This is an optimization exercise on Yosys and OpenROAD, whose aim is small area, not a production implementation.
Where RTL was checked, it was by simulation tests only, not by an equivalence proof against the original.
Some runs may be left out. An edit can pass the tests and still lose a function that they never use.
For run 10, only the layout was checked, not whether the RTL still works. The clock port is modelled as an ideal driver; clocking choices that lean on that would not hold on a real chip.

--- flow/design.v: outline only ---
// module nco_sin_rom: 138 lines
// module nco: 31 lines
// module cmpy_0: 28 lines
// module cmpy_mix: 2039 lines
// module acc_add: 196 lines
// module pacc_add: 287 lines
// module sum_add: 390 lines
// module pd_add: 278 lines
// module loop_filter: 25 lines
// module polar_costas: 76 lines
module polar_costas (
  input aclk,
  input aresetn,
  input signed [15:0] s_axis_i_tdata,
  input               s_axis_i_tvalid,
  output              s_axis_i_tready,
  input signed [15:0] s_axis_q_tdata,
  input               s_axis_q_tvalid,
  output              s_axis_q_tready,
  output signed [15:0] m_axis_i_sync_tdata,
  output               m_axis_i_sync_tvalid,
  input                m_axis_i_sync_tready,
  output signed [15:0] m_axis_q_sync_tdata,
  output               m_axis_q_sync_tvalid,
  input                m_axis_q_sync_tready
);
  // ...
==> flow/run.sh <==
#!/bin/bash
# synth_recipe.tcl (not shown) runs the flow's synth.tcl, then flattens the netlist and writes it again
# the make line also repeats each setting of config.mk as NAME=value (left out here)
make -C /OpenROAD-flow-scripts/flow DESIGN_CONFIG=/design/flow/config.mk WORK_HOME=/design/flow/orfs CLKGATE_MAP_FILE= SYNTH_SCRIPT=/design/flow/synth_recipe.tcl finish
==> flow/config.mk <==
export PLATFORM = sky130hd
export DESIGN_NAME = polar_costas
export DESIGN_NICKNAME = polar_costas
export VERILOG_FILES = /design/flow/design.v
export SDC_FILE = /design/flow/constraint.sdc
export NUM_CORES = 4
export LEC_CHECK = 0
export ABC_AREA = 1
export CAP_MARGIN = 20
export CORE_MARGIN = 2
export CORE_UTILIZATION = 40
export CTS_CLUSTER_DIAMETER = 100
export CTS_CLUSTER_SIZE = 30
export SLEW_MARGIN = 20
==> flow/constraint.sdc <==
create_clock -name core_clock -period 10.0 [get_ports {aclk}]
set_input_delay 2.0000 -clock core_clock [delete_from_list [all_inputs] [get_ports {aclk}]]
set_output_delay 2.0000 -clock core_clock [all_outputs]
set_load 0.01 [all_outputs]
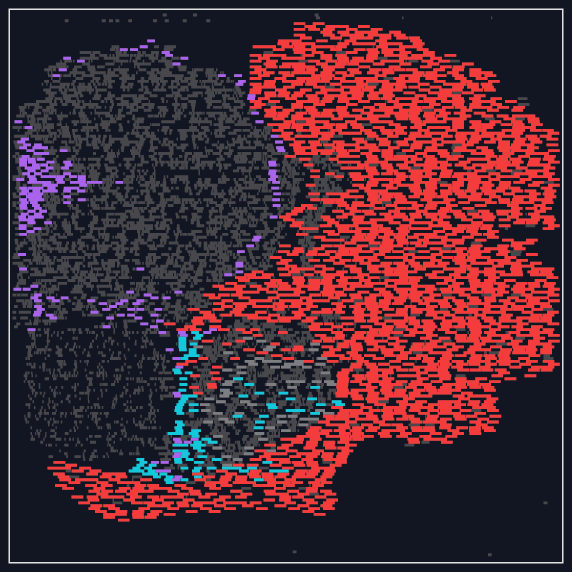
run_1/hierarchy.png
Other sequential cells in the stronger grey, the rest of the logic in the fainter grey.
nco -> cyan  # placed flops 108
cmpy -> purple  # placed flops 212
lp -> red  # placed flops 2,093
die area: 271,000 um2
final core area utilization: 43.3%
final cell count without fillers: 10,600

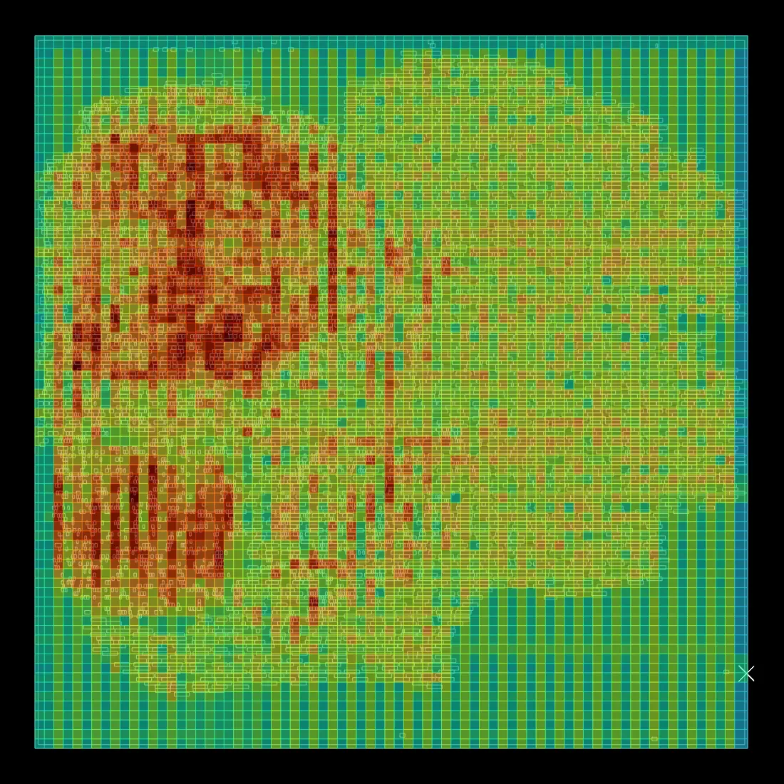
run_1/final_congestion.png
met3 GRT Util: 2.37%
met1 usage in global routing: 23.7%
layer with the highest usage: met2
routed length per placed instance: 20.8 um
All-Layer GR Usage: 16.2%

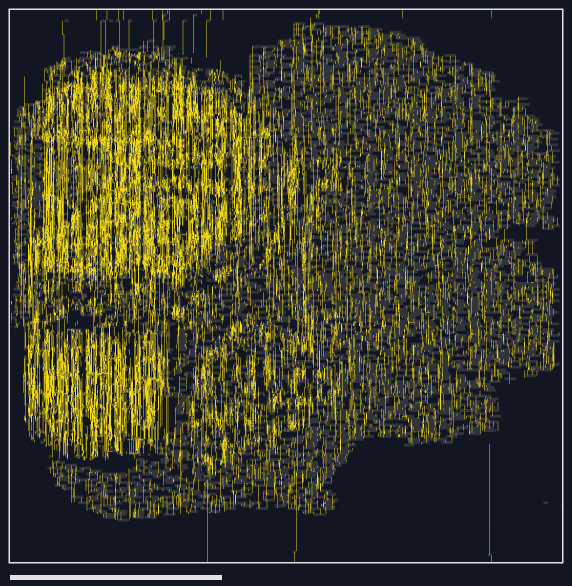
run_1/met2.png
Bar = 200 um.
nets with wire on the layer = 6,790
share of all routed wire = 44%

==> flow_summary.json, run 1 <==
{
  "outcome": "complete, but fails checks",
  "so_faults": "design-rule violations",
  "clockBufferDepth": 3,
  "diodes": 2,
  "cp.depth": 24,
  "hold_class": "flop to flop",
  "rows": 189,
  "drv_cap": 0,
  "largest_reg_flops": 2048,
  "placedCellCount": 10400,
  "synth_xor_xnor_area_share_pct": 6.24,
  "async_reset_ff_share_pct": 6.09,
  "final_cell_mix": "2,048 x edfxtp_1, 645 x inv_1, 604 x xor2_1",
  "clock_sinks": 2481,
  "buffers_excl_clock": 188,
  "clk_share_pct": 2.86,
  "syn_avg_cell_area_um2": 15.2,
  "drc": 8,
  "cts_htree_levels": 3,
  "synth_top_family_by_area": "adder cells"
}
run_1/density.png
26 x 26 tiles, from dark blue (low) to red (high), 0 to 100% covered.
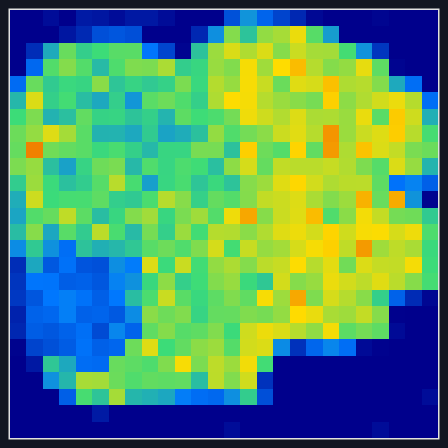

==> run 2: changes to the inputs <==
--- a/flow/config.mk
+++ b/flow/config.mk
@@ -10,5 +10,5 @@
 export CORE_MARGIN = 2
 export CORE_UTILIZATION = 40
-export CTS_CLUSTER_DIAMETER = 100
-export CTS_CLUSTER_SIZE = 30
+export CTS_CLUSTER_DIAMETER = 70
+export CTS_CLUSTER_SIZE = 34
 export SLEW_MARGIN = 20
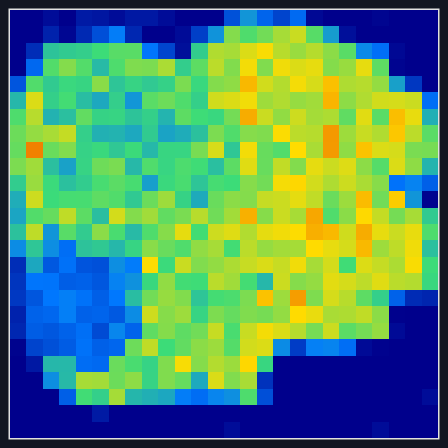
run_2/density.png
26 x 26 tiles, from dark blue (low) to red (high), 0 to 100% covered.
emptiest ninth of the die = lower right
fullest tile = 85%
tiles over 75% full = 3.8%
initial core utilization: 40.2%
final core area utilization: 43.6%
Core Region: 265,000 um2

==> run 2 against run 1 <==
Still fails the layout checks on design-rule violations. Die area is the same. Setup slack lost 50 ps. Largest cell class unchanged. Final cell count grew 0.19%. Global-route usage is essentially flat. Sequential cell count is the same. Synthesized cell count is the same. Maximum frequency shrank 0.64%. Clock-buffer cell count shrank 27. Synthesized area is the same. First-iteration DRC count grew 4.8%. Via count shrank 0.14%.
==> flow_summary.json, run 2 <==
{
  "multi_input_area_um2": 31900,
  "so_faults": "design-rule violations",
  "grt_setup_unrepaired": "no",
  "crit_arrival_ps": 8480,
  "largest_reg_flops": 2048,
  "buffers_excl_clock": 188,
  "required_ps": 10700,
  "clock_sinks": 2481,
  "start_kind": "flop",
  "synth_adder_area_share_pct": 14.5,
  "drv_cap": 0,
  "die_area_um2": 271000,
  "async_reset_ff_share_pct": 6.09,
  "synth_xor_xnor_area_share_pct": 6.24,
  "grt.busiest_layer": "met2",
  "gr-usage-met3_pct": 2.24,
  "crit_path_end_kind": "flop",
  "syn_avg_cell_area_um2": 15.2,
  "diodes": 1,
  "hold_class": "flop to flop",
  "fin_cells": 10600,
  "yosysTopAreaCell": "edfxtp_1",
  "r2r_cells": 24,
  "drc": 4,
  "synth_warnings": 6,
  "clockBufferDepth": 3,
  "final_cell_mix": "2,048 x edfxtp_1, 645 x inv_1, 604 x xor2_1",
  "grt_util_met1_pct": 23.8,
  "clk_share_pct": 3.53,
  "rows": 189,
  "placedCellCount": 10400,
  "grtUsageTotal_pct": 16.2,
  "overflow": 0,
  "outcome": "complete, but fails checks",
  "cp.depth": 24,
  "wl_um": 220000,
  "synth_top_family_by_area": "adder cells",
  "wl_per_cell_um": 20.8
}
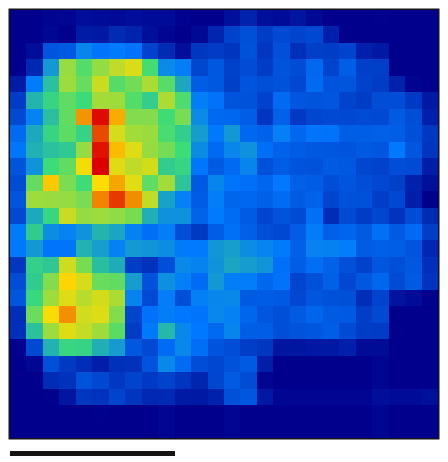
run_2/wire_density.png
Bar = 200 um. 26 x 26 tiles, from dark blue (low) to red (high), scaled to the fullest tile. Values are wire area over tile area, all layers added.
mean over tiles = 0.13
emptiest ninth of the die = lower right
nearly empty tiles = 20%
densest ninth of the die = middle left
fullest tile = 0.60

run_2/met2.png
Bar = 200 um.
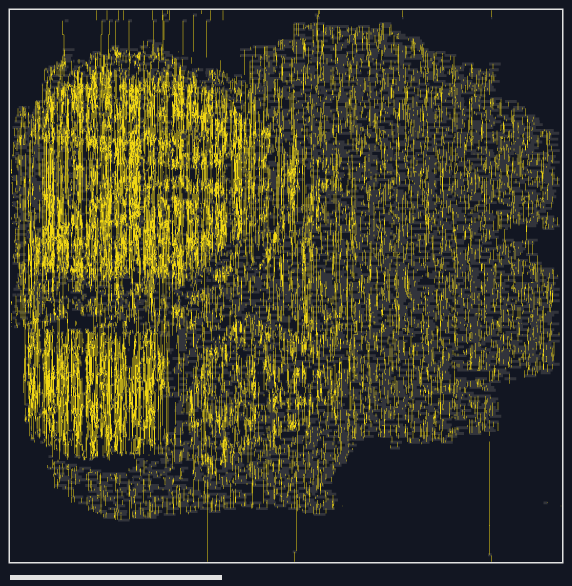

==> run 3: changes to the inputs <==
--- a/flow/config.mk
+++ b/flow/config.mk
@@ -10,5 +10,4 @@
 export CORE_MARGIN = 2
 export CORE_UTILIZATION = 40
-export CTS_CLUSTER_DIAMETER = 70
-export CTS_CLUSTER_SIZE = 34
+export GPL_TIMING_DRIVEN = 0
 export SLEW_MARGIN = 20
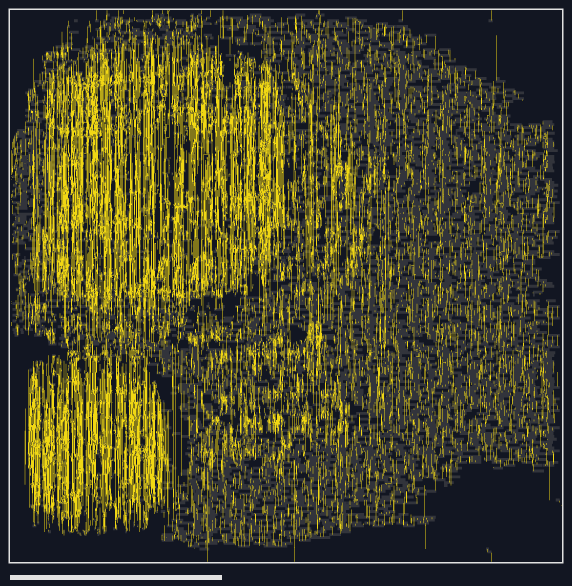
run_3/met2.png
Bar = 200 um.
wire length on this layer = 124 mm
longest straight run = 171 um
main direction = vertical
met2 GRT Util: 30.9%
Vias: 57,100
routed wire length: 289,000 um

==> run 3 against run 2 <==
Register-to-register slack lost 1300 ps. Clock-buffer cell count grew 222. Synthesized cell count is the same. Critical path type unchanged. The layout still fails its checks (design-rule violations). Highest routed layer unchanged. Non-clock buffer count grew 251.
==> flow_summary.json, run 3 <==
{
  "outcome": "complete, but fails checks",
  "so_faults": "design-rule violations",
  "multi_input_area_um2": 31700,
  "syn_to_final_growth_pct": 13.8,
  "clk_share_pct": 6.85,
  "post_cts_resized": 0,
  "drv_slew": 0,
  "crit_path_end_kind": "flop",
  "gr-usage-met3_pct": 3.26,
  "clockBufferDepth": 4,
  "cts_htree_levels": 5,
  "wl_per_cell_um": 26.0,
  "grt.busiest_layer": "met1",
  "overflow": 0,
  "buffers_excl_clock": 439,
  "grt_util_met1_pct": 31.0,
  "synth_adder_area_share_pct": 14.5,
  "clock_sinks": 2481,
  "drive_above_1_share_pct": 8.95,
  "diodes": 8,
  "crit_family": "adder cells",
  "antenna_found_initial": 10,
  "grtUsageTotal_pct": 21.3,
  "async_reset_ff_share_pct": 6.09,
  "synth_xor_xnor_area_share_pct": 6.24,
  "r2r_cells": 28,
  "start_util_pct": 40.2,
  "finalNetCount": 8331,
  "synth_top_family_by_area": "adder cells",
  "cp.depth": 28,
  "syn_avg_cell_area_um2": 15.2,
  "grt_pass1_wl_um": 415000,
  "clock-root-buffer": "clkbuf_16",
  "postCtsHoldBufs": 0,
  "critPathMaxStageDelay_ps": 790,
  "synth_warnings": 6,
  "die_area_um2": 271000,
  "core_um2": 265000,
  "crit_arrival_ps": 9730,
  "final_cell_mix": "2,048 x edfxtp_1, 647 x inv_1, 599 x xor2_1",
  "hold_class": "flop to flop",
  "rows": 189,
  "synth_edf_count": 2048,
  "start_kind": "flop",
  "grt_setup_unrepaired": "no",
  "drc": 2,
  "largest_reg_flops": 2048,
  "required_ps": 10640,
  "yosysTopAreaCell": "edfxtp_1",
  "sh_seq_area_pct": 58.5,
  "drv_cap": 0
}
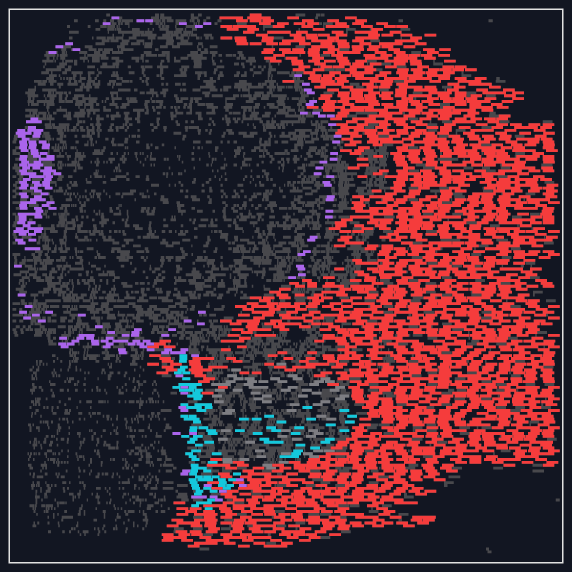
run_3/hierarchy.png
Other sequential cells in the stronger grey, the rest of the logic in the fainter grey.
cmpy -> purple  # placed flops 212
nco -> cyan  # placed flops 108
lp -> red  # placed flops 2,093
final core area utilization: 45.7%
final cell count without fillers: 11,100

run_3/final_clocks.png
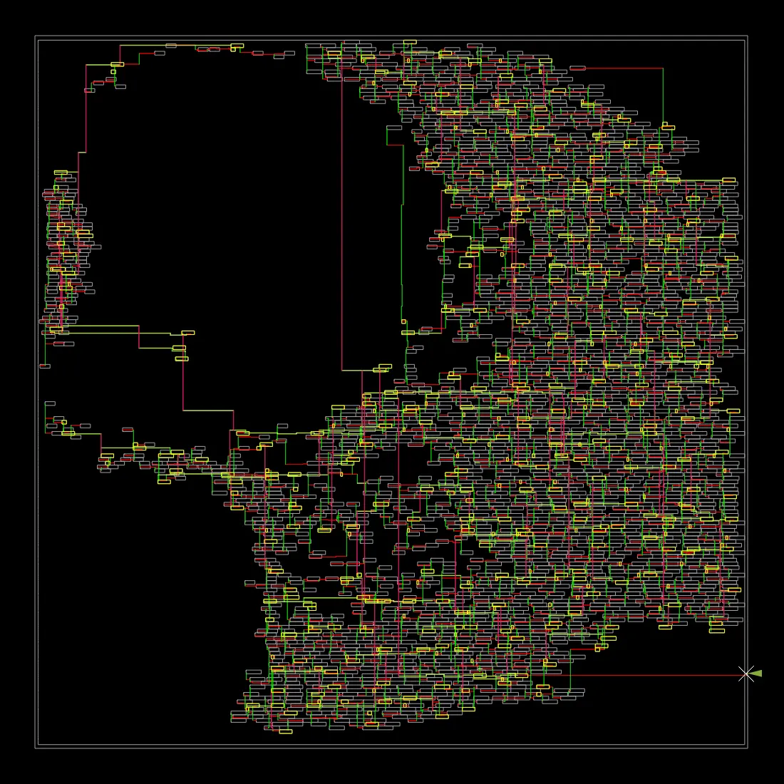

==> run 4: changes to the inputs <==
==> flow/flow/run.sh (new file) <==
#!/bin/bash
# Standard layout, with clock-tree synthesis told not to add dummy loads.
set -e
export CTS_ARGS="-sink_clustering_enable -repair_clock_nets -dont_use_dummy_load -sink_clustering_size 30 -sink_clustering_max_diameter 100"
bash standard.sh > standard.log 2>&1
==> flow/standard.sh (new file) <==
#!/bin/bash
# synth_recipe.tcl (not shown) runs the flow's synth.tcl, then flattens the netlist and writes it again
# the make line also repeats each setting of config.mk as NAME=value (left out here)
make -C /OpenROAD-flow-scripts/flow DESIGN_CONFIG=/design/flow/config.mk WORK_HOME=/design/flow/orfs CLKGATE_MAP_FILE= SYNTH_SCRIPT=/design/flow/synth_recipe.tcl "${@:-finish}"
--- a/flow/config.mk
+++ b/flow/config.mk
@@ -10,4 +10,5 @@
 export CORE_MARGIN = 2
 export CORE_UTILIZATION = 40
-export GPL_TIMING_DRIVEN = 0
+export CTS_CLUSTER_DIAMETER = 100
+export CTS_CLUSTER_SIZE = 30
 export SLEW_MARGIN = 20
removed: flow/run.sh
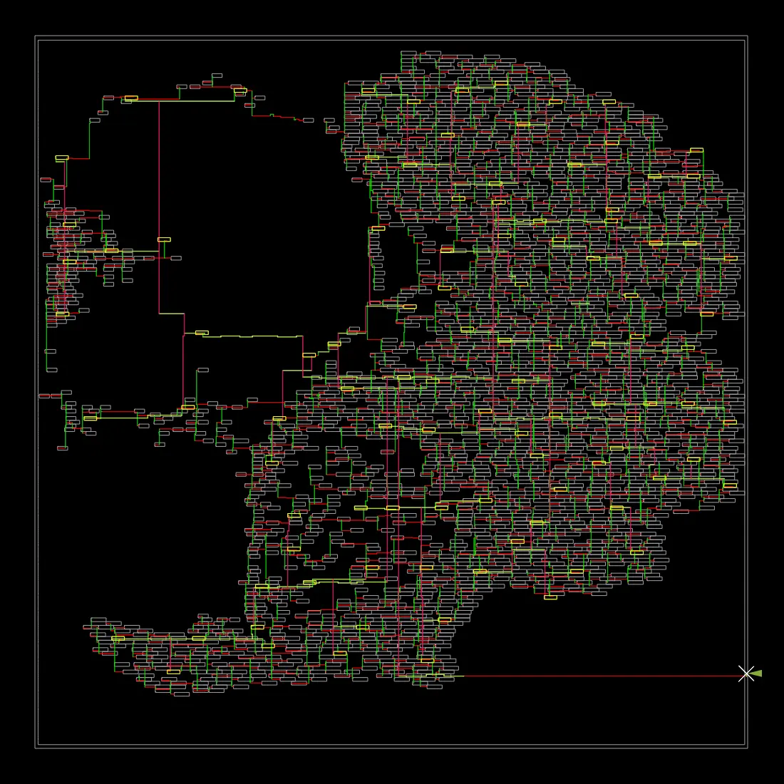
run_4/final_clocks.png
CTS sink cnt: 2,481
clock latency (worst-skew pair): 790 ps

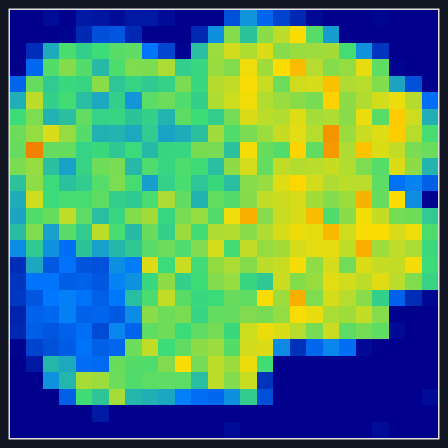
run_4/density.png
26 x 26 tiles, from dark blue (low) to red (high), 0 to 100% covered.
mean over tiles = 41%
emptiest ninth of the die = lower right
fullest tile = 85%
tiles over 75% full = 2.7%

==> run 4 against run 3 <==
The layout still fails its checks (design-rule violations). Synthesized cell count unchanged. Die area unchanged. Setup slack better by 1400 ps. Via count down 6.3%. Final cell count down 5.6%. Non-clock buffer count down 251. Hold slack worse by 2.4 ps. Utilization down 2.7 points. Maximum frequency up 18%. Sequential cell count unchanged. Critical path type unchanged.
==> flow_summary.json, run 4 <==
{
  "crit_family": "adder cells",
  "hold_class": "flop to flop",
  "drv_cap": 0,
  "clock-root-buffer": "clkbuf_16",
  "gr-usage-met3_pct": 2.34,
  "largest_reg_flops": 2048,
  "syn_to_final_growth_pct": 7.02,
  "grt_pass1_wl_um": 338000,
  "r2r_cells": 24,
  "synth_top_family_by_area": "adder cells",
  "core_um2": 265000,
  "grt_setup_unrepaired": "no",
  "final_cell_mix": "2,048 x edfxtp_1, 645 x inv_1, 604 x xor2_1",
  "so_faults": "design-rule violations",
  "overflow": 0,
  "met2_usage_pct": 24.1,
  "final_util_pct": 43.0,
  "buffers_excl_clock": 188,
  "synth_edf_count": 2048,
  "outcome": "complete, but fails checks",
  "start_kind": "flop",
  "rows": 189,
  "grtUsageTotal_pct": 16.2,
  "drive_above_1_share_pct": 5.02,
  "antenna_found_initial": 3,
  "drc": 4,
  "syn_avg_cell_area_um2": 15.2,
  "synth_adder_area_share_pct": 14.5,
  "clockBufferDepth": 3,
  "grt.busiest_layer": "met2",
  "synth_xor_xnor_area_share_pct": 6.24,
  "wl_per_cell_um": 21.0,
  "async_reset_ff_share_pct": 6.09,
  "wl_um": 221000
}
run_4/final_congestion.png
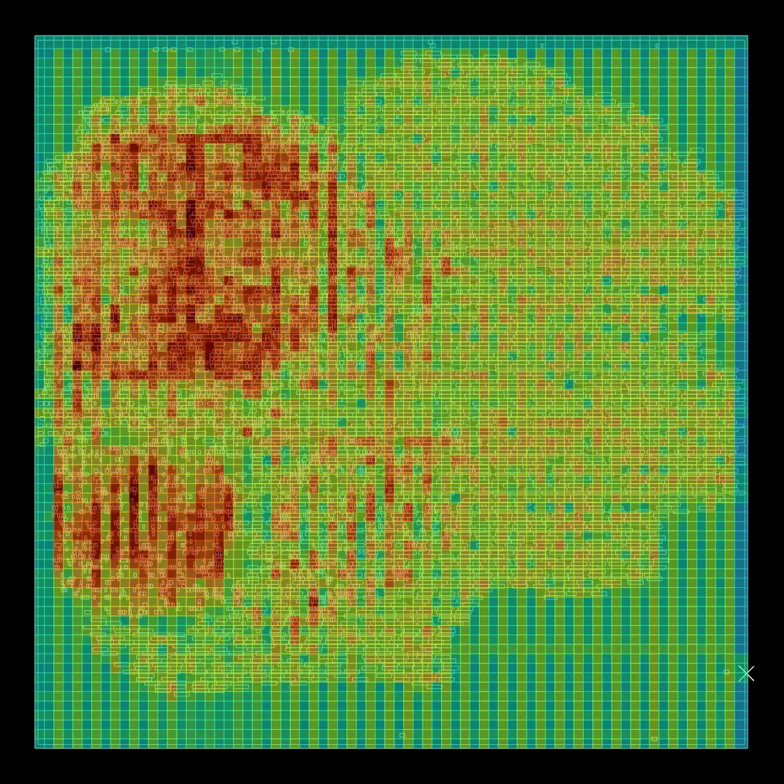

==> run 5: changes to the inputs <==
==> flow/flow/run.sh (replaced) <==
#!/bin/bash
# The standard layout, with clock-tree synthesis given larger sink clusters,
# no dummy loads and no non-default routing rule on the clock nets.
set -e
export CTS_ARGS="-sink_clustering_enable -repair_clock_nets -dont_use_dummy_load -apply_ndr none -sink_clustering_size 30 -sink_clustering_max_diameter 100"
bash standard.sh > standard.log 2>&1
--- a/flow/config.mk
+++ b/flow/config.mk
@@ -10,5 +10,3 @@
 export CORE_MARGIN = 2
 export CORE_UTILIZATION = 40
-export CTS_CLUSTER_DIAMETER = 100
-export CTS_CLUSTER_SIZE = 30
 export SLEW_MARGIN = 20
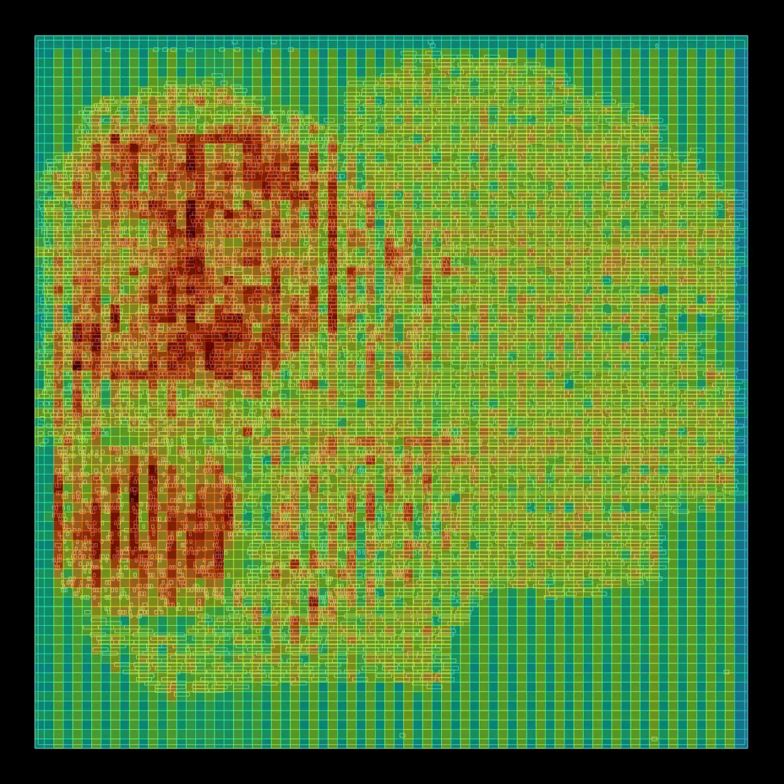
run_5/final_congestion.png
All-Layer GR Usage: 16.0%
routed length per placed instance: 21.0 um
met3 GRT Util: 1.86%
met2 GRT Util: 24.1%
final core area utilization: 43.0%

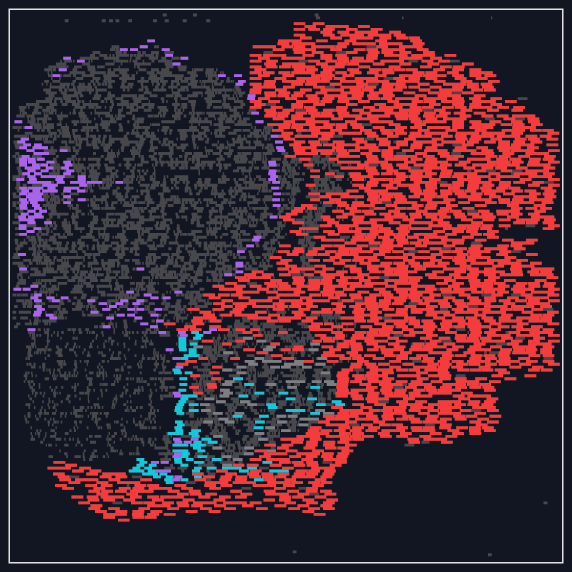
run_5/hierarchy.png
Other sequential cells in the stronger grey, the rest of the logic in the fainter grey.
cmpy -> purple  # placed flops 212
nco -> cyan  # placed flops 108
lp -> red  # placed flops 2,093
final cell count without fillers: 10,500

==> run 5 against run 4 <==
Now clean on timing, DRC and antenna. Routed wire length about the same. Final cell count stayed put. Maximum frequency fell by 0.25%. Clock skew grew 0.71 ps. Critical path type unchanged. Highest routed layer unchanged.
==> flow_summary.json, run 5 <==
{
  "outcome": "finished clean",
  "antenna_found_initial": 3,
  "synth_adder_area_share_pct": 14.5,
  "clk_latency_ps": 770,
  "wl_um": 221000,
  "drv_slew": 0,
  "drc": 0,
  "r2r_cells": 24,
  "yosysTopAreaCell": "edfxtp_1",
  "slew_headroom_pct": 25.3,
  "multi_input_area_um2": 31900,
  "post_cts_resized": 0,
  "buffers_excl_clock": 188,
  "clockBufferDepth": 3,
  "critPathMaxStageDelay_ps": 930,
  "drive_above_1_share_pct": 5.02,
  "start_kind": "flop",
  "cts_htree_levels": 3,
  "cp.depth": 24,
  "grt_pass1_wl_um": 338000,
  "diodes": 1,
  "final_cell_mix": "2,048 x edfxtp_1, 645 x inv_1, 604 x xor2_1",
  "synth-seq-cells": 2481,
  "grt.busiest_layer": "met2",
  "vias": 53500,
  "postCtsHoldBufs": 0,
  "crit_family": "adder cells",
  "die_area_um2": 271000,
  "grt_setup_unrepaired": "no",
  "core_um2": 265000,
  "async_reset_ff_share_pct": 6.09,
  "synth_edf_count": 2048,
  "clock_sinks": 2481,
  "synth_warnings": 6,
  "io_pins": 74,
  "syn_avg_cell_area_um2": 15.2,
  "largest_reg_flops": 2048,
  "grt_util_met1_pct": 23.8,
  "rows": 189,
  "clk_share_pct": 2.24,
  "syn_to_final_growth_pct": 7.02,
  "crit_path_end_kind": "flop",
  "sh_seq_area_pct": 62.2,
  "required_ps": 10630,
  "placedCellCount": 10400,
  "drv_cap": 0,
  "start_util_pct": 40.2
}
run_5/wire_density.png
Bar = 200 um. 26 x 26 tiles, from dark blue (low) to red (high), scaled to the fullest tile. Values are wire area over tile area, all layers added.
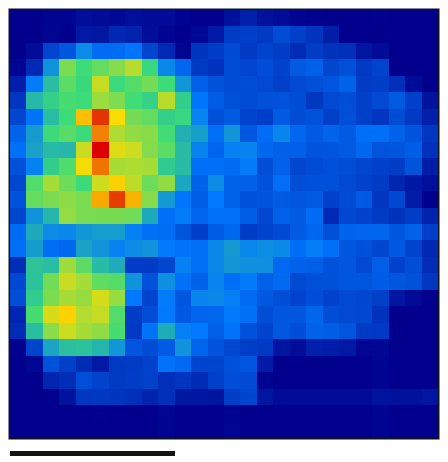

==> run 6: changes to the inputs <==
==> flow/flow/run.sh (replaced) <==
#!/bin/bash
# Own flow: the standard ORFS layout (standard.sh) with two changes.
#  1. Synthesis runs synth_recipe.tcl with one more option on yosys synth,
#     -noabc, which drops the quick ABC pass inside synth's fine stage, so that
#     extract_fa sees the design's adder trees as written. Everything else
#     (-nofsm -noshare, the ORFS synthesis script, flattening and renaming) is
#     unchanged.
#  2. Clock-tree synthesis uses larger sink clusters, no dummy loads and no
#     non-default routing rule on the clock nets.
set -euo pipefail
sed 's/yosys synth -nofsm -noshare {\*}\$args/yosys synth -nofsm -noshare -noabc {*}$args/' synth_recipe.tcl > synth_noabc.tcl
grep -q -- '-noabc' synth_noabc.tcl
sed "s#SYNTH_SCRIPT=[^ ]*#SYNTH_SCRIPT=$PWD/synth_noabc.tcl#" standard.sh > standard_noabc.sh
grep -q 'synth_noabc.tcl' standard_noabc.sh
export CTS_ARGS="-sink_clustering_enable -repair_clock_nets -dont_use_dummy_load -apply_ndr none -sink_clustering_size 30 -sink_clustering_max_diameter 100"
bash standard_noabc.sh > standard.log 2>&1
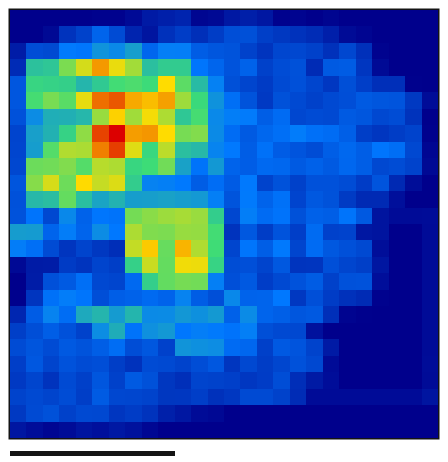
run_6/wire_density.png
Bar = 200 um. 26 x 26 tiles, from dark blue (low) to red (high), scaled to the fullest tile. Values are wire area over tile area, all layers added.
emptiest ninth of the die = lower right
mean over tiles = 0.13
nearly empty tiles = 17%
fullest tile = 0.63
densest ninth of the die = upper left

==> run 6 against run 5 <==
Critical endpoint is now lp.sum[34]$_DFF_PN0_. Utilization is 0.18 points higher. Via count is 1.1% lower. Clock skew shrank 41 ps. Cell area is 0.38% lower. Still clean. Routed wire length decreased by 0.68%.
==> flow_summary.json, run 6 <==
{
  "slew_headroom_pct": 24.2,
  "crit_family": "adder cells",
  "diodes": 6,
  "synth_adder_area_share_pct": 14.9,
  "r2r_cells": 31,
  "final_cell_mix": "2,048 x edfxtp_1, 632 x nand2_1, 583 x xor2_1",
  "yosysTopAreaCell": "edfxtp_1",
  "drive_above_1_share_pct": 5.84,
  "overflow": 0,
  "crit_path_end_kind": "flop",
  "critPathMaxStageDelay_ps": 690,
  "outcome": "finished clean",
  "finalNetCount": 7749,
  "hold_class": "flop to flop",
  "syn_to_final_growth_pct": 7.25,
  "antenna_found_initial": 8,
  "clk_latency_ps": 780,
  "io_pins": 74,
  "required_ps": 10640,
  "wl_um": 219000,
  "syn_avg_cell_area_um2": 15.5,
  "synth_edf_count": 2048,
  "start_kind": "flop",
  "met2_usage_pct": 23.7,
  "wl_per_cell_um": 21.2,
  "clock_sinks": 2481,
  "clk_share_pct": 2.25,
  "clock-root-buffer": "clkbuf_16",
  "drv_slew": 0,
  "grtUsageTotal_pct": 15.9,
  "drv_cap": 0,
  "postCtsHoldBufs": 0,
  "synth_xor_xnor_area_share_pct": 5.93,
  "synth_top_family_by_area": "adder cells",
  "grt_pass1_wl_um": 334000
}
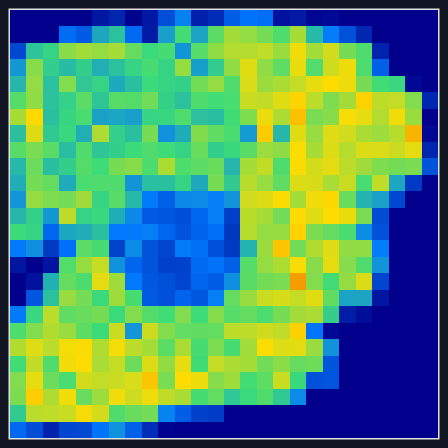
run_6/density.png
26 x 26 tiles, from dark blue (low) to red (high), 0 to 100% covered.
emptiest ninth of the die = lower right
mean over tiles = 41%
tiles over 75% full = 2.1%
densest ninth of the die = lower left
final core area utilization: 43.2%
initial core utilization: 40.3%
Core Region: 263,000 um2

run_6/hierarchy.png
Other sequential cells in the stronger grey, the rest of the logic in the fainter grey.
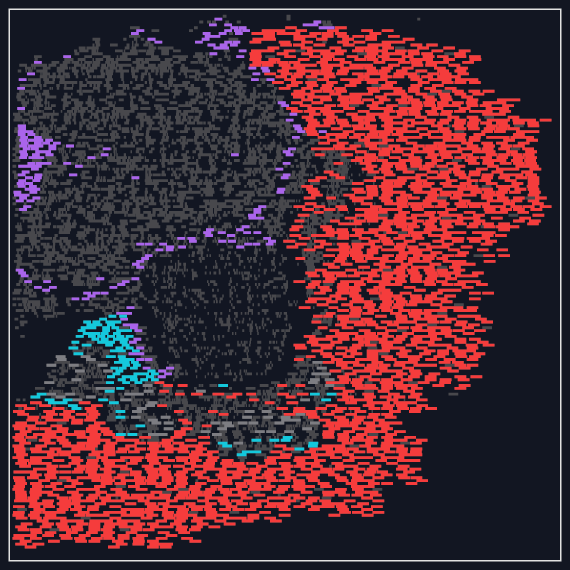

==> run 7: changes to the inputs <==
==> flow/flow/run.sh (replaced) <==
#!/bin/bash
# Own flow: the standard ORFS layout (standard.sh) with these changes.
#  1. Synthesis runs synth_recipe.tcl with one more option on yosys synth,
#     -noabc, which drops the quick ABC pass inside synth's fine stage, so that
#     extract_fa sees the design's adder trees as written; and the final ABC
#     mapping uses flow/abc_area.script (area-oriented mapping with &nf)
#     in place of ORFS's abc_area.script. Everything else (-nofsm -noshare,
#     the ORFS synthesis script, dfflibmap, flattening and renaming) is
#     unchanged, so the registers are those of the standard synthesis.
#  2. Clock-tree synthesis uses larger sink clusters, no dummy loads and no
#     non-default routing rule on the clock nets.
#  3. Every input and output port still gets its buffer (buffer_ports), of the
#     smallest buffer cell; the resizer sizes it up where timing needs it.
set -euo pipefail
W=$PWD
sed 's/yosys synth -nofsm -noshare {\*}\$args/yosys synth -nofsm -noshare -noabc {*}$args/' synth_recipe.tcl > synth_own.tmp
grep -q -- '-noabc' synth_own.tmp
{
  head -n 1 synth_own.tmp
  cat <<EOF
proc abc {args} {
  set i [lsearch \$args -script]
  if {\$i >= 0} { lset args [expr {\$i + 1}] $W/flow/abc_area.script }
  yosys abc {*}\$args
}
EOF
  tail -n +2 synth_own.tmp
} > synth_own.tcl
sed "s#SYNTH_SCRIPT=[^ ]*#SYNTH_SCRIPT=$W/synth_own.tcl#" standard.sh > standard_own.sh
grep -q 'synth_own.tcl' standard_own.sh
export CTS_ARGS="-sink_clustering_enable -repair_clock_nets -dont_use_dummy_load -apply_ndr none -sink_clustering_size 30 -sink_clustering_max_diameter 100"
export BUFFER_PORTS_ARGS="-buffer_cell sky130_fd_sc_hd__buf_1"
bash standard_own.sh > standard.log 2>&1
==> flow/flow/abc_area.script (new file) <==
strash
&get -n
&fraig -x
&put
scorr
dc2
strash
&get -n
&dch -f
&nf -R 1000
&put
topo
stime -c
--- a/flow/config.mk
+++ b/flow/config.mk
@@ -9,4 +9,4 @@
 export CAP_MARGIN = 20
 export CORE_MARGIN = 2
-export CORE_UTILIZATION = 40
+export CORE_UTILIZATION = 55
 export SLEW_MARGIN = 20
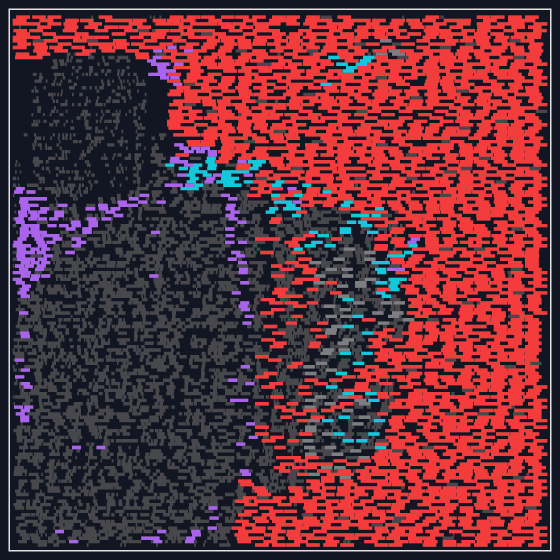
run_7/hierarchy.png
Other sequential cells in the stronger grey, the rest of the logic in the fainter grey.
cmpy -> purple  # placed flops 212
nco -> cyan  # placed flops 108
lp -> red  # placed flops 2,093
not coloured = 68

==> run 7 against run 6 <==
Still clean. Hold slack got worse by 17 ps. Via count decreased by 5.4%. Global-route usage is 6.4 points higher. Highest routed layer unchanged.
==> flow_summary.json, run 7 <==
{
  "outcome": "finished clean",
  "fin_cells": 8708,
  "wl_um": 213000,
  "core_um2": 186000,
  "io_pins": 74,
  "post_cts_resized": 0,
  "synth-seq-cells": 2481,
  "clock-root-buffer": "clkbuf_16",
  "vias": 50100,
  "syn_avg_cell_area_um2": 17.3,
  "synth_xor_xnor_area_share_pct": 5.96,
  "async_reset_ff_share_pct": 6.09,
  "drc": 0,
  "grt_setup_unrepaired": "no",
  "grt_util_met1_pct": 33.1,
  "critPathMaxStageDelay_ps": 510,
  "multi_input_area_um2": 31600,
  "antenna_found_initial": 2,
  "overflow": 0,
  "synth_adder_area_share_pct": 15.3,
  "final_util_pct": 59.5,
  "cp.depth": 47,
  "wl_per_cell_um": 24.5,
  "crit_path_end_kind": "flop",
  "finalNetCount": 7174,
  "synth_edf_count": 2048,
  "hold_class": "flop to flop",
  "cts_htree_levels": 3,
  "clk_share_pct": 2.24,
  "drv_cap": 0,
  "clockBufferDepth": 3,
  "crit_arrival_ps": 9450,
  "grt_pass1_wl_um": 322000
}
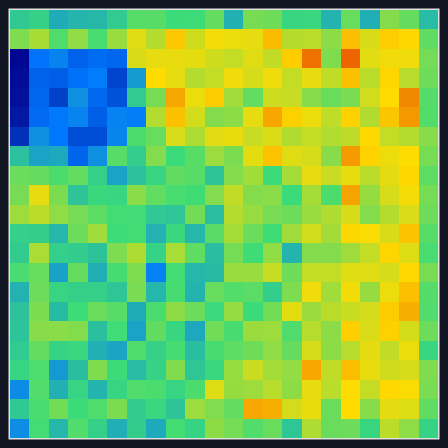
run_7/density.png
22 x 22 tiles, from dark blue (low) to red (high), 0 to 100% covered.
tiles over 75% full = 8.5%
nearly empty tiles = 0.20%
mean over tiles = 56%
fullest tile = 89%

run_7/met2.png
Bar = 100 um.
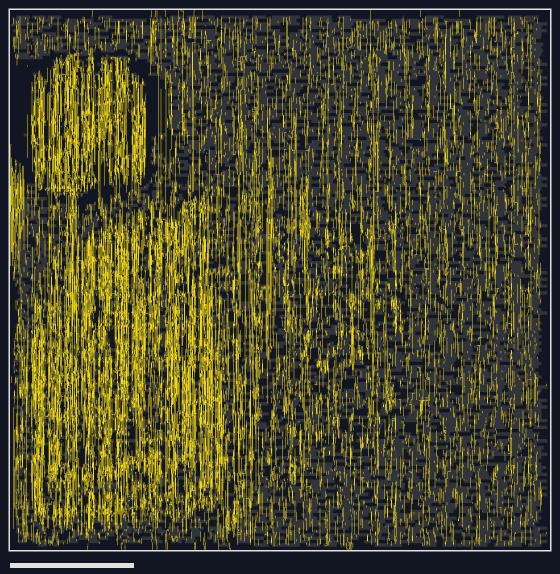

==> run 8: changes to the inputs <==
--- a/flow/config.mk
+++ b/flow/config.mk
@@ -9,4 +9,4 @@
 export CAP_MARGIN = 20
 export CORE_MARGIN = 2
-export CORE_UTILIZATION = 55
+export CORE_UTILIZATION = 40
 export SLEW_MARGIN = 20
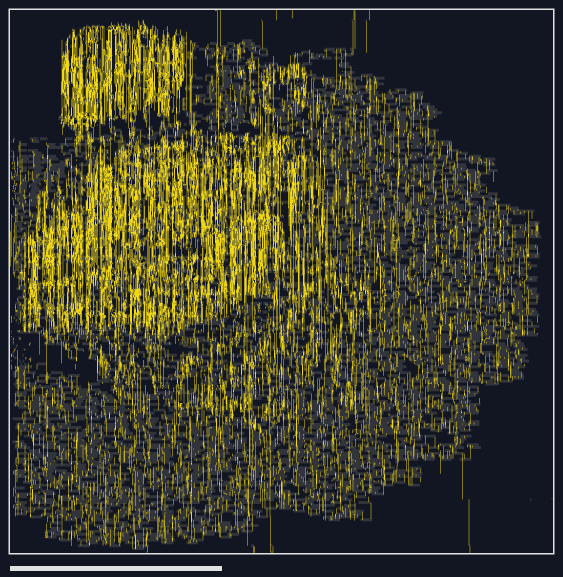
run_8/met2.png
Bar = 200 um.
main direction = vertical
longest straight run = 152 um
wire length on this layer = 91.4 mm

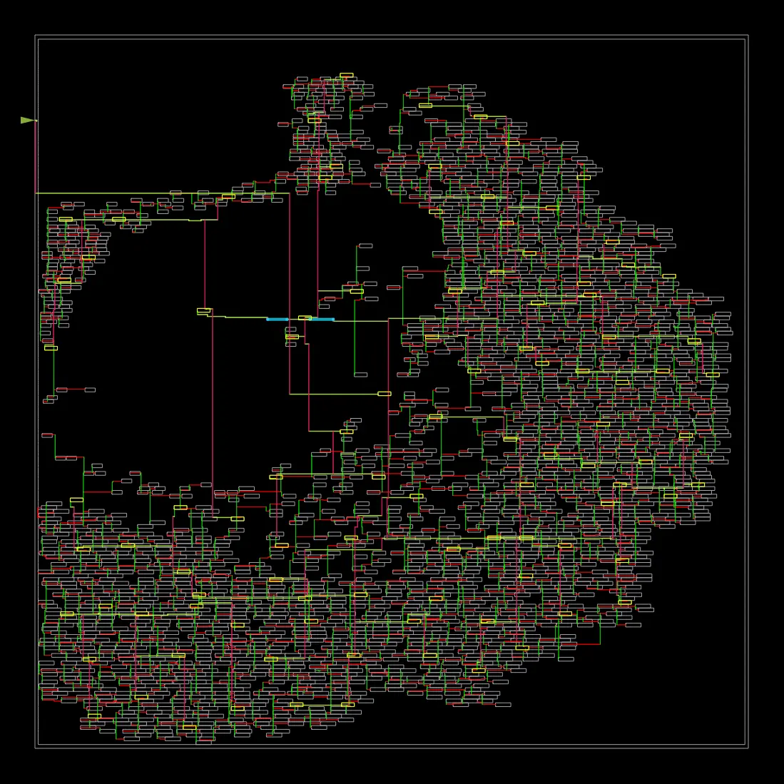
run_8/final_clocks.png
clkbuf count: 101
FFs & Latches: 2,481
clock skew: 116 ps

==> run 8 against run 7 <==
Routed wire length decreased by 1.1%. Sequential share of layout area fell by 0.81 points. Clock-buffer cell count up 2. First-iteration DRC count rose by 1.9%. Highest routed layer is now met5.
==> flow_summary.json, run 8 <==
{
  "drv_cap": 0,
  "synth_xor_xnor_area_share_pct": 5.96,
  "synth-seq-cells": 2481,
  "final_cell_mix": "2,048 x edfxtp_1, 583 x fa_1, 530 x xnor2_1",
  "buffers_excl_clock": 226,
  "yosysTopAreaCell": "edfxtp_1",
  "critPathMaxStageDelay_ps": 590,
  "grtUsageTotal_pct": 15.7,
  "core_um2": 256000,
  "cts_htree_levels": 3,
  "synth_top_family_by_area": "adder cells",
  "grt_setup_unrepaired": "no",
  "synth_edf_count": 2048,
  "die_area_um2": 262000,
  "vias": 50100,
  "rows": 186,
  "grt_util_met1_pct": 24.0,
  "drc": 0,
  "synth_warnings": 6,
  "required_ps": 10710,
  "met2_usage_pct": 23.1,
  "clk_latency_ps": 820,
  "outcome": "finished clean",
  "crit_arrival_ps": 9780,
  "start_kind": "flop",
  "multi_input_area_um2": 31700,
  "syn_to_final_growth_pct": 8.67,
  "io_pins": 74,
  "clk_share_pct": 2.26,
  "wl_per_cell_um": 21.9,
  "crit_path_end_kind": "flop",
  "largest_reg_flops": 2048,
  "clockBufferDepth": 3,
  "hold_class": "flop to flop",
  "wl_um": 211000,
  "grt.busiest_layer": "met1",
  "start_util_pct": 40.2,
  "post_cts_resized": 0
}
run_8/density.png
26 x 26 tiles, from dark blue (low) to red (high), 0 to 100% covered.
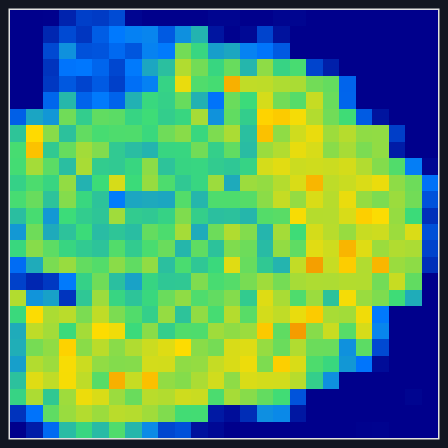

==> run 9: changes to the inputs <==
--- a/flow/flow/run.sh
+++ b/flow/flow/run.sh
@@ -29,5 +29,5 @@
 sed "s#SYNTH_SCRIPT=[^ ]*#SYNTH_SCRIPT=$W/synth_own.tcl#" standard.sh > standard_own.sh
 grep -q 'synth_own.tcl' standard_own.sh
-export CTS_ARGS="-sink_clustering_enable -repair_clock_nets -dont_use_dummy_load -apply_ndr none -sink_clustering_size 30 -sink_clustering_max_diameter 100"
+export CTS_ARGS="-sink_clustering_enable -repair_clock_nets -dont_use_dummy_load -apply_ndr none -sink_clustering_size 36 -sink_clustering_max_diameter 60"
 export BUFFER_PORTS_ARGS="-buffer_cell sky130_fd_sc_hd__buf_1"
 bash standard_own.sh > standard.log 2>&1
--- a/flow/config.mk
+++ b/flow/config.mk
@@ -7,6 +7,6 @@
 export LEC_CHECK = 0
 export ABC_AREA = 1
-export CAP_MARGIN = 20
+export CAP_MARGIN = 5
 export CORE_MARGIN = 2
-export CORE_UTILIZATION = 40
-export SLEW_MARGIN = 20
+export CORE_UTILIZATION = 55
+export SLEW_MARGIN = 5
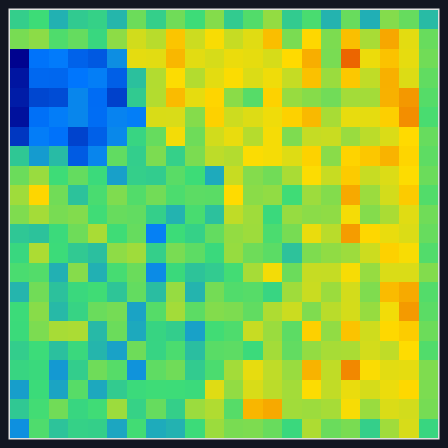
run_9/density.png
22 x 22 tiles, from dark blue (low) to red (high), 0 to 100% covered.
emptiest ninth of the die = upper left
fullest tile = 89%
nearly empty tiles = 0.20%

==> run 9 against run 8 <==
Die area down 27%. Routed wire length rose by 1.4%. Utilization up 16 points. Synthesized cell count stayed put. First-iteration DRC count rose by 3.2%. Synthesized area unchanged. Global-route usage rose by 6.6 points. Hold slack worse by 29 ps. Via count grew 0.69%. Setup slack gained 310 ps. Non-clock buffer count fell by 14.
==> flow_summary.json, run 9 <==
{
  "grt_setup_unrepaired": "no",
  "clock-root-buffer": "clkbuf_16",
  "outcome": "finished clean",
  "required_ps": 10710,
  "buffers_excl_clock": 212,
  "antenna_found_initial": 6,
  "clockBufferDepth": 3,
  "sh_seq_area_pct": 63.6,
  "crit_family": "adder cells",
  "drc": 0,
  "synth-seq-cells": 2481,
  "clock_sinks": 2481,
  "synth_warnings": 6,
  "io_pins": 74,
  "grt_util_met1_pct": 33.2,
  "async_reset_ff_share_pct": 6.09,
  "overflow": 0,
  "cp.depth": 47,
  "drv_cap": 0,
  "drive_above_1_share_pct": 6.32,
  "diodes": 4,
  "die_area_um2": 191000,
  "grtUsageTotal_pct": 22.3,
  "gr-usage-met3_pct": 2.76,
  "grt.busiest_layer": "met2",
  "start_kind": "flop",
  "slew_headroom_pct": 22.9,
  "drv_slew": 0,
  "placedCellCount": 8606,
  "postCtsHoldBufs": 0,
  "synth_adder_area_share_pct": 15.3,
  "synth_top_family_by_area": "adder cells",
  "final_util_pct": 60.0,
  "final_cell_mix": "2,048 x edfxtp_1, 583 x fa_1, 530 x xnor2_1",
  "fin_cells": 8746,
  "largest_reg_flops": 2048,
  "grt_pass1_wl_um": 324000,
  "clk_share_pct": 3.05,
  "r2r_cells": 47,
  "synth_edf_count": 2048,
  "multi_input_area_um2": 31600,
  "syn_to_final_growth_pct": 8.16,
  "finalClockSkew_ps": 142
}
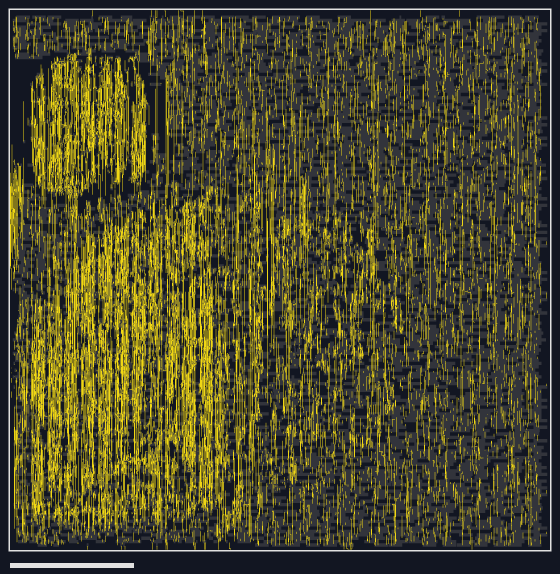
run_9/met2.png
Bar = 100 um.
nets with wire on the layer = 6,221
longest straight run = 150 um
share of all routed wire = 46%
wire length on this layer = 98.5 mm
main direction = vertical
routed wire length: 214,000 um
met2 GRT Util: 34.8%
Vias: 50,400

run_9/final_clocks.png
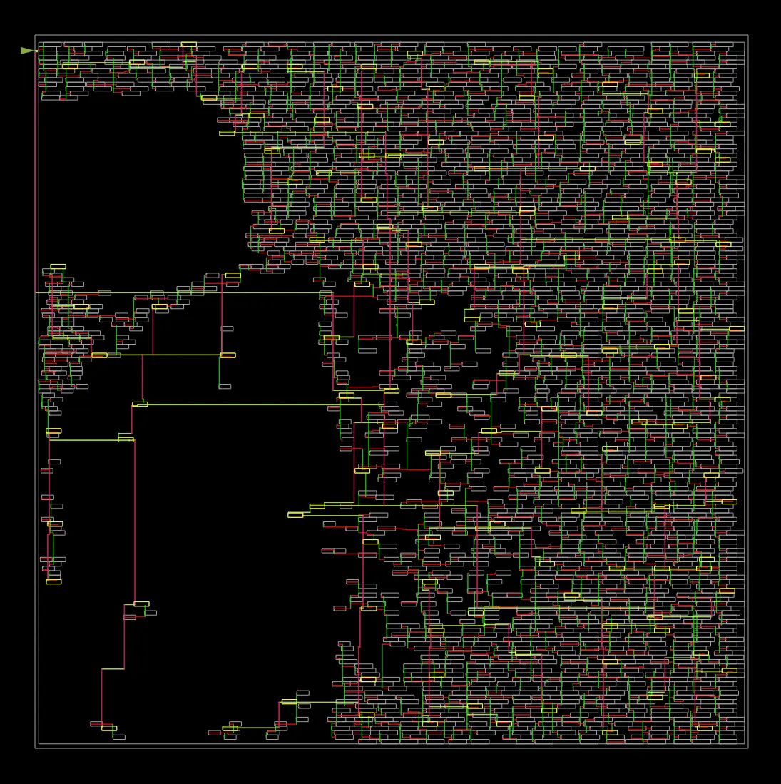

--- run 10: outline of the changes from run 9 ---
flow/design.v: 3488 -> 3391 lines; modules unchanged: 7
  cmpy_0: edited, 28 -> 25 lines
  pacc_add: edited, 287 -> 255 lines
  sum_add: edited, 390 -> 328 lines
==> module cmpy_0 as of run 10 <==
module cmpy_0 (
  input         aclk,
  input  [9:0]  phase,
  input  [31:0] s_axis_b_tdata,      
  output signed [31:0] re_o,
  output signed [31:0] im_o
);
reg [41:0] s1, s2, s3;
wire [1:0]  quad = s3[9:8];
wire [7:0]  idx  = s3[7:0];
wire [29:0] tp;
nco_sin_rom rom (.addr(idx[7] ? ~idx[6:0] : idx[6:0]), .data(tp));
wire        swp = idx[7] ^ quad[0];
always @(posedge aclk) begin
  s1  <= {s_axis_b_tdata, phase};
  s2  <= s1;
  s3  <= s2;
end
wire [14:0] cm3 = swp ? tp[14:0] : tp[29:15];    
wire [14:0] sm3 = swp ? tp[29:15] : tp[14:0];    
wire        nc3 = quad[1] ^ quad[0];             
wire        ns3 = quad[1];                       
cmpy_mix mix (.clk(aclk), .cm(cm3), .sm(sm3), .nc(nc3), .ns(ns3),
              .br(s3[25:10]), .bi(s3[41:26]), .re(re_o), .im(im_o));
endmodule
==> module pacc_add as of run 10 <==
module pacc_add(input [38:0] a, input [23:0] k, output [38:0] s);
wire x_g0 = a[0] & k[0];
wire x_p0 = a[0] ^ k[0];
wire x_g1 = a[1] & k[1];
wire x_p1 = a[1] ^ k[1];
wire x_g2 = a[2] & k[2];
wire x_p2 = a[2] ^ k[2];
wire x_g3 = a[3] & k[3];
wire x_p3 = a[3] ^ k[3];
wire x_g4 = a[4] & k[4];
wire x_p4 = a[4] ^ k[4];
wire x_g5 = a[5] & k[5];
wire x_p5 = a[5] ^ k[5];
wire x_g6 = a[6] & k[6];
wire x_p6 = a[6] ^ k[6];
wire x_g7 = a[7] & k[7];
wire x_p7 = a[7] ^ k[7];
wire x_g8 = a[8] & k[8];
wire x_p8 = a[8] ^ k[8];
wire x_g9 = a[9] & k[9];
wire x_p9 = a[9] ^ k[9];
wire x_g10 = a[10] & k[10];
wire x_p10 = a[10] ^ k[10];
wire x_g11 = a[11] & k[11];
wire x_p11 = a[11] ^ k[11];
wire x_g12 = a[12] & k[12];
wire x_p12 = a[12] ^ k[12];
wire x_g13 = a[13] & k[13];
wire x_p13 = a[13] ^ k[13];
wire x_g14 = a[14] & k[14];
wire x_p14 = a[14] ^ k[14];
wire x_g15 = a[15] & k[15];
wire x_p15 = a[15] ^ k[15];
wire x_g16 = a[16] & k[16];
wire x_p16 = a[16] ^ k[16];
wire x_g17 = a[17] & k[17];
wire x_p17 = a[17] ^ k[17];
wire x_g18 = a[18] & k[18];
wire x_p18 = a[18] ^ k[18];
wire x_g19 = a[19] & k[19];
wire x_p19 = a[19] ^ k[19];
wire x_g20 = a[20] & k[20];
wire x_p20 = a[20] ^ k[20];
wire x_g21 = a[21] & k[21];
wire x_p21 = a[21] ^ k[21];
wire x_g22 = a[22] & k[22];
wire x_p22 = a[22] ^ k[22];
wire x_g23 = a[23] & k[23];
wire x_p23 = a[23] ^ k[23];
wire x_g24 = a[24] & k[23];
wire x_p24 = a[24] ^ k[23];
wire x_g25 = a[25] & k[23];
wire x_p25 = a[25] ^ k[23];
wire x_g26 = a[26] & k[23];
wire x_p26 = a[26] ^ k[23];
wire x_g27 = a[27] & k[23];
wire x_p27 = a[27] ^ k[23];
wire x_g28 = a[28] & k[23];
wire x_p28 = a[28] ^ k[23];
wire x_g29 = a[29] & k[23];
wire x_p29 = a[29] ^ k[23];
wire x_g30 = a[30] & k[23];
wire x_p30 = a[30] ^ k[23];
wire x_g31 = a[31] & k[23];
wire x_p31 = a[31] ^ k[23];
wire x_g32 = a[32] & k[23];
wire x_p32 = a[32] ^ k[23];
wire x_g33 = a[33] & k[23];
wire x_p33 = a[33] ^ k[23];
wire x_g34 = a[34] & k[23];
wire x_p34 = a[34] ^ k[23];
wire x_g35 = a[35] & k[23];
wire x_p35 = a[35] ^ k[23];
wire x_g36 = a[36] & k[23];
wire x_p36 = a[36] ^ k[23];
wire x_g37 = a[37] & k[23];
wire x_p37 = a[37] ^ k[23];
wire x_g38 = a[38] & k[23];
wire x_p38 = a[38] ^ k[23];
wire x_n1_G = x_g1 | (x_p1 & x_g0);
wire x_n1_P = x_p1 & x_p0;
wire x_n2_G = x_g3 | (x_p3 & x_g2);
wire x_n2_P = x_p3 & x_p2;
wire x_n3_G = x_g5 | (x_p5 & x_g4);
wire x_n3_P = x_p5 & x_p4;
wire x_n4_G = x_g7 | (x_p7 & x_g6);
wire x_n4_P = x_p7 & x_p6;
wire x_n5_G = x_g9 | (x_p9 & x_g8);
wire x_n5_P = x_p9 & x_p8;
wire x_n6_G = x_g11 | (x_p11 & x_g10);
wire x_n6_P = x_p11 & x_p10;
wire x_n7_G = x_g13 | (x_p13 & x_g12);
wire x_n7_P = x_p13 & x_p12;
wire x_n8_G = x_g15 | (x_p15 & x_g14);
wire x_n8_P = x_p15 & x_p14;
wire x_n9_G = x_g17 | (x_p17 & x_g16);
wire x_n9_P = x_p17 & x_p16;
wire x_n10_G = x_g19 | (x_p19 & x_g18);
wire x_n10_P = x_p19 & x_p18;
wire x_n11_G = x_g21 | (x_p21 & x_g20);
wire x_n11_P = x_p21 & x_p20;
wire x_n12_G = x_g23 | (x_p23 & x_g22);
wire x_n12_P = x_p23 & x_p22;
wire x_n13_G = x_g25 | (x_p25 & x_g24);
wire x_n13_P = x_p25 & x_p24;
wire x_n14_G = x_g27 | (x_p27 & x_g26);
wire x_n14_P = x_p27 & x_p26;
wire x_n15_G = x_g29 | (x_p29 & x_g28);
wire x_n15_P = x_p29 & x_p28;
wire x_n16_G = x_g31 | (x_p31 & x_g30);
wire x_n16_P = x_p31 & x_p30;
wire x_n17_G = x_g33 | (x_p33 & x_g32);
wire x_n17_P = x_p33 & x_p32;
wire x_n18_G = x_g35 | (x_p35 & x_g34);
wire x_n18_P = x_p35 & x_p34;
wire x_n19_G = x_g37 | (x_p37 & x_g36);
wire x_n19_P = x_p37 & x_p36;
wire x_n20_G = x_n2_G | (x_n2_P & x_n1_G);
wire x_n20_P = x_n2_P & x_n1_P;
wire x_n21_G = x_n4_G | (x_n4_P & x_n3_G);
wire x_n21_P = x_n4_P & x_n3_P;
wire x_n22_G = x_n6_G | (x_n6_P & x_n5_G);
wire x_n22_P = x_n6_P & x_n5_P;
wire x_n23_G = x_n8_G | (x_n8_P & x_n7_G);
wire x_n23_P = x_n8_P & x_n7_P;
wire x_n24_G = x_n10_G | (x_n10_P & x_n9_G);
wire x_n24_P = x_n10_P & x_n9_P;
wire x_n25_G = x_n12_G | (x_n12_P & x_n11_G);
wire x_n25_P = x_n12_P & x_n11_P;
wire x_n26_G = x_n14_G | (x_n14_P & x_n13_G);
wire x_n26_P = x_n14_P & x_n13_P;
wire x_n27_G = x_n16_G | (x_n16_P & x_n15_G);
wire x_n27_P = x_n16_P & x_n15_P;
wire x_n28_G = x_n18_G | (x_n18_P & x_n17_G);
wire x_n28_P = x_n18_P & x_n17_P;
wire x_n29_G = x_n21_G | (x_n21_P & x_n20_G);
wire x_n29_P = x_n21_P & x_n20_P;
wire x_n30_G = x_n23_G | (x_n23_P & x_n22_G);
wire x_n30_P = x_n23_P & x_n22_P;
wire x_n31_G = x_n25_G | (x_n25_P & x_n24_G);
wire x_n31_P = x_n25_P & x_n24_P;
wire x_n32_G = x_n27_G | (x_n27_P & x_n26_G);
wire x_n32_P = x_n27_P & x_n26_P;
wire x_n33_G = x_n30_G | (x_n30_P & x_n29_G);
wire x_n33_P = x_n30_P & x_n29_P;
wire x_n34_G = x_n32_G | (x_n32_P & x_n31_G);
wire x_n34_P = x_n32_P & x_n31_P;
wire x_n35_G = x_n34_G | (x_n34_P & x_n33_G);
wire x_n35_P = x_n34_P & x_n33_P;
wire x_n36_G = x_n31_G | (x_n31_P & x_n33_G);
wire x_n36_P = x_n31_P & x_n33_P;
wire x_n37_G = x_n22_G | (x_n22_P & x_n29_G);
wire x_n37_P = x_n22_P & x_n29_P;
wire x_n38_G = x_n24_G | (x_n24_P & x_n33_G);
wire x_n38_P = x_n24_P & x_n33_P;
wire x_n39_G = x_n26_G | (x_n26_P & x_n36_G);
wire x_n39_P = x_n26_P & x_n36_P;
wire x_n40_G = x_n28_G | (x_n28_P & x_n35_G);
wire x_n40_P = x_n28_P & x_n35_P;
wire x_n41_G = x_n3_G | (x_n3_P & x_n20_G);
wire x_n41_P = x_n3_P & x_n20_P;
wire x_n42_G = x_n5_G | (x_n5_P & x_n29_G);
wire x_n42_P = x_n5_P & x_n29_P;
wire x_n43_G = x_n7_G | (x_n7_P & x_n37_G);
wire x_n43_P = x_n7_P & x_n37_P;
wire x_n44_G = x_n9_G | (x_n9_P & x_n33_G);
wire x_n44_P = x_n9_P & x_n33_P;
wire x_n45_G = x_n11_G | (x_n11_P & x_n38_G);
wire x_n45_P = x_n11_P & x_n38_P;
wire x_n46_G = x_n13_G | (x_n13_P & x_n36_G);
wire x_n46_P = x_n13_P & x_n36_P;
wire x_n47_G = x_n15_G | (x_n15_P & x_n39_G);
wire x_n47_P = x_n15_P & x_n39_P;
wire x_n48_G = x_n17_G | (x_n17_P & x_n35_G);
wire x_n48_P = x_n17_P & x_n35_P;
wire x_n49_G = x_n19_G | (x_n19_P & x_n40_G);
wire x_n49_P = x_n19_P & x_n40_P;
wire x_n50_G = x_g2 | (x_p2 & x_n1_G);
wire x_n50_P = x_p2 & x_n1_P;
wire x_n51_G = x_g4 | (x_p4 & x_n20_G);
wire x_n51_P = x_p4 & x_n20_P;
wire x_n52_G = x_g6 | (x_p6 & x_n41_G);
wire x_n52_P = x_p6 & x_n41_P;
wire x_n53_G = x_g8 | (x_p8 & x_n29_G);
wire x_n53_P = x_p8 & x_n29_P;
wire x_n54_G = x_g10 | (x_p10 & x_n42_G);
wire x_n54_P = x_p10 & x_n42_P;
wire x_n55_G = x_g12 | (x_p12 & x_n37_G);
wire x_n55_P = x_p12 & x_n37_P;
wire x_n56_G = x_g14 | (x_p14 & x_n43_G);
wire x_n56_P = x_p14 & x_n43_P;
wire x_n57_G = x_g16 | (x_p16 & x_n33_G);
wire x_n57_P = x_p16 & x_n33_P;
wire x_n58_G = x_g18 | (x_p18 & x_n44_G);
wire x_n58_P = x_p18 & x_n44_P;
wire x_n59_G = x_g20 | (x_p20 & x_n38_G);
wire x_n59_P = x_p20 & x_n38_P;
wire x_n60_G = x_g22 | (x_p22 & x_n45_G);
wire x_n60_P = x_p22 & x_n45_P;
wire x_n61_G = x_g24 | (x_p24 & x_n36_G);
wire x_n61_P = x_p24 & x_n36_P;
wire x_n62_G = x_g26 | (x_p26 & x_n46_G);
wire x_n62_P = x_p26 & x_n46_P;
wire x_n63_G = x_g28 | (x_p28 & x_n39_G);
wire x_n63_P = x_p28 & x_n39_P;
wire x_n64_G = x_g30 | (x_p30 & x_n47_G);
wire x_n64_P = x_p30 & x_n47_P;
wire x_n65_G = x_g32 | (x_p32 & x_n35_G);
wire x_n65_P = x_p32 & x_n35_P;
wire x_n66_G = x_g34 | (x_p34 & x_n48_G);
wire x_n66_P = x_p34 & x_n48_P;
wire x_n67_G = x_g36 | (x_p36 & x_n40_G);
wire x_n67_P = x_p36 & x_n40_P;
wire x_n68_G = x_g38 | (x_p38 & x_n49_G);
wire x_n68_P = x_p38 & x_n49_P;
wire x_s1 = x_p1 ^ x_g0;
wire x_s2 = x_p2 ^ x_n1_G;
wire x_s3 = x_p3 ^ x_n50_G;
wire x_s4 = x_p4 ^ x_n20_G;
wire x_s5 = x_p5 ^ x_n51_G;
wire x_s6 = x_p6 ^ x_n41_G;
wire x_s7 = x_p7 ^ x_n52_G;
wire x_s8 = x_p8 ^ x_n29_G;
wire x_s9 = x_p9 ^ x_n53_G;
wire x_s10 = x_p10 ^ x_n42_G;
wire x_s11 = x_p11 ^ x_n54_G;
wire x_s12 = x_p12 ^ x_n37_G;
wire x_s13 = x_p13 ^ x_n55_G;
wire x_s14 = x_p14 ^ x_n43_G;
wire x_s15 = x_p15 ^ x_n56_G;
wire x_s16 = x_p16 ^ x_n33_G;
wire x_s17 = x_p17 ^ x_n57_G;
wire x_s18 = x_p18 ^ x_n44_G;
wire x_s19 = x_p19 ^ x_n58_G;
wire x_s20 = x_p20 ^ x_n38_G;
wire x_s21 = x_p21 ^ x_n59_G;
wire x_s22 = x_p22 ^ x_n45_G;
wire x_s23 = x_p23 ^ x_n60_G;
wire x_s24 = x_p24 ^ x_n36_G;
wire x_s25 = x_p25 ^ x_n61_G;
wire x_s26 = x_p26 ^ x_n46_G;
wire x_s27 = x_p27 ^ x_n62_G;
wire x_s28 = x_p28 ^ x_n39_G;
wire x_s29 = x_p29 ^ x_n63_G;
wire x_s30 = x_p30 ^ x_n47_G;
wire x_s31 = x_p31 ^ x_n64_G;
wire x_s32 = x_p32 ^ x_n35_G;
wire x_s33 = x_p33 ^ x_n65_G;
wire x_s34 = x_p34 ^ x_n48_G;
wire x_s35 = x_p35 ^ x_n66_G;
wire x_s36 = x_p36 ^ x_n40_G;
wire x_s37 = x_p37 ^ x_n67_G;
wire x_s38 = x_p38 ^ x_n49_G;
assign s = {x_s38,x_s37,x_s36,x_s35,x_s34,x_s33,x_s32,x_s31,x_s30,x_s29,x_s28,x_s27,x_s26,x_s25,x_s24,x_s23,x_s22,x_s21,x_s20,x_s19,x_s18,x_s17,x_s16,x_s15,x_s14,x_s13,x_s12,x_s11,x_s10,x_s9,x_s8,x_s7,x_s6,x_s5,x_s4,x_s3,x_s2,x_s1,x_p0};
endmodule
--- a/flow/flow/run.sh
+++ b/flow/flow/run.sh
@@ -29,5 +29,5 @@
 sed "s#SYNTH_SCRIPT=[^ ]*#SYNTH_SCRIPT=$W/synth_own.tcl#" standard.sh > standard_own.sh
 grep -q 'synth_own.tcl' standard_own.sh
-export CTS_ARGS="-sink_clustering_enable -repair_clock_nets -dont_use_dummy_load -apply_ndr none -sink_clustering_size 36 -sink_clustering_max_diameter 60"
+export CTS_ARGS="-sink_clustering_enable -repair_clock_nets -dont_use_dummy_load -apply_ndr none -sink_clustering_size 30 -sink_clustering_max_diameter 100"
 export BUFFER_PORTS_ARGS="-buffer_cell sky130_fd_sc_hd__buf_1"
 bash standard_own.sh > standard.log 2>&1
--- a/flow/config.mk
+++ b/flow/config.mk
@@ -7,6 +7,6 @@
 export LEC_CHECK = 0
 export ABC_AREA = 1
-export CAP_MARGIN = 5
+export CAP_MARGIN = 20
 export CORE_MARGIN = 2
 export CORE_UTILIZATION = 55
-export SLEW_MARGIN = 5
+export SLEW_MARGIN = 20
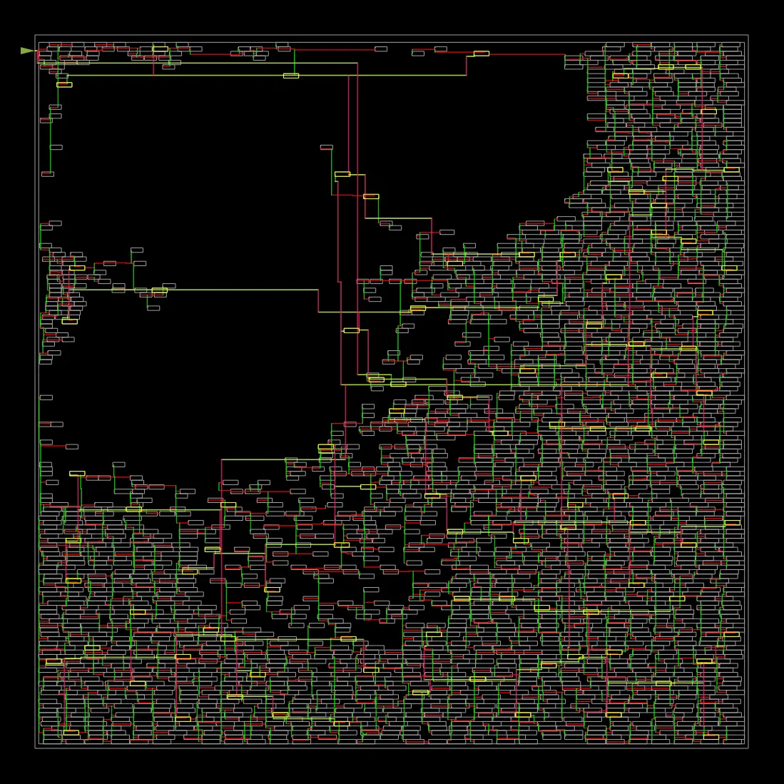
run_10/final_clocks.png
clock skew: 121 ps
FFs & Latches: 2,459

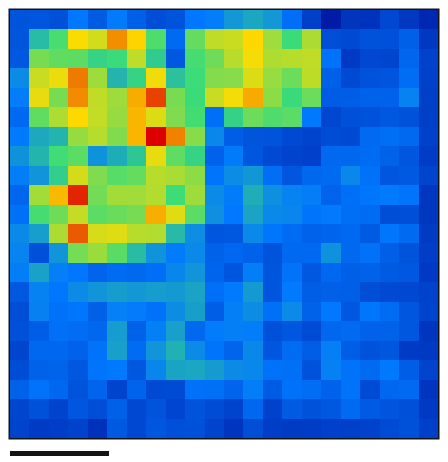
run_10/wire_density.png
Bar = 100 um. 22 x 22 tiles, from dark blue (low) to red (high), scaled to the fullest tile. Values are wire area over tile area, all layers added.
fullest tile = 0.57
mean over tiles = 0.18
tiles over half the peak = 22%
All-Layer GR Usage: 22.5%
routed wire length: 212,000 um
routed length per placed instance: 23.2 um
Vias: 51,100

==> run 10 against run 9 <==
Utilization is 1.7 points higher. Highest routed layer unchanged.
==> flow_summary.json, run 10 <==
{
  "finalNetCount": 7581,
  "buffers_excl_clock": 685,
  "die_area_um2": 189000,
  "post_cts_resized": 0,
  "clock_sinks": 2459,
  "cp.depth": 47,
  "gr-usage-met3_pct": 3.10,
  "async_reset_ff_share_pct": 6.14,
  "antenna_found_initial": 5,
  "multi_input_area_um2": 30800,
  "clock-root-buffer": "clkbuf_16",
  "met2_usage_pct": 33.4,
  "placedCellCount": 9025,
  "fin_cells": 9126,
  "crit_path_end_kind": "flop",
  "slew_headroom_pct": 22.6,
  "syn_avg_cell_area_um2": 17.2,
  "overflow": 0,
  "clockBufferCount": 98,
  "start_kind": "flop",
  "grt_util_met1_pct": 34.9,
  "critPathMaxStageDelay_ps": 570,
  "crit_family": "adder cells",
  "largest_reg_flops": 2048,
  "outcome": "finished clean",
  "drive_above_1_share_pct": 12.4,
  "synth_adder_area_share_pct": 15.2,
  "drv_cap": 0,
  "clk_share_pct": 2.17,
  "synth_warnings": 6,
  "synth_top_family_by_area": "adder cells"
}
run_10/met2.png
Bar = 100 um.
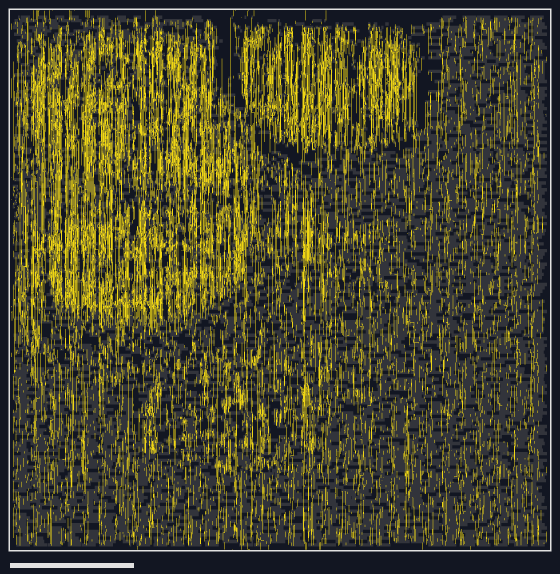

==> run 11: changes to the inputs <==
--- a/flow/design.v
+++ b/flow/design.v
@@ -175,7 +175,10 @@
   output signed [31:0] im_o
 );
-reg [41:0] s1, s2, s3;
-wire [1:0]  quad = s3[9:8];
-wire [7:0]  idx  = s3[7:0];
+reg [41:0] s1, s2;
+reg [31:0] s3;
+reg [14:0] cm3, sm3;
+reg        nc3, ns3;
+wire [1:0]  quad = s2[9:8];
+wire [7:0]  idx  = s2[7:0];
 wire [29:0] tp;
 nco_sin_rom rom (.addr(idx[7] ? ~idx[6:0] : idx[6:0]), .data(tp));
@@ -184,12 +187,12 @@
   s1  <= {s_axis_b_tdata, phase};
   s2  <= s1;
-  s3  <= s2;
+  s3  <= s2[41:10];
+  cm3 <= swp ? tp[14:0] : tp[29:15];    
+  sm3 <= swp ? tp[29:15] : tp[14:0];    
+  nc3 <= quad[1] ^ quad[0];             
+  ns3 <= quad[1];                       
 end
-wire [14:0] cm3 = swp ? tp[14:0] : tp[29:15];    
-wire [14:0] sm3 = swp ? tp[29:15] : tp[14:0];    
-wire        nc3 = quad[1] ^ quad[0];             
-wire        ns3 = quad[1];                       
 cmpy_mix mix (.clk(aclk), .cm(cm3), .sm(sm3), .nc(nc3), .ns(ns3),
-              .br(s3[25:10]), .bi(s3[41:26]), .re(re_o), .im(im_o));
+              .br(s3[15:0]), .bi(s3[31:16]), .re(re_o), .im(im_o));
 endmodule
 module cmpy_mix(input clk, input [14:0] cm, input [14:0] sm, input nc, input ns, input signed [15:0] br, bi, output reg signed [31:0] re, im);
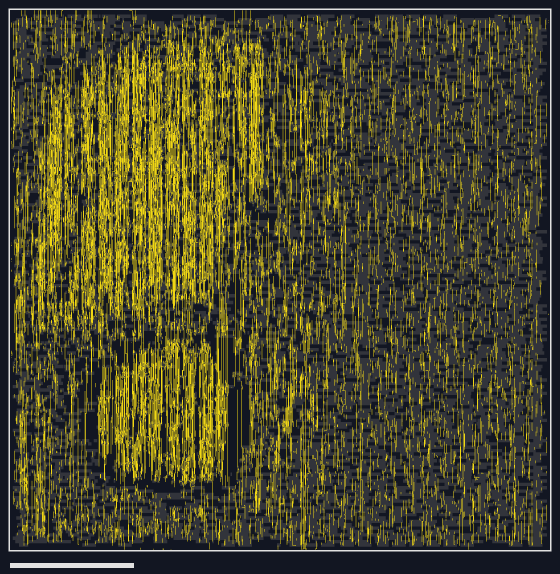
run_11/met2.png
Bar = 100 um.
longest straight run = 114 um
main direction = vertical
nets with wire on the layer = 6,108
share of all routed wire = 45%
routed wire length: 210,000 um
met2 GRT Util: 33.0%
Vias: 50,000

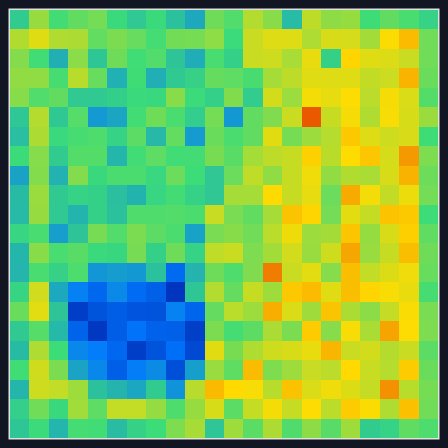
run_11/density.png
22 x 22 tiles, from dark blue (low) to red (high), 0 to 100% covered.
emptiest ninth of the die = lower left
tiles over 75% full = 8.3%
fullest tile = 90%
mean over tiles = 56%

==> run 11 against run 10 <==
Critical endpoint is now lp.sum[37]$_DFF_PN0_. Utilization is 2.2 points lower. Setup slack better by 410 ps. Critical path type unchanged. Via count is 2.2% lower. Sequential share of layout area is 2.0 points higher. Synthesized cell count hardly changed. Final cell count is 5.0% lower. Still clean. Critical path depth is 5 higher. Routed wire length is 0.65% lower.
==> flow_summary.json, run 11 <==
{
  "wl_per_cell_um": 24.2,
  "async_reset_ff_share_pct": 6.09,
  "clk_share_pct": 2.22,
  "start_util_pct": 55.4,
  "fin_cells": 8674,
  "die_area_um2": 190000,
  "hold_class": "flop to flop",
  "syn_avg_cell_area_um2": 17.4,
  "grt.busiest_layer": "met1",
  "syn_to_final_growth_pct": 7.47,
  "post_cts_resized": 0,
  "clockBufferDepth": 3,
  "grt_setup_unrepaired": "no",
  "diodes": 2,
  "cts_htree_levels": 3,
  "synth-seq-cells": 2481,
  "crit_path_end_kind": "flop",
  "grt_util_met1_pct": 33.6,
  "buffers_excl_clock": 221,
  "postCtsHoldBufs": 0,
  "synth_adder_area_share_pct": 15.0,
  "drc": 0,
  "drive_above_1_share_pct": 5.94,
  "crit_family": "adder cells",
  "crit_arrival_ps": 9630,
  "cp.depth": 52,
  "grt_pass1_wl_um": 320000,
  "clockBufferCount": 98,
  "grtUsageTotal_pct": 22.0,
  "r2r_cells": 52,
  "finalNetCount": 7112,
  "final_util_pct": 59.5,
  "critPathMaxStageDelay_ps": 510,
  "placedCellCount": 8573,
  "antenna_found_initial": 5,
  "drv_slew": 0,
  "overflow": 0,
  "rows": 158,
  "finalClockSkew_ps": 98.1,
  "sh_seq_area_pct": 64.3,
  "multi_input_area_um2": 31400,
  "io_pins": 74,
  "outcome": "finished clean",
  "yosysTopAreaCell": "edfxtp_1",
  "clock-root-buffer": "clkbuf_16"
}
run_11/final_clocks.png
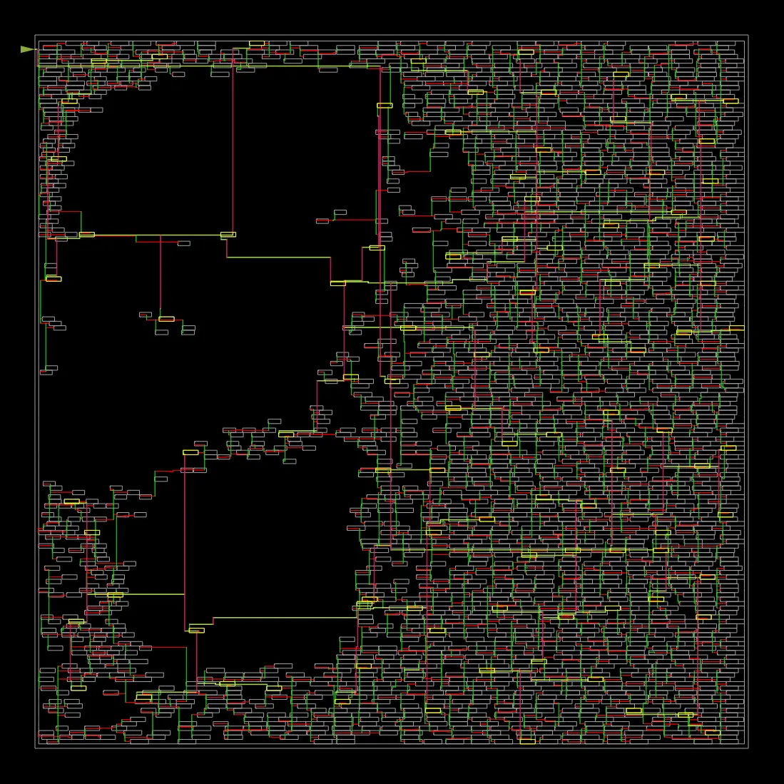

--- run 12: outline of the changes from run 11 ---
flow/design.v: 3394 -> 3394 lines; modules unchanged: 8
  cmpy_0: edited, 28 -> 28 lines
  cmpy_mix: edited, 2039 -> 2039 lines
==> module cmpy_0 as of run 12 <==
module cmpy_0 (
  input         aclk,
  input  [9:0]  phase,
  input  [31:0] s_axis_b_tdata,      
  output signed [31:0] re_o,
  output signed [31:0] im_o
);
reg [41:0] s1, s2;
reg [31:0] s3;
reg [14:0] ncm3, nsm3;    
reg        nc3, ns3;
wire [1:0]  quad = s2[9:8];
wire [7:0]  idx  = s2[7:0];
wire [29:0] tp;
nco_sin_rom rom (.addr(idx[7] ? ~idx[6:0] : idx[6:0]), .data(tp));
wire        swp = idx[7] ^ quad[0];
always @(posedge aclk) begin
  s1  <= {s_axis_b_tdata, phase};
  s2  <= s1;
  s3  <= s2[41:10];
  ncm3 <= ~(swp ? tp[14:0] : tp[29:15]);    
  nsm3 <= ~(swp ? tp[29:15] : tp[14:0]);    
  nc3 <= quad[1] ^ quad[0];             
  ns3 <= quad[1];                       
end
cmpy_mix mix (.clk(aclk), .ncm(ncm3), .nsm(nsm3), .nc(nc3), .ns(ns3),
              .br(s3[15:0]), .bi(s3[31:16]), .re(re_o), .im(im_o));
endmodule
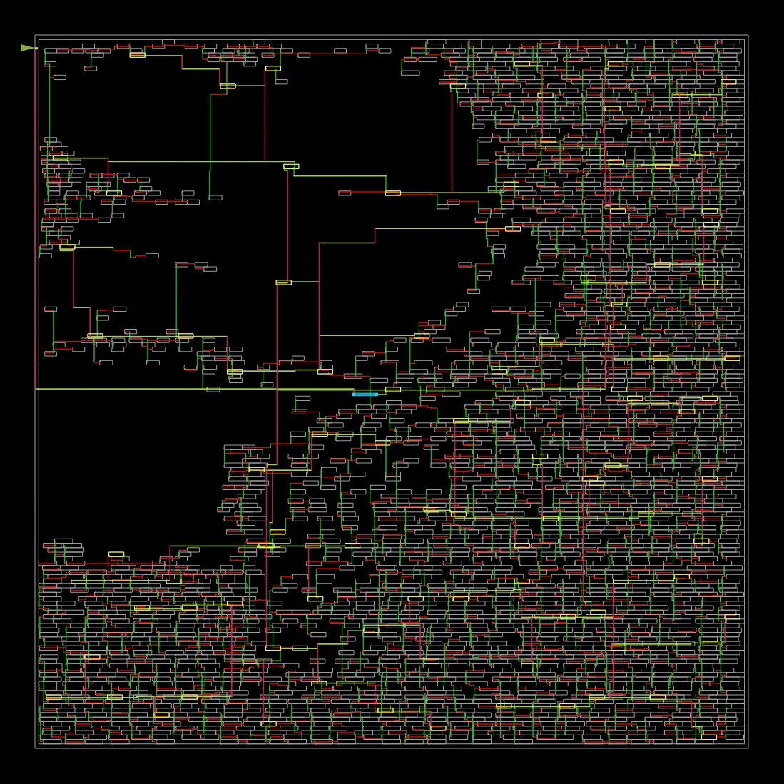
run_12/final_clocks.png
clkbuf count: 100
clock latency (worst-skew pair): 800 ps
clock skew: 134 ps
CTS Buf Count: 100

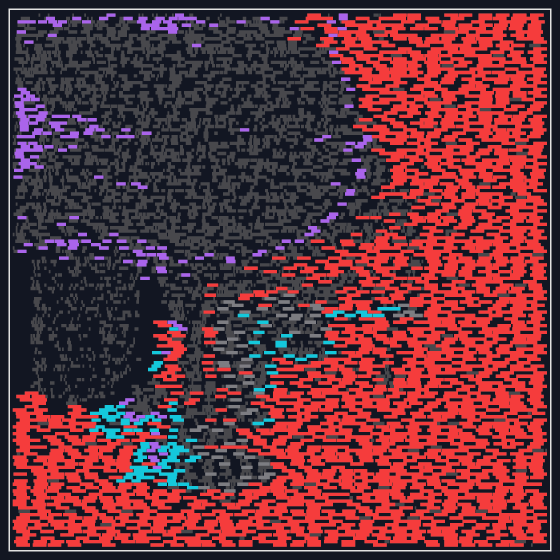
run_12/hierarchy.png
Other sequential cells in the stronger grey, the rest of the logic in the fainter grey.
cmpy -> purple  # placed flops 212
lp -> red  # placed flops 2,093, where widely spread
nco -> cyan  # placed flops 108
not coloured = 68
final core area utilization: 59.3%
final cell count without fillers: 8,691
die area: 189,000 um2

==> run 12 against run 11 <==
Register-to-register slack worse by 160 ps. Critical path depth is 1 lower. Non-clock buffer count is 3 higher. Critical path type unchanged.
==> flow_summary.json, run 12 <==
{
  "clk_share_pct": 2.28,
  "diodes": 2,
  "postCtsHoldBufs": 0,
  "yosysTopAreaCell": "edfxtp_1",
  "nFlopsAndLatches": 2481,
  "syn_avg_cell_area_um2": 17.3,
  "largest_reg_flops": 2048,
  "vias": 49600,
  "finalNetCount": 7129,
  "start_kind": "flop",
  "grt.busiest_layer": "met1",
  "wl_um": 203000,
  "synth_xor_xnor_area_share_pct": 6.14,
  "buffers_excl_clock": 224,
  "crit_path_end_kind": "flop",
  "final_cell_mix": "2,048 x edfxtp_1, 585 x fa_1, 490 x xnor2_1",
  "cts_htree_levels": 3,
  "wl_per_cell_um": 23.4,
  "grt_pass1_wl_um": 313000,
  "grt_util_met1_pct": 33.4,
  "drc": 0,
  "multi_input_area_um2": 30600,
  "synth_adder_area_share_pct": 15.1,
  "outcome": "finished clean",
  "syn_to_final_growth_pct": 7.30
}
run_12/final_congestion.png
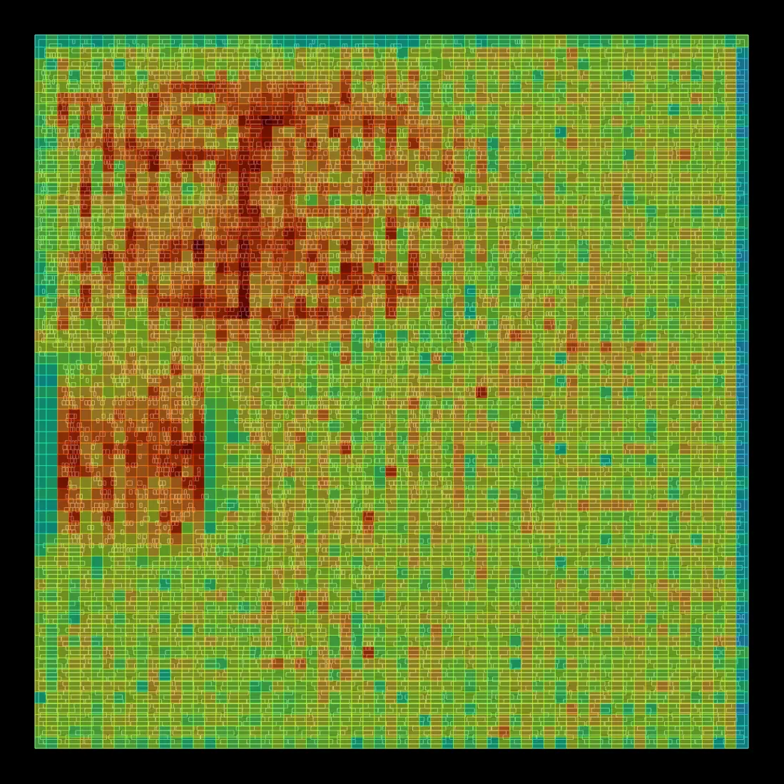

==> run 13: changes to the inputs <==
--- a/flow/design.v
+++ b/flow/design.v
@@ -3303,6 +3303,7 @@
 wire         full = cnt[6];
 wire signed [31:0] old = (full & pd_valid) ? dl[2047:2016] : 32'd0;
+wire signed [31:0] pd_m = pd_valid ? pd : 32'd0;
 wire [37:0] sum_n;
-sum_add sum_adder (.a(sum), .p(pd), .o(old), .s(sum_n));
+sum_add sum_adder (.a(sum), .p(pd_m), .o(old), .s(sum_n));
 always @(posedge clk)
   if (pd_valid) dl <= {dl[2015:0], pd};
@@ -3369,10 +3370,9 @@
 wire [31:0] pd;
 pd_add pd_adder (.x(im ^ {32{pr}}), .y(re ^ {32{~pm}}), .c0(pr), .c1(~pm), .s(pd));
-wire [31:0] pd_in = pd & {32{v4}};
 wire signed [37:0] sum;
 loop_filter lp (
   .rst_n(aresetn),
   .clk(aclk),
-  .pd(pd_in),
+  .pd(pd),
   .pd_valid(v4),
   .sum(sum)
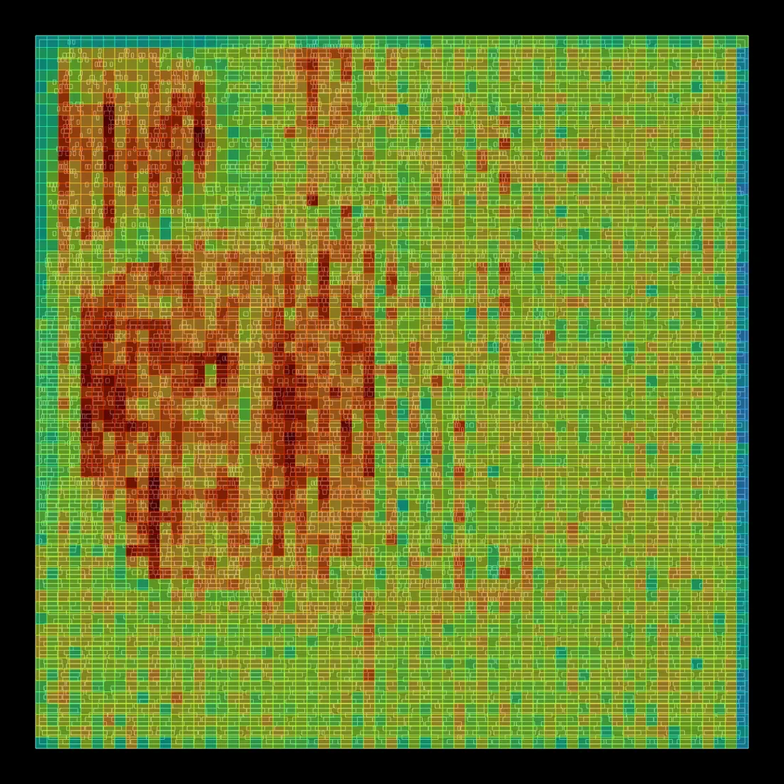
run_13/final_congestion.png
final core area utilization: 59.3%
met2 GRT Util: 32.8%
All-Layer GR Usage: 22.0%

==> run 13 against run 12 <==
Still clean on timing, DRC and antenna. Hold slack got worse by 28 ps. Synthesized area down 0.11%. Non-clock buffer count is 17 lower. Highest routed layer is now met4.
==> flow_summary.json, run 13 <==
{
  "gr-usage-met3_pct": 3.07,
  "outcome": "finished clean",
  "clk_latency_ps": 760,
  "io_pins": 74,
  "antenna_found_initial": 8,
  "fin_cells": 8645,
  "synth-seq-cells": 2481,
  "postCtsHoldBufs": 0,
  "rows": 158,
  "drv_cap": 0,
  "synth_edf_count": 2048,
  "post_cts_resized": 0,
  "drive_above_1_share_pct": 5.92,
  "crit_arrival_ps": 9410,
  "multi_input_area_um2": 30800,
  "vias": 50100,
  "finalNetCount": 7084,
  "slew_headroom_pct": 24.3,
  "grt_pass1_wl_um": 318000,
  "wl_um": 210000,
  "largest_reg_flops": 2048,
  "syn_avg_cell_area_um2": 17.3,
  "nFlopsAndLatches": 2481,
  "wl_per_cell_um": 24.3,
  "cts_buffers": 99,
  "synth_xor_xnor_area_share_pct": 6.16,
  "grt_util_met1_pct": 33.8,
  "buffers_excl_clock": 207,
  "critPathMaxStageDelay_ps": 650,
  "clockBufferDepth": 3,
  "grt_setup_unrepaired": "no",
  "diodes": 1,
  "placedCellCount": 8542,
  "sh_seq_area_pct": 64.7,
  "syn_to_final_growth_pct": 7.38,
  "synth_adder_area_share_pct": 15.1,
  "grt.busiest_layer": "met1",
  "synth_top_family_by_area": "adder cells",
  "synth_warnings": 6,
  "overflow": 0,
  "crit_path_end_kind": "flop",
  "cp.depth": 49,
  "cts_htree_levels": 3
}
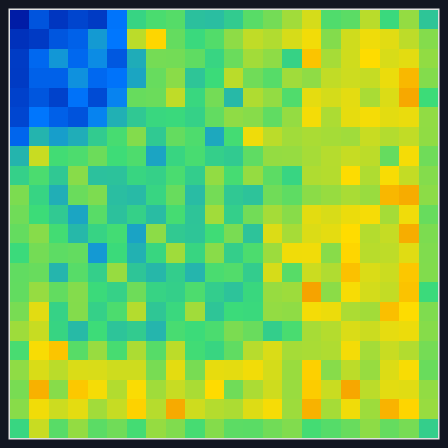
run_13/density.png
22 x 22 tiles, from dark blue (low) to red (high), 0 to 100% covered.
tiles over 75% full = 5.2%
mean over tiles = 56%
fullest tile = 82%
emptiest ninth of the die = upper left
Core Region: 185,000 um2
initial core utilization: 55.2%

run_13/met2.png
Bar = 100 um.
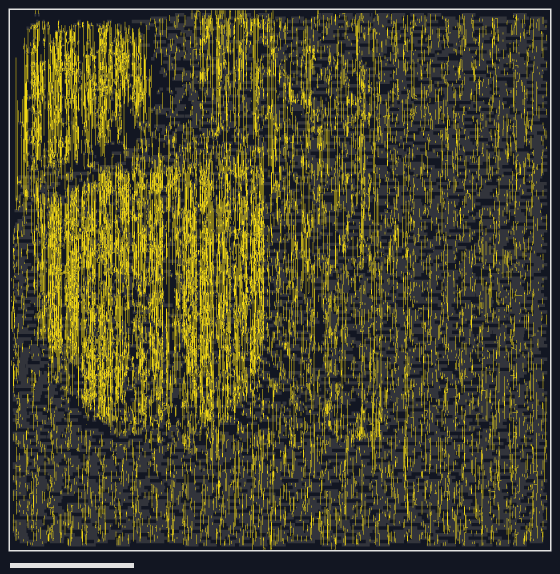

==> run 14: changes to the inputs <==
--- a/flow/flow/run.sh
+++ b/flow/flow/run.sh
@@ -29,5 +29,5 @@
 sed "s#SYNTH_SCRIPT=[^ ]*#SYNTH_SCRIPT=$W/synth_own.tcl#" standard.sh > standard_own.sh
 grep -q 'synth_own.tcl' standard_own.sh
-export CTS_ARGS="-sink_clustering_enable -repair_clock_nets -dont_use_dummy_load -apply_ndr none -sink_clustering_size 30 -sink_clustering_max_diameter 100"
+export CTS_ARGS="-sink_clustering_enable -repair_clock_nets -dont_use_dummy_load -apply_ndr none -sink_clustering_size 33 -sink_clustering_max_diameter 100"
 export BUFFER_PORTS_ARGS="-buffer_cell sky130_fd_sc_hd__buf_1"
 bash standard_own.sh > standard.log 2>&1
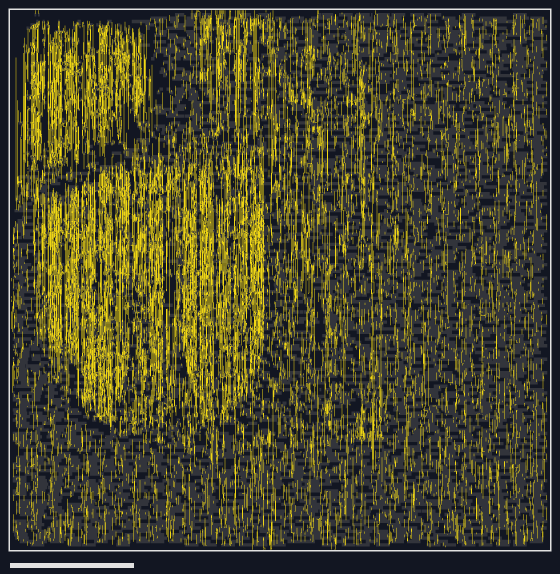
run_14/met2.png
Bar = 100 um.
share of all routed wire = 44%
wire length on this layer = 92.4 mm
main direction = vertical

==> run 14 against run 13 <==
Die area unchanged. Register-to-register slack lost 60 ps. Global-route usage hardly changed. Utilization decreased by 0.087 points. Maximum frequency is 0.71% lower. Clock-buffer cell count fell by 7.
==> flow_summary.json, run 14 <==
{
  "outcome": "finished clean",
  "syn_to_final_growth_pct": 7.23,
  "antenna_found_initial": 6,
  "clock_sinks": 2481,
  "grt_pass1_wl_um": 318000,
  "required_ps": 10520,
  "fin_cells": 8644,
  "gr-usage-met3_pct": 2.99,
  "drv_slew": 0,
  "cts_htree_levels": 3,
  "die_area_um2": 189000,
  "postCtsHoldBufs": 0,
  "nFlopsAndLatches": 2481,
  "synth-seq-cells": 2481,
  "finalNetCount": 7077,
  "syn_avg_cell_area_um2": 17.3,
  "cp.depth": 31,
  "core_um2": 185000,
  "cts_buffers": 92,
  "async_reset_ff_share_pct": 6.09,
  "final_util_pct": 59.2,
  "final_cell_mix": "2,048 x edfxtp_1, 572 x fa_1, 492 x xnor2_1",
  "clockBufferCount": 92,
  "critPathMaxStageDelay_ps": 980,
  "synth_xor_xnor_area_share_pct": 6.16,
  "synth_top_family_by_area": "adder cells",
  "synth_warnings": 6,
  "clk_share_pct": 2.10,
  "post_cts_resized": 0,
  "grt.busiest_layer": "met1",
  "buffers_excl_clock": 207,
  "synth_edf_count": 2048,
  "io_pins": 74,
  "clockBufferDepth": 3,
  "drive_above_1_share_pct": 5.81,
  "met2_usage_pct": 32.8,
  "hold_class": "flop to flop",
  "rows": 158,
  "drc": 0,
  "finalClockSkew_ps": 128,
  "largest_reg_flops": 2048,
  "slew_headroom_pct": 14.5,
  "sh_seq_area_pct": 64.8,
  "start_util_pct": 55.2,
  "crit_family": "adder cells",
  "clk_latency_ps": 760,
  "start_kind": "flop"
}
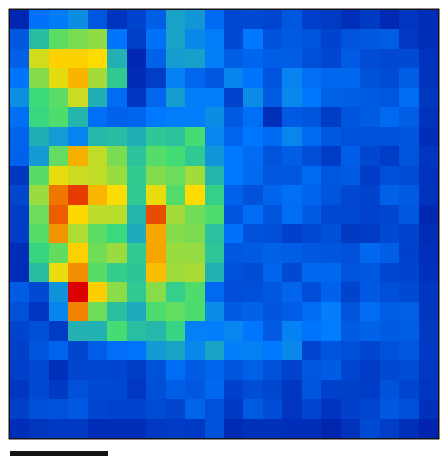
run_14/wire_density.png
Bar = 100 um. 22 x 22 tiles, from dark blue (low) to red (high), scaled to the fullest tile. Values are wire area over tile area, all layers added.
mean over tiles = 0.18
densest ninth of the die = middle left
fullest tile = 0.65
routed length per placed instance: 24.3 um
routed wire length: 210,000 um
Vias: 50,000


==> layout pictures side by side <==
Local utilization.
picture 1
22 x 22 tiles, from dark blue (low) to red (high), 0 to 100% covered.
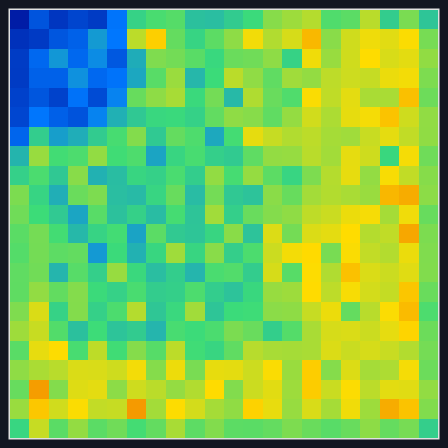
picture 2
22 x 22 tiles, from dark blue (low) to red (high), 0 to 100% covered.
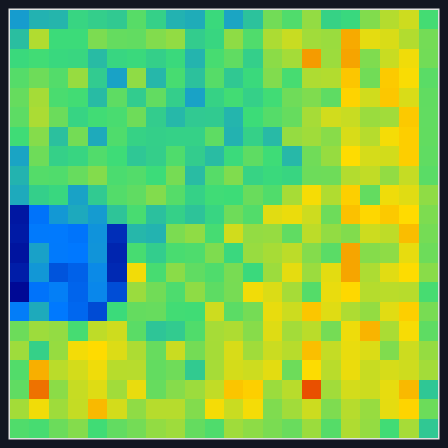
picture 3
22 x 22 tiles, from dark blue (low) to red (high), 0 to 100% covered.
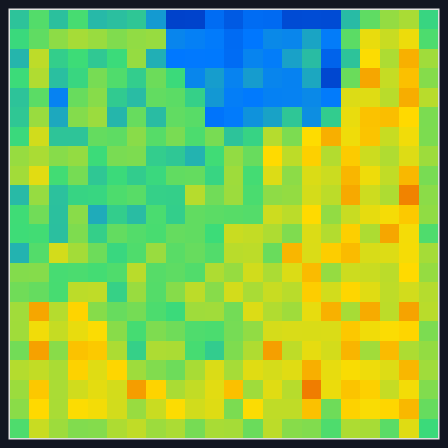
picture 4
26 x 26 tiles, from dark blue (low) to red (high), 0 to 100% covered.
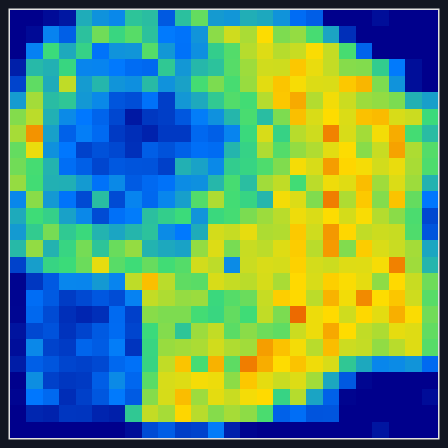
run 3 -> picture 4
run 14 -> picture 1
run 10 -> picture 3
run 12 -> picture 2
The one with the lowest utilization is picture 4.


## Gallery

M2 wires.
shot_01.png
Bar = 200 um.
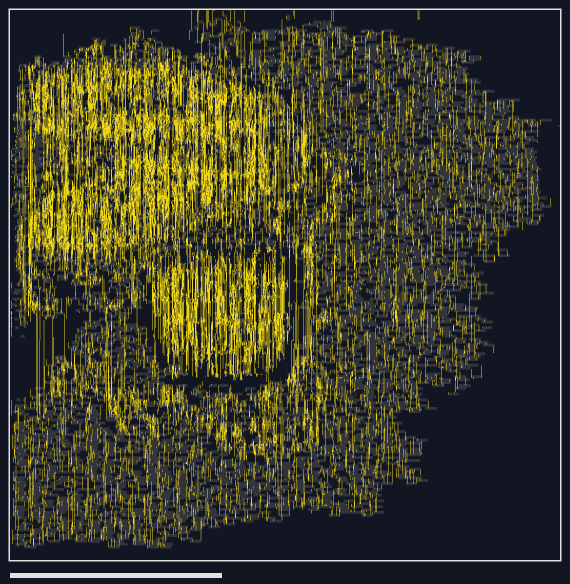
shot_02.png
Bar = 100 um.
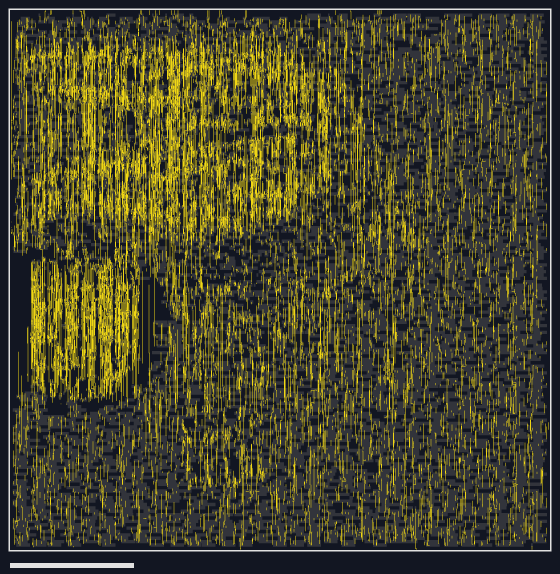
Of these, largest die: shot_01.png
run 6 -> shot_01.png
run 12 -> shot_02.png

Key to shot_01.png:
nets with wire on the layer = 6,711
longest straight run = 147 um
main direction = vertical
wire length on this layer = 95.7 mm

what the ideal ports hide:
In the flow no input, the clock included, has a driving cell. The finished layouts below were timed again as built, in two steps.
Step 1 sets driving cells, clkbuf_16 on the clock port and buf_2 on the other inputs (assumed; they add their load-dependent delay and slew).
Step 2 times the ports against the registers' clock, not the clock port: input delays grow and output delays shrink by t, the midpoint of the rising clock arrivals with the driver on.
Three values: no drivers, after step 1, after step 2; two values: the first two.
run	shift t [ns]	setup slack, ns	latest minus earliest clock arrival (ns)
run 1	0.858	2.270 / 2.270 / 2.270	0.124 / 0.125
run 2	0.872	2.220 / 2.220 / 2.220	0.076 / 0.076
run 3	0.883	0.905 / 0.905 / 0.905	0.101 / 0.100
run 4	0.801	2.278 / 2.278 / 2.278	0.170 / 0.169
run 5	0.797	2.258 / 2.258 / 2.258	0.172 / 0.173
run 6	0.823	2.110 / 2.110 / 2.110	0.144 / 0.145
run 7	0.811	1.265 / 1.265 / 1.265	0.132 / 0.132
run 8	0.851	0.934 / 0.934 / 0.934	0.126 / 0.126
run 9	0.832	1.242 / 1.242 / 1.242	0.165 / 0.165
run 10	0.828	0.605 / 0.605 / 0.605	0.122 / 0.122
run 11	0.832	1.010 / 1.010 / 1.010	0.118 / 0.119
run 12	0.825	0.851 / 0.851 / 0.851	0.138 / 0.139
run 13	0.803	1.222 / 1.222 / 1.222	0.169 / 0.169
run 14	0.798	1.159 / 1.159 / 1.159	0.161 / 0.161
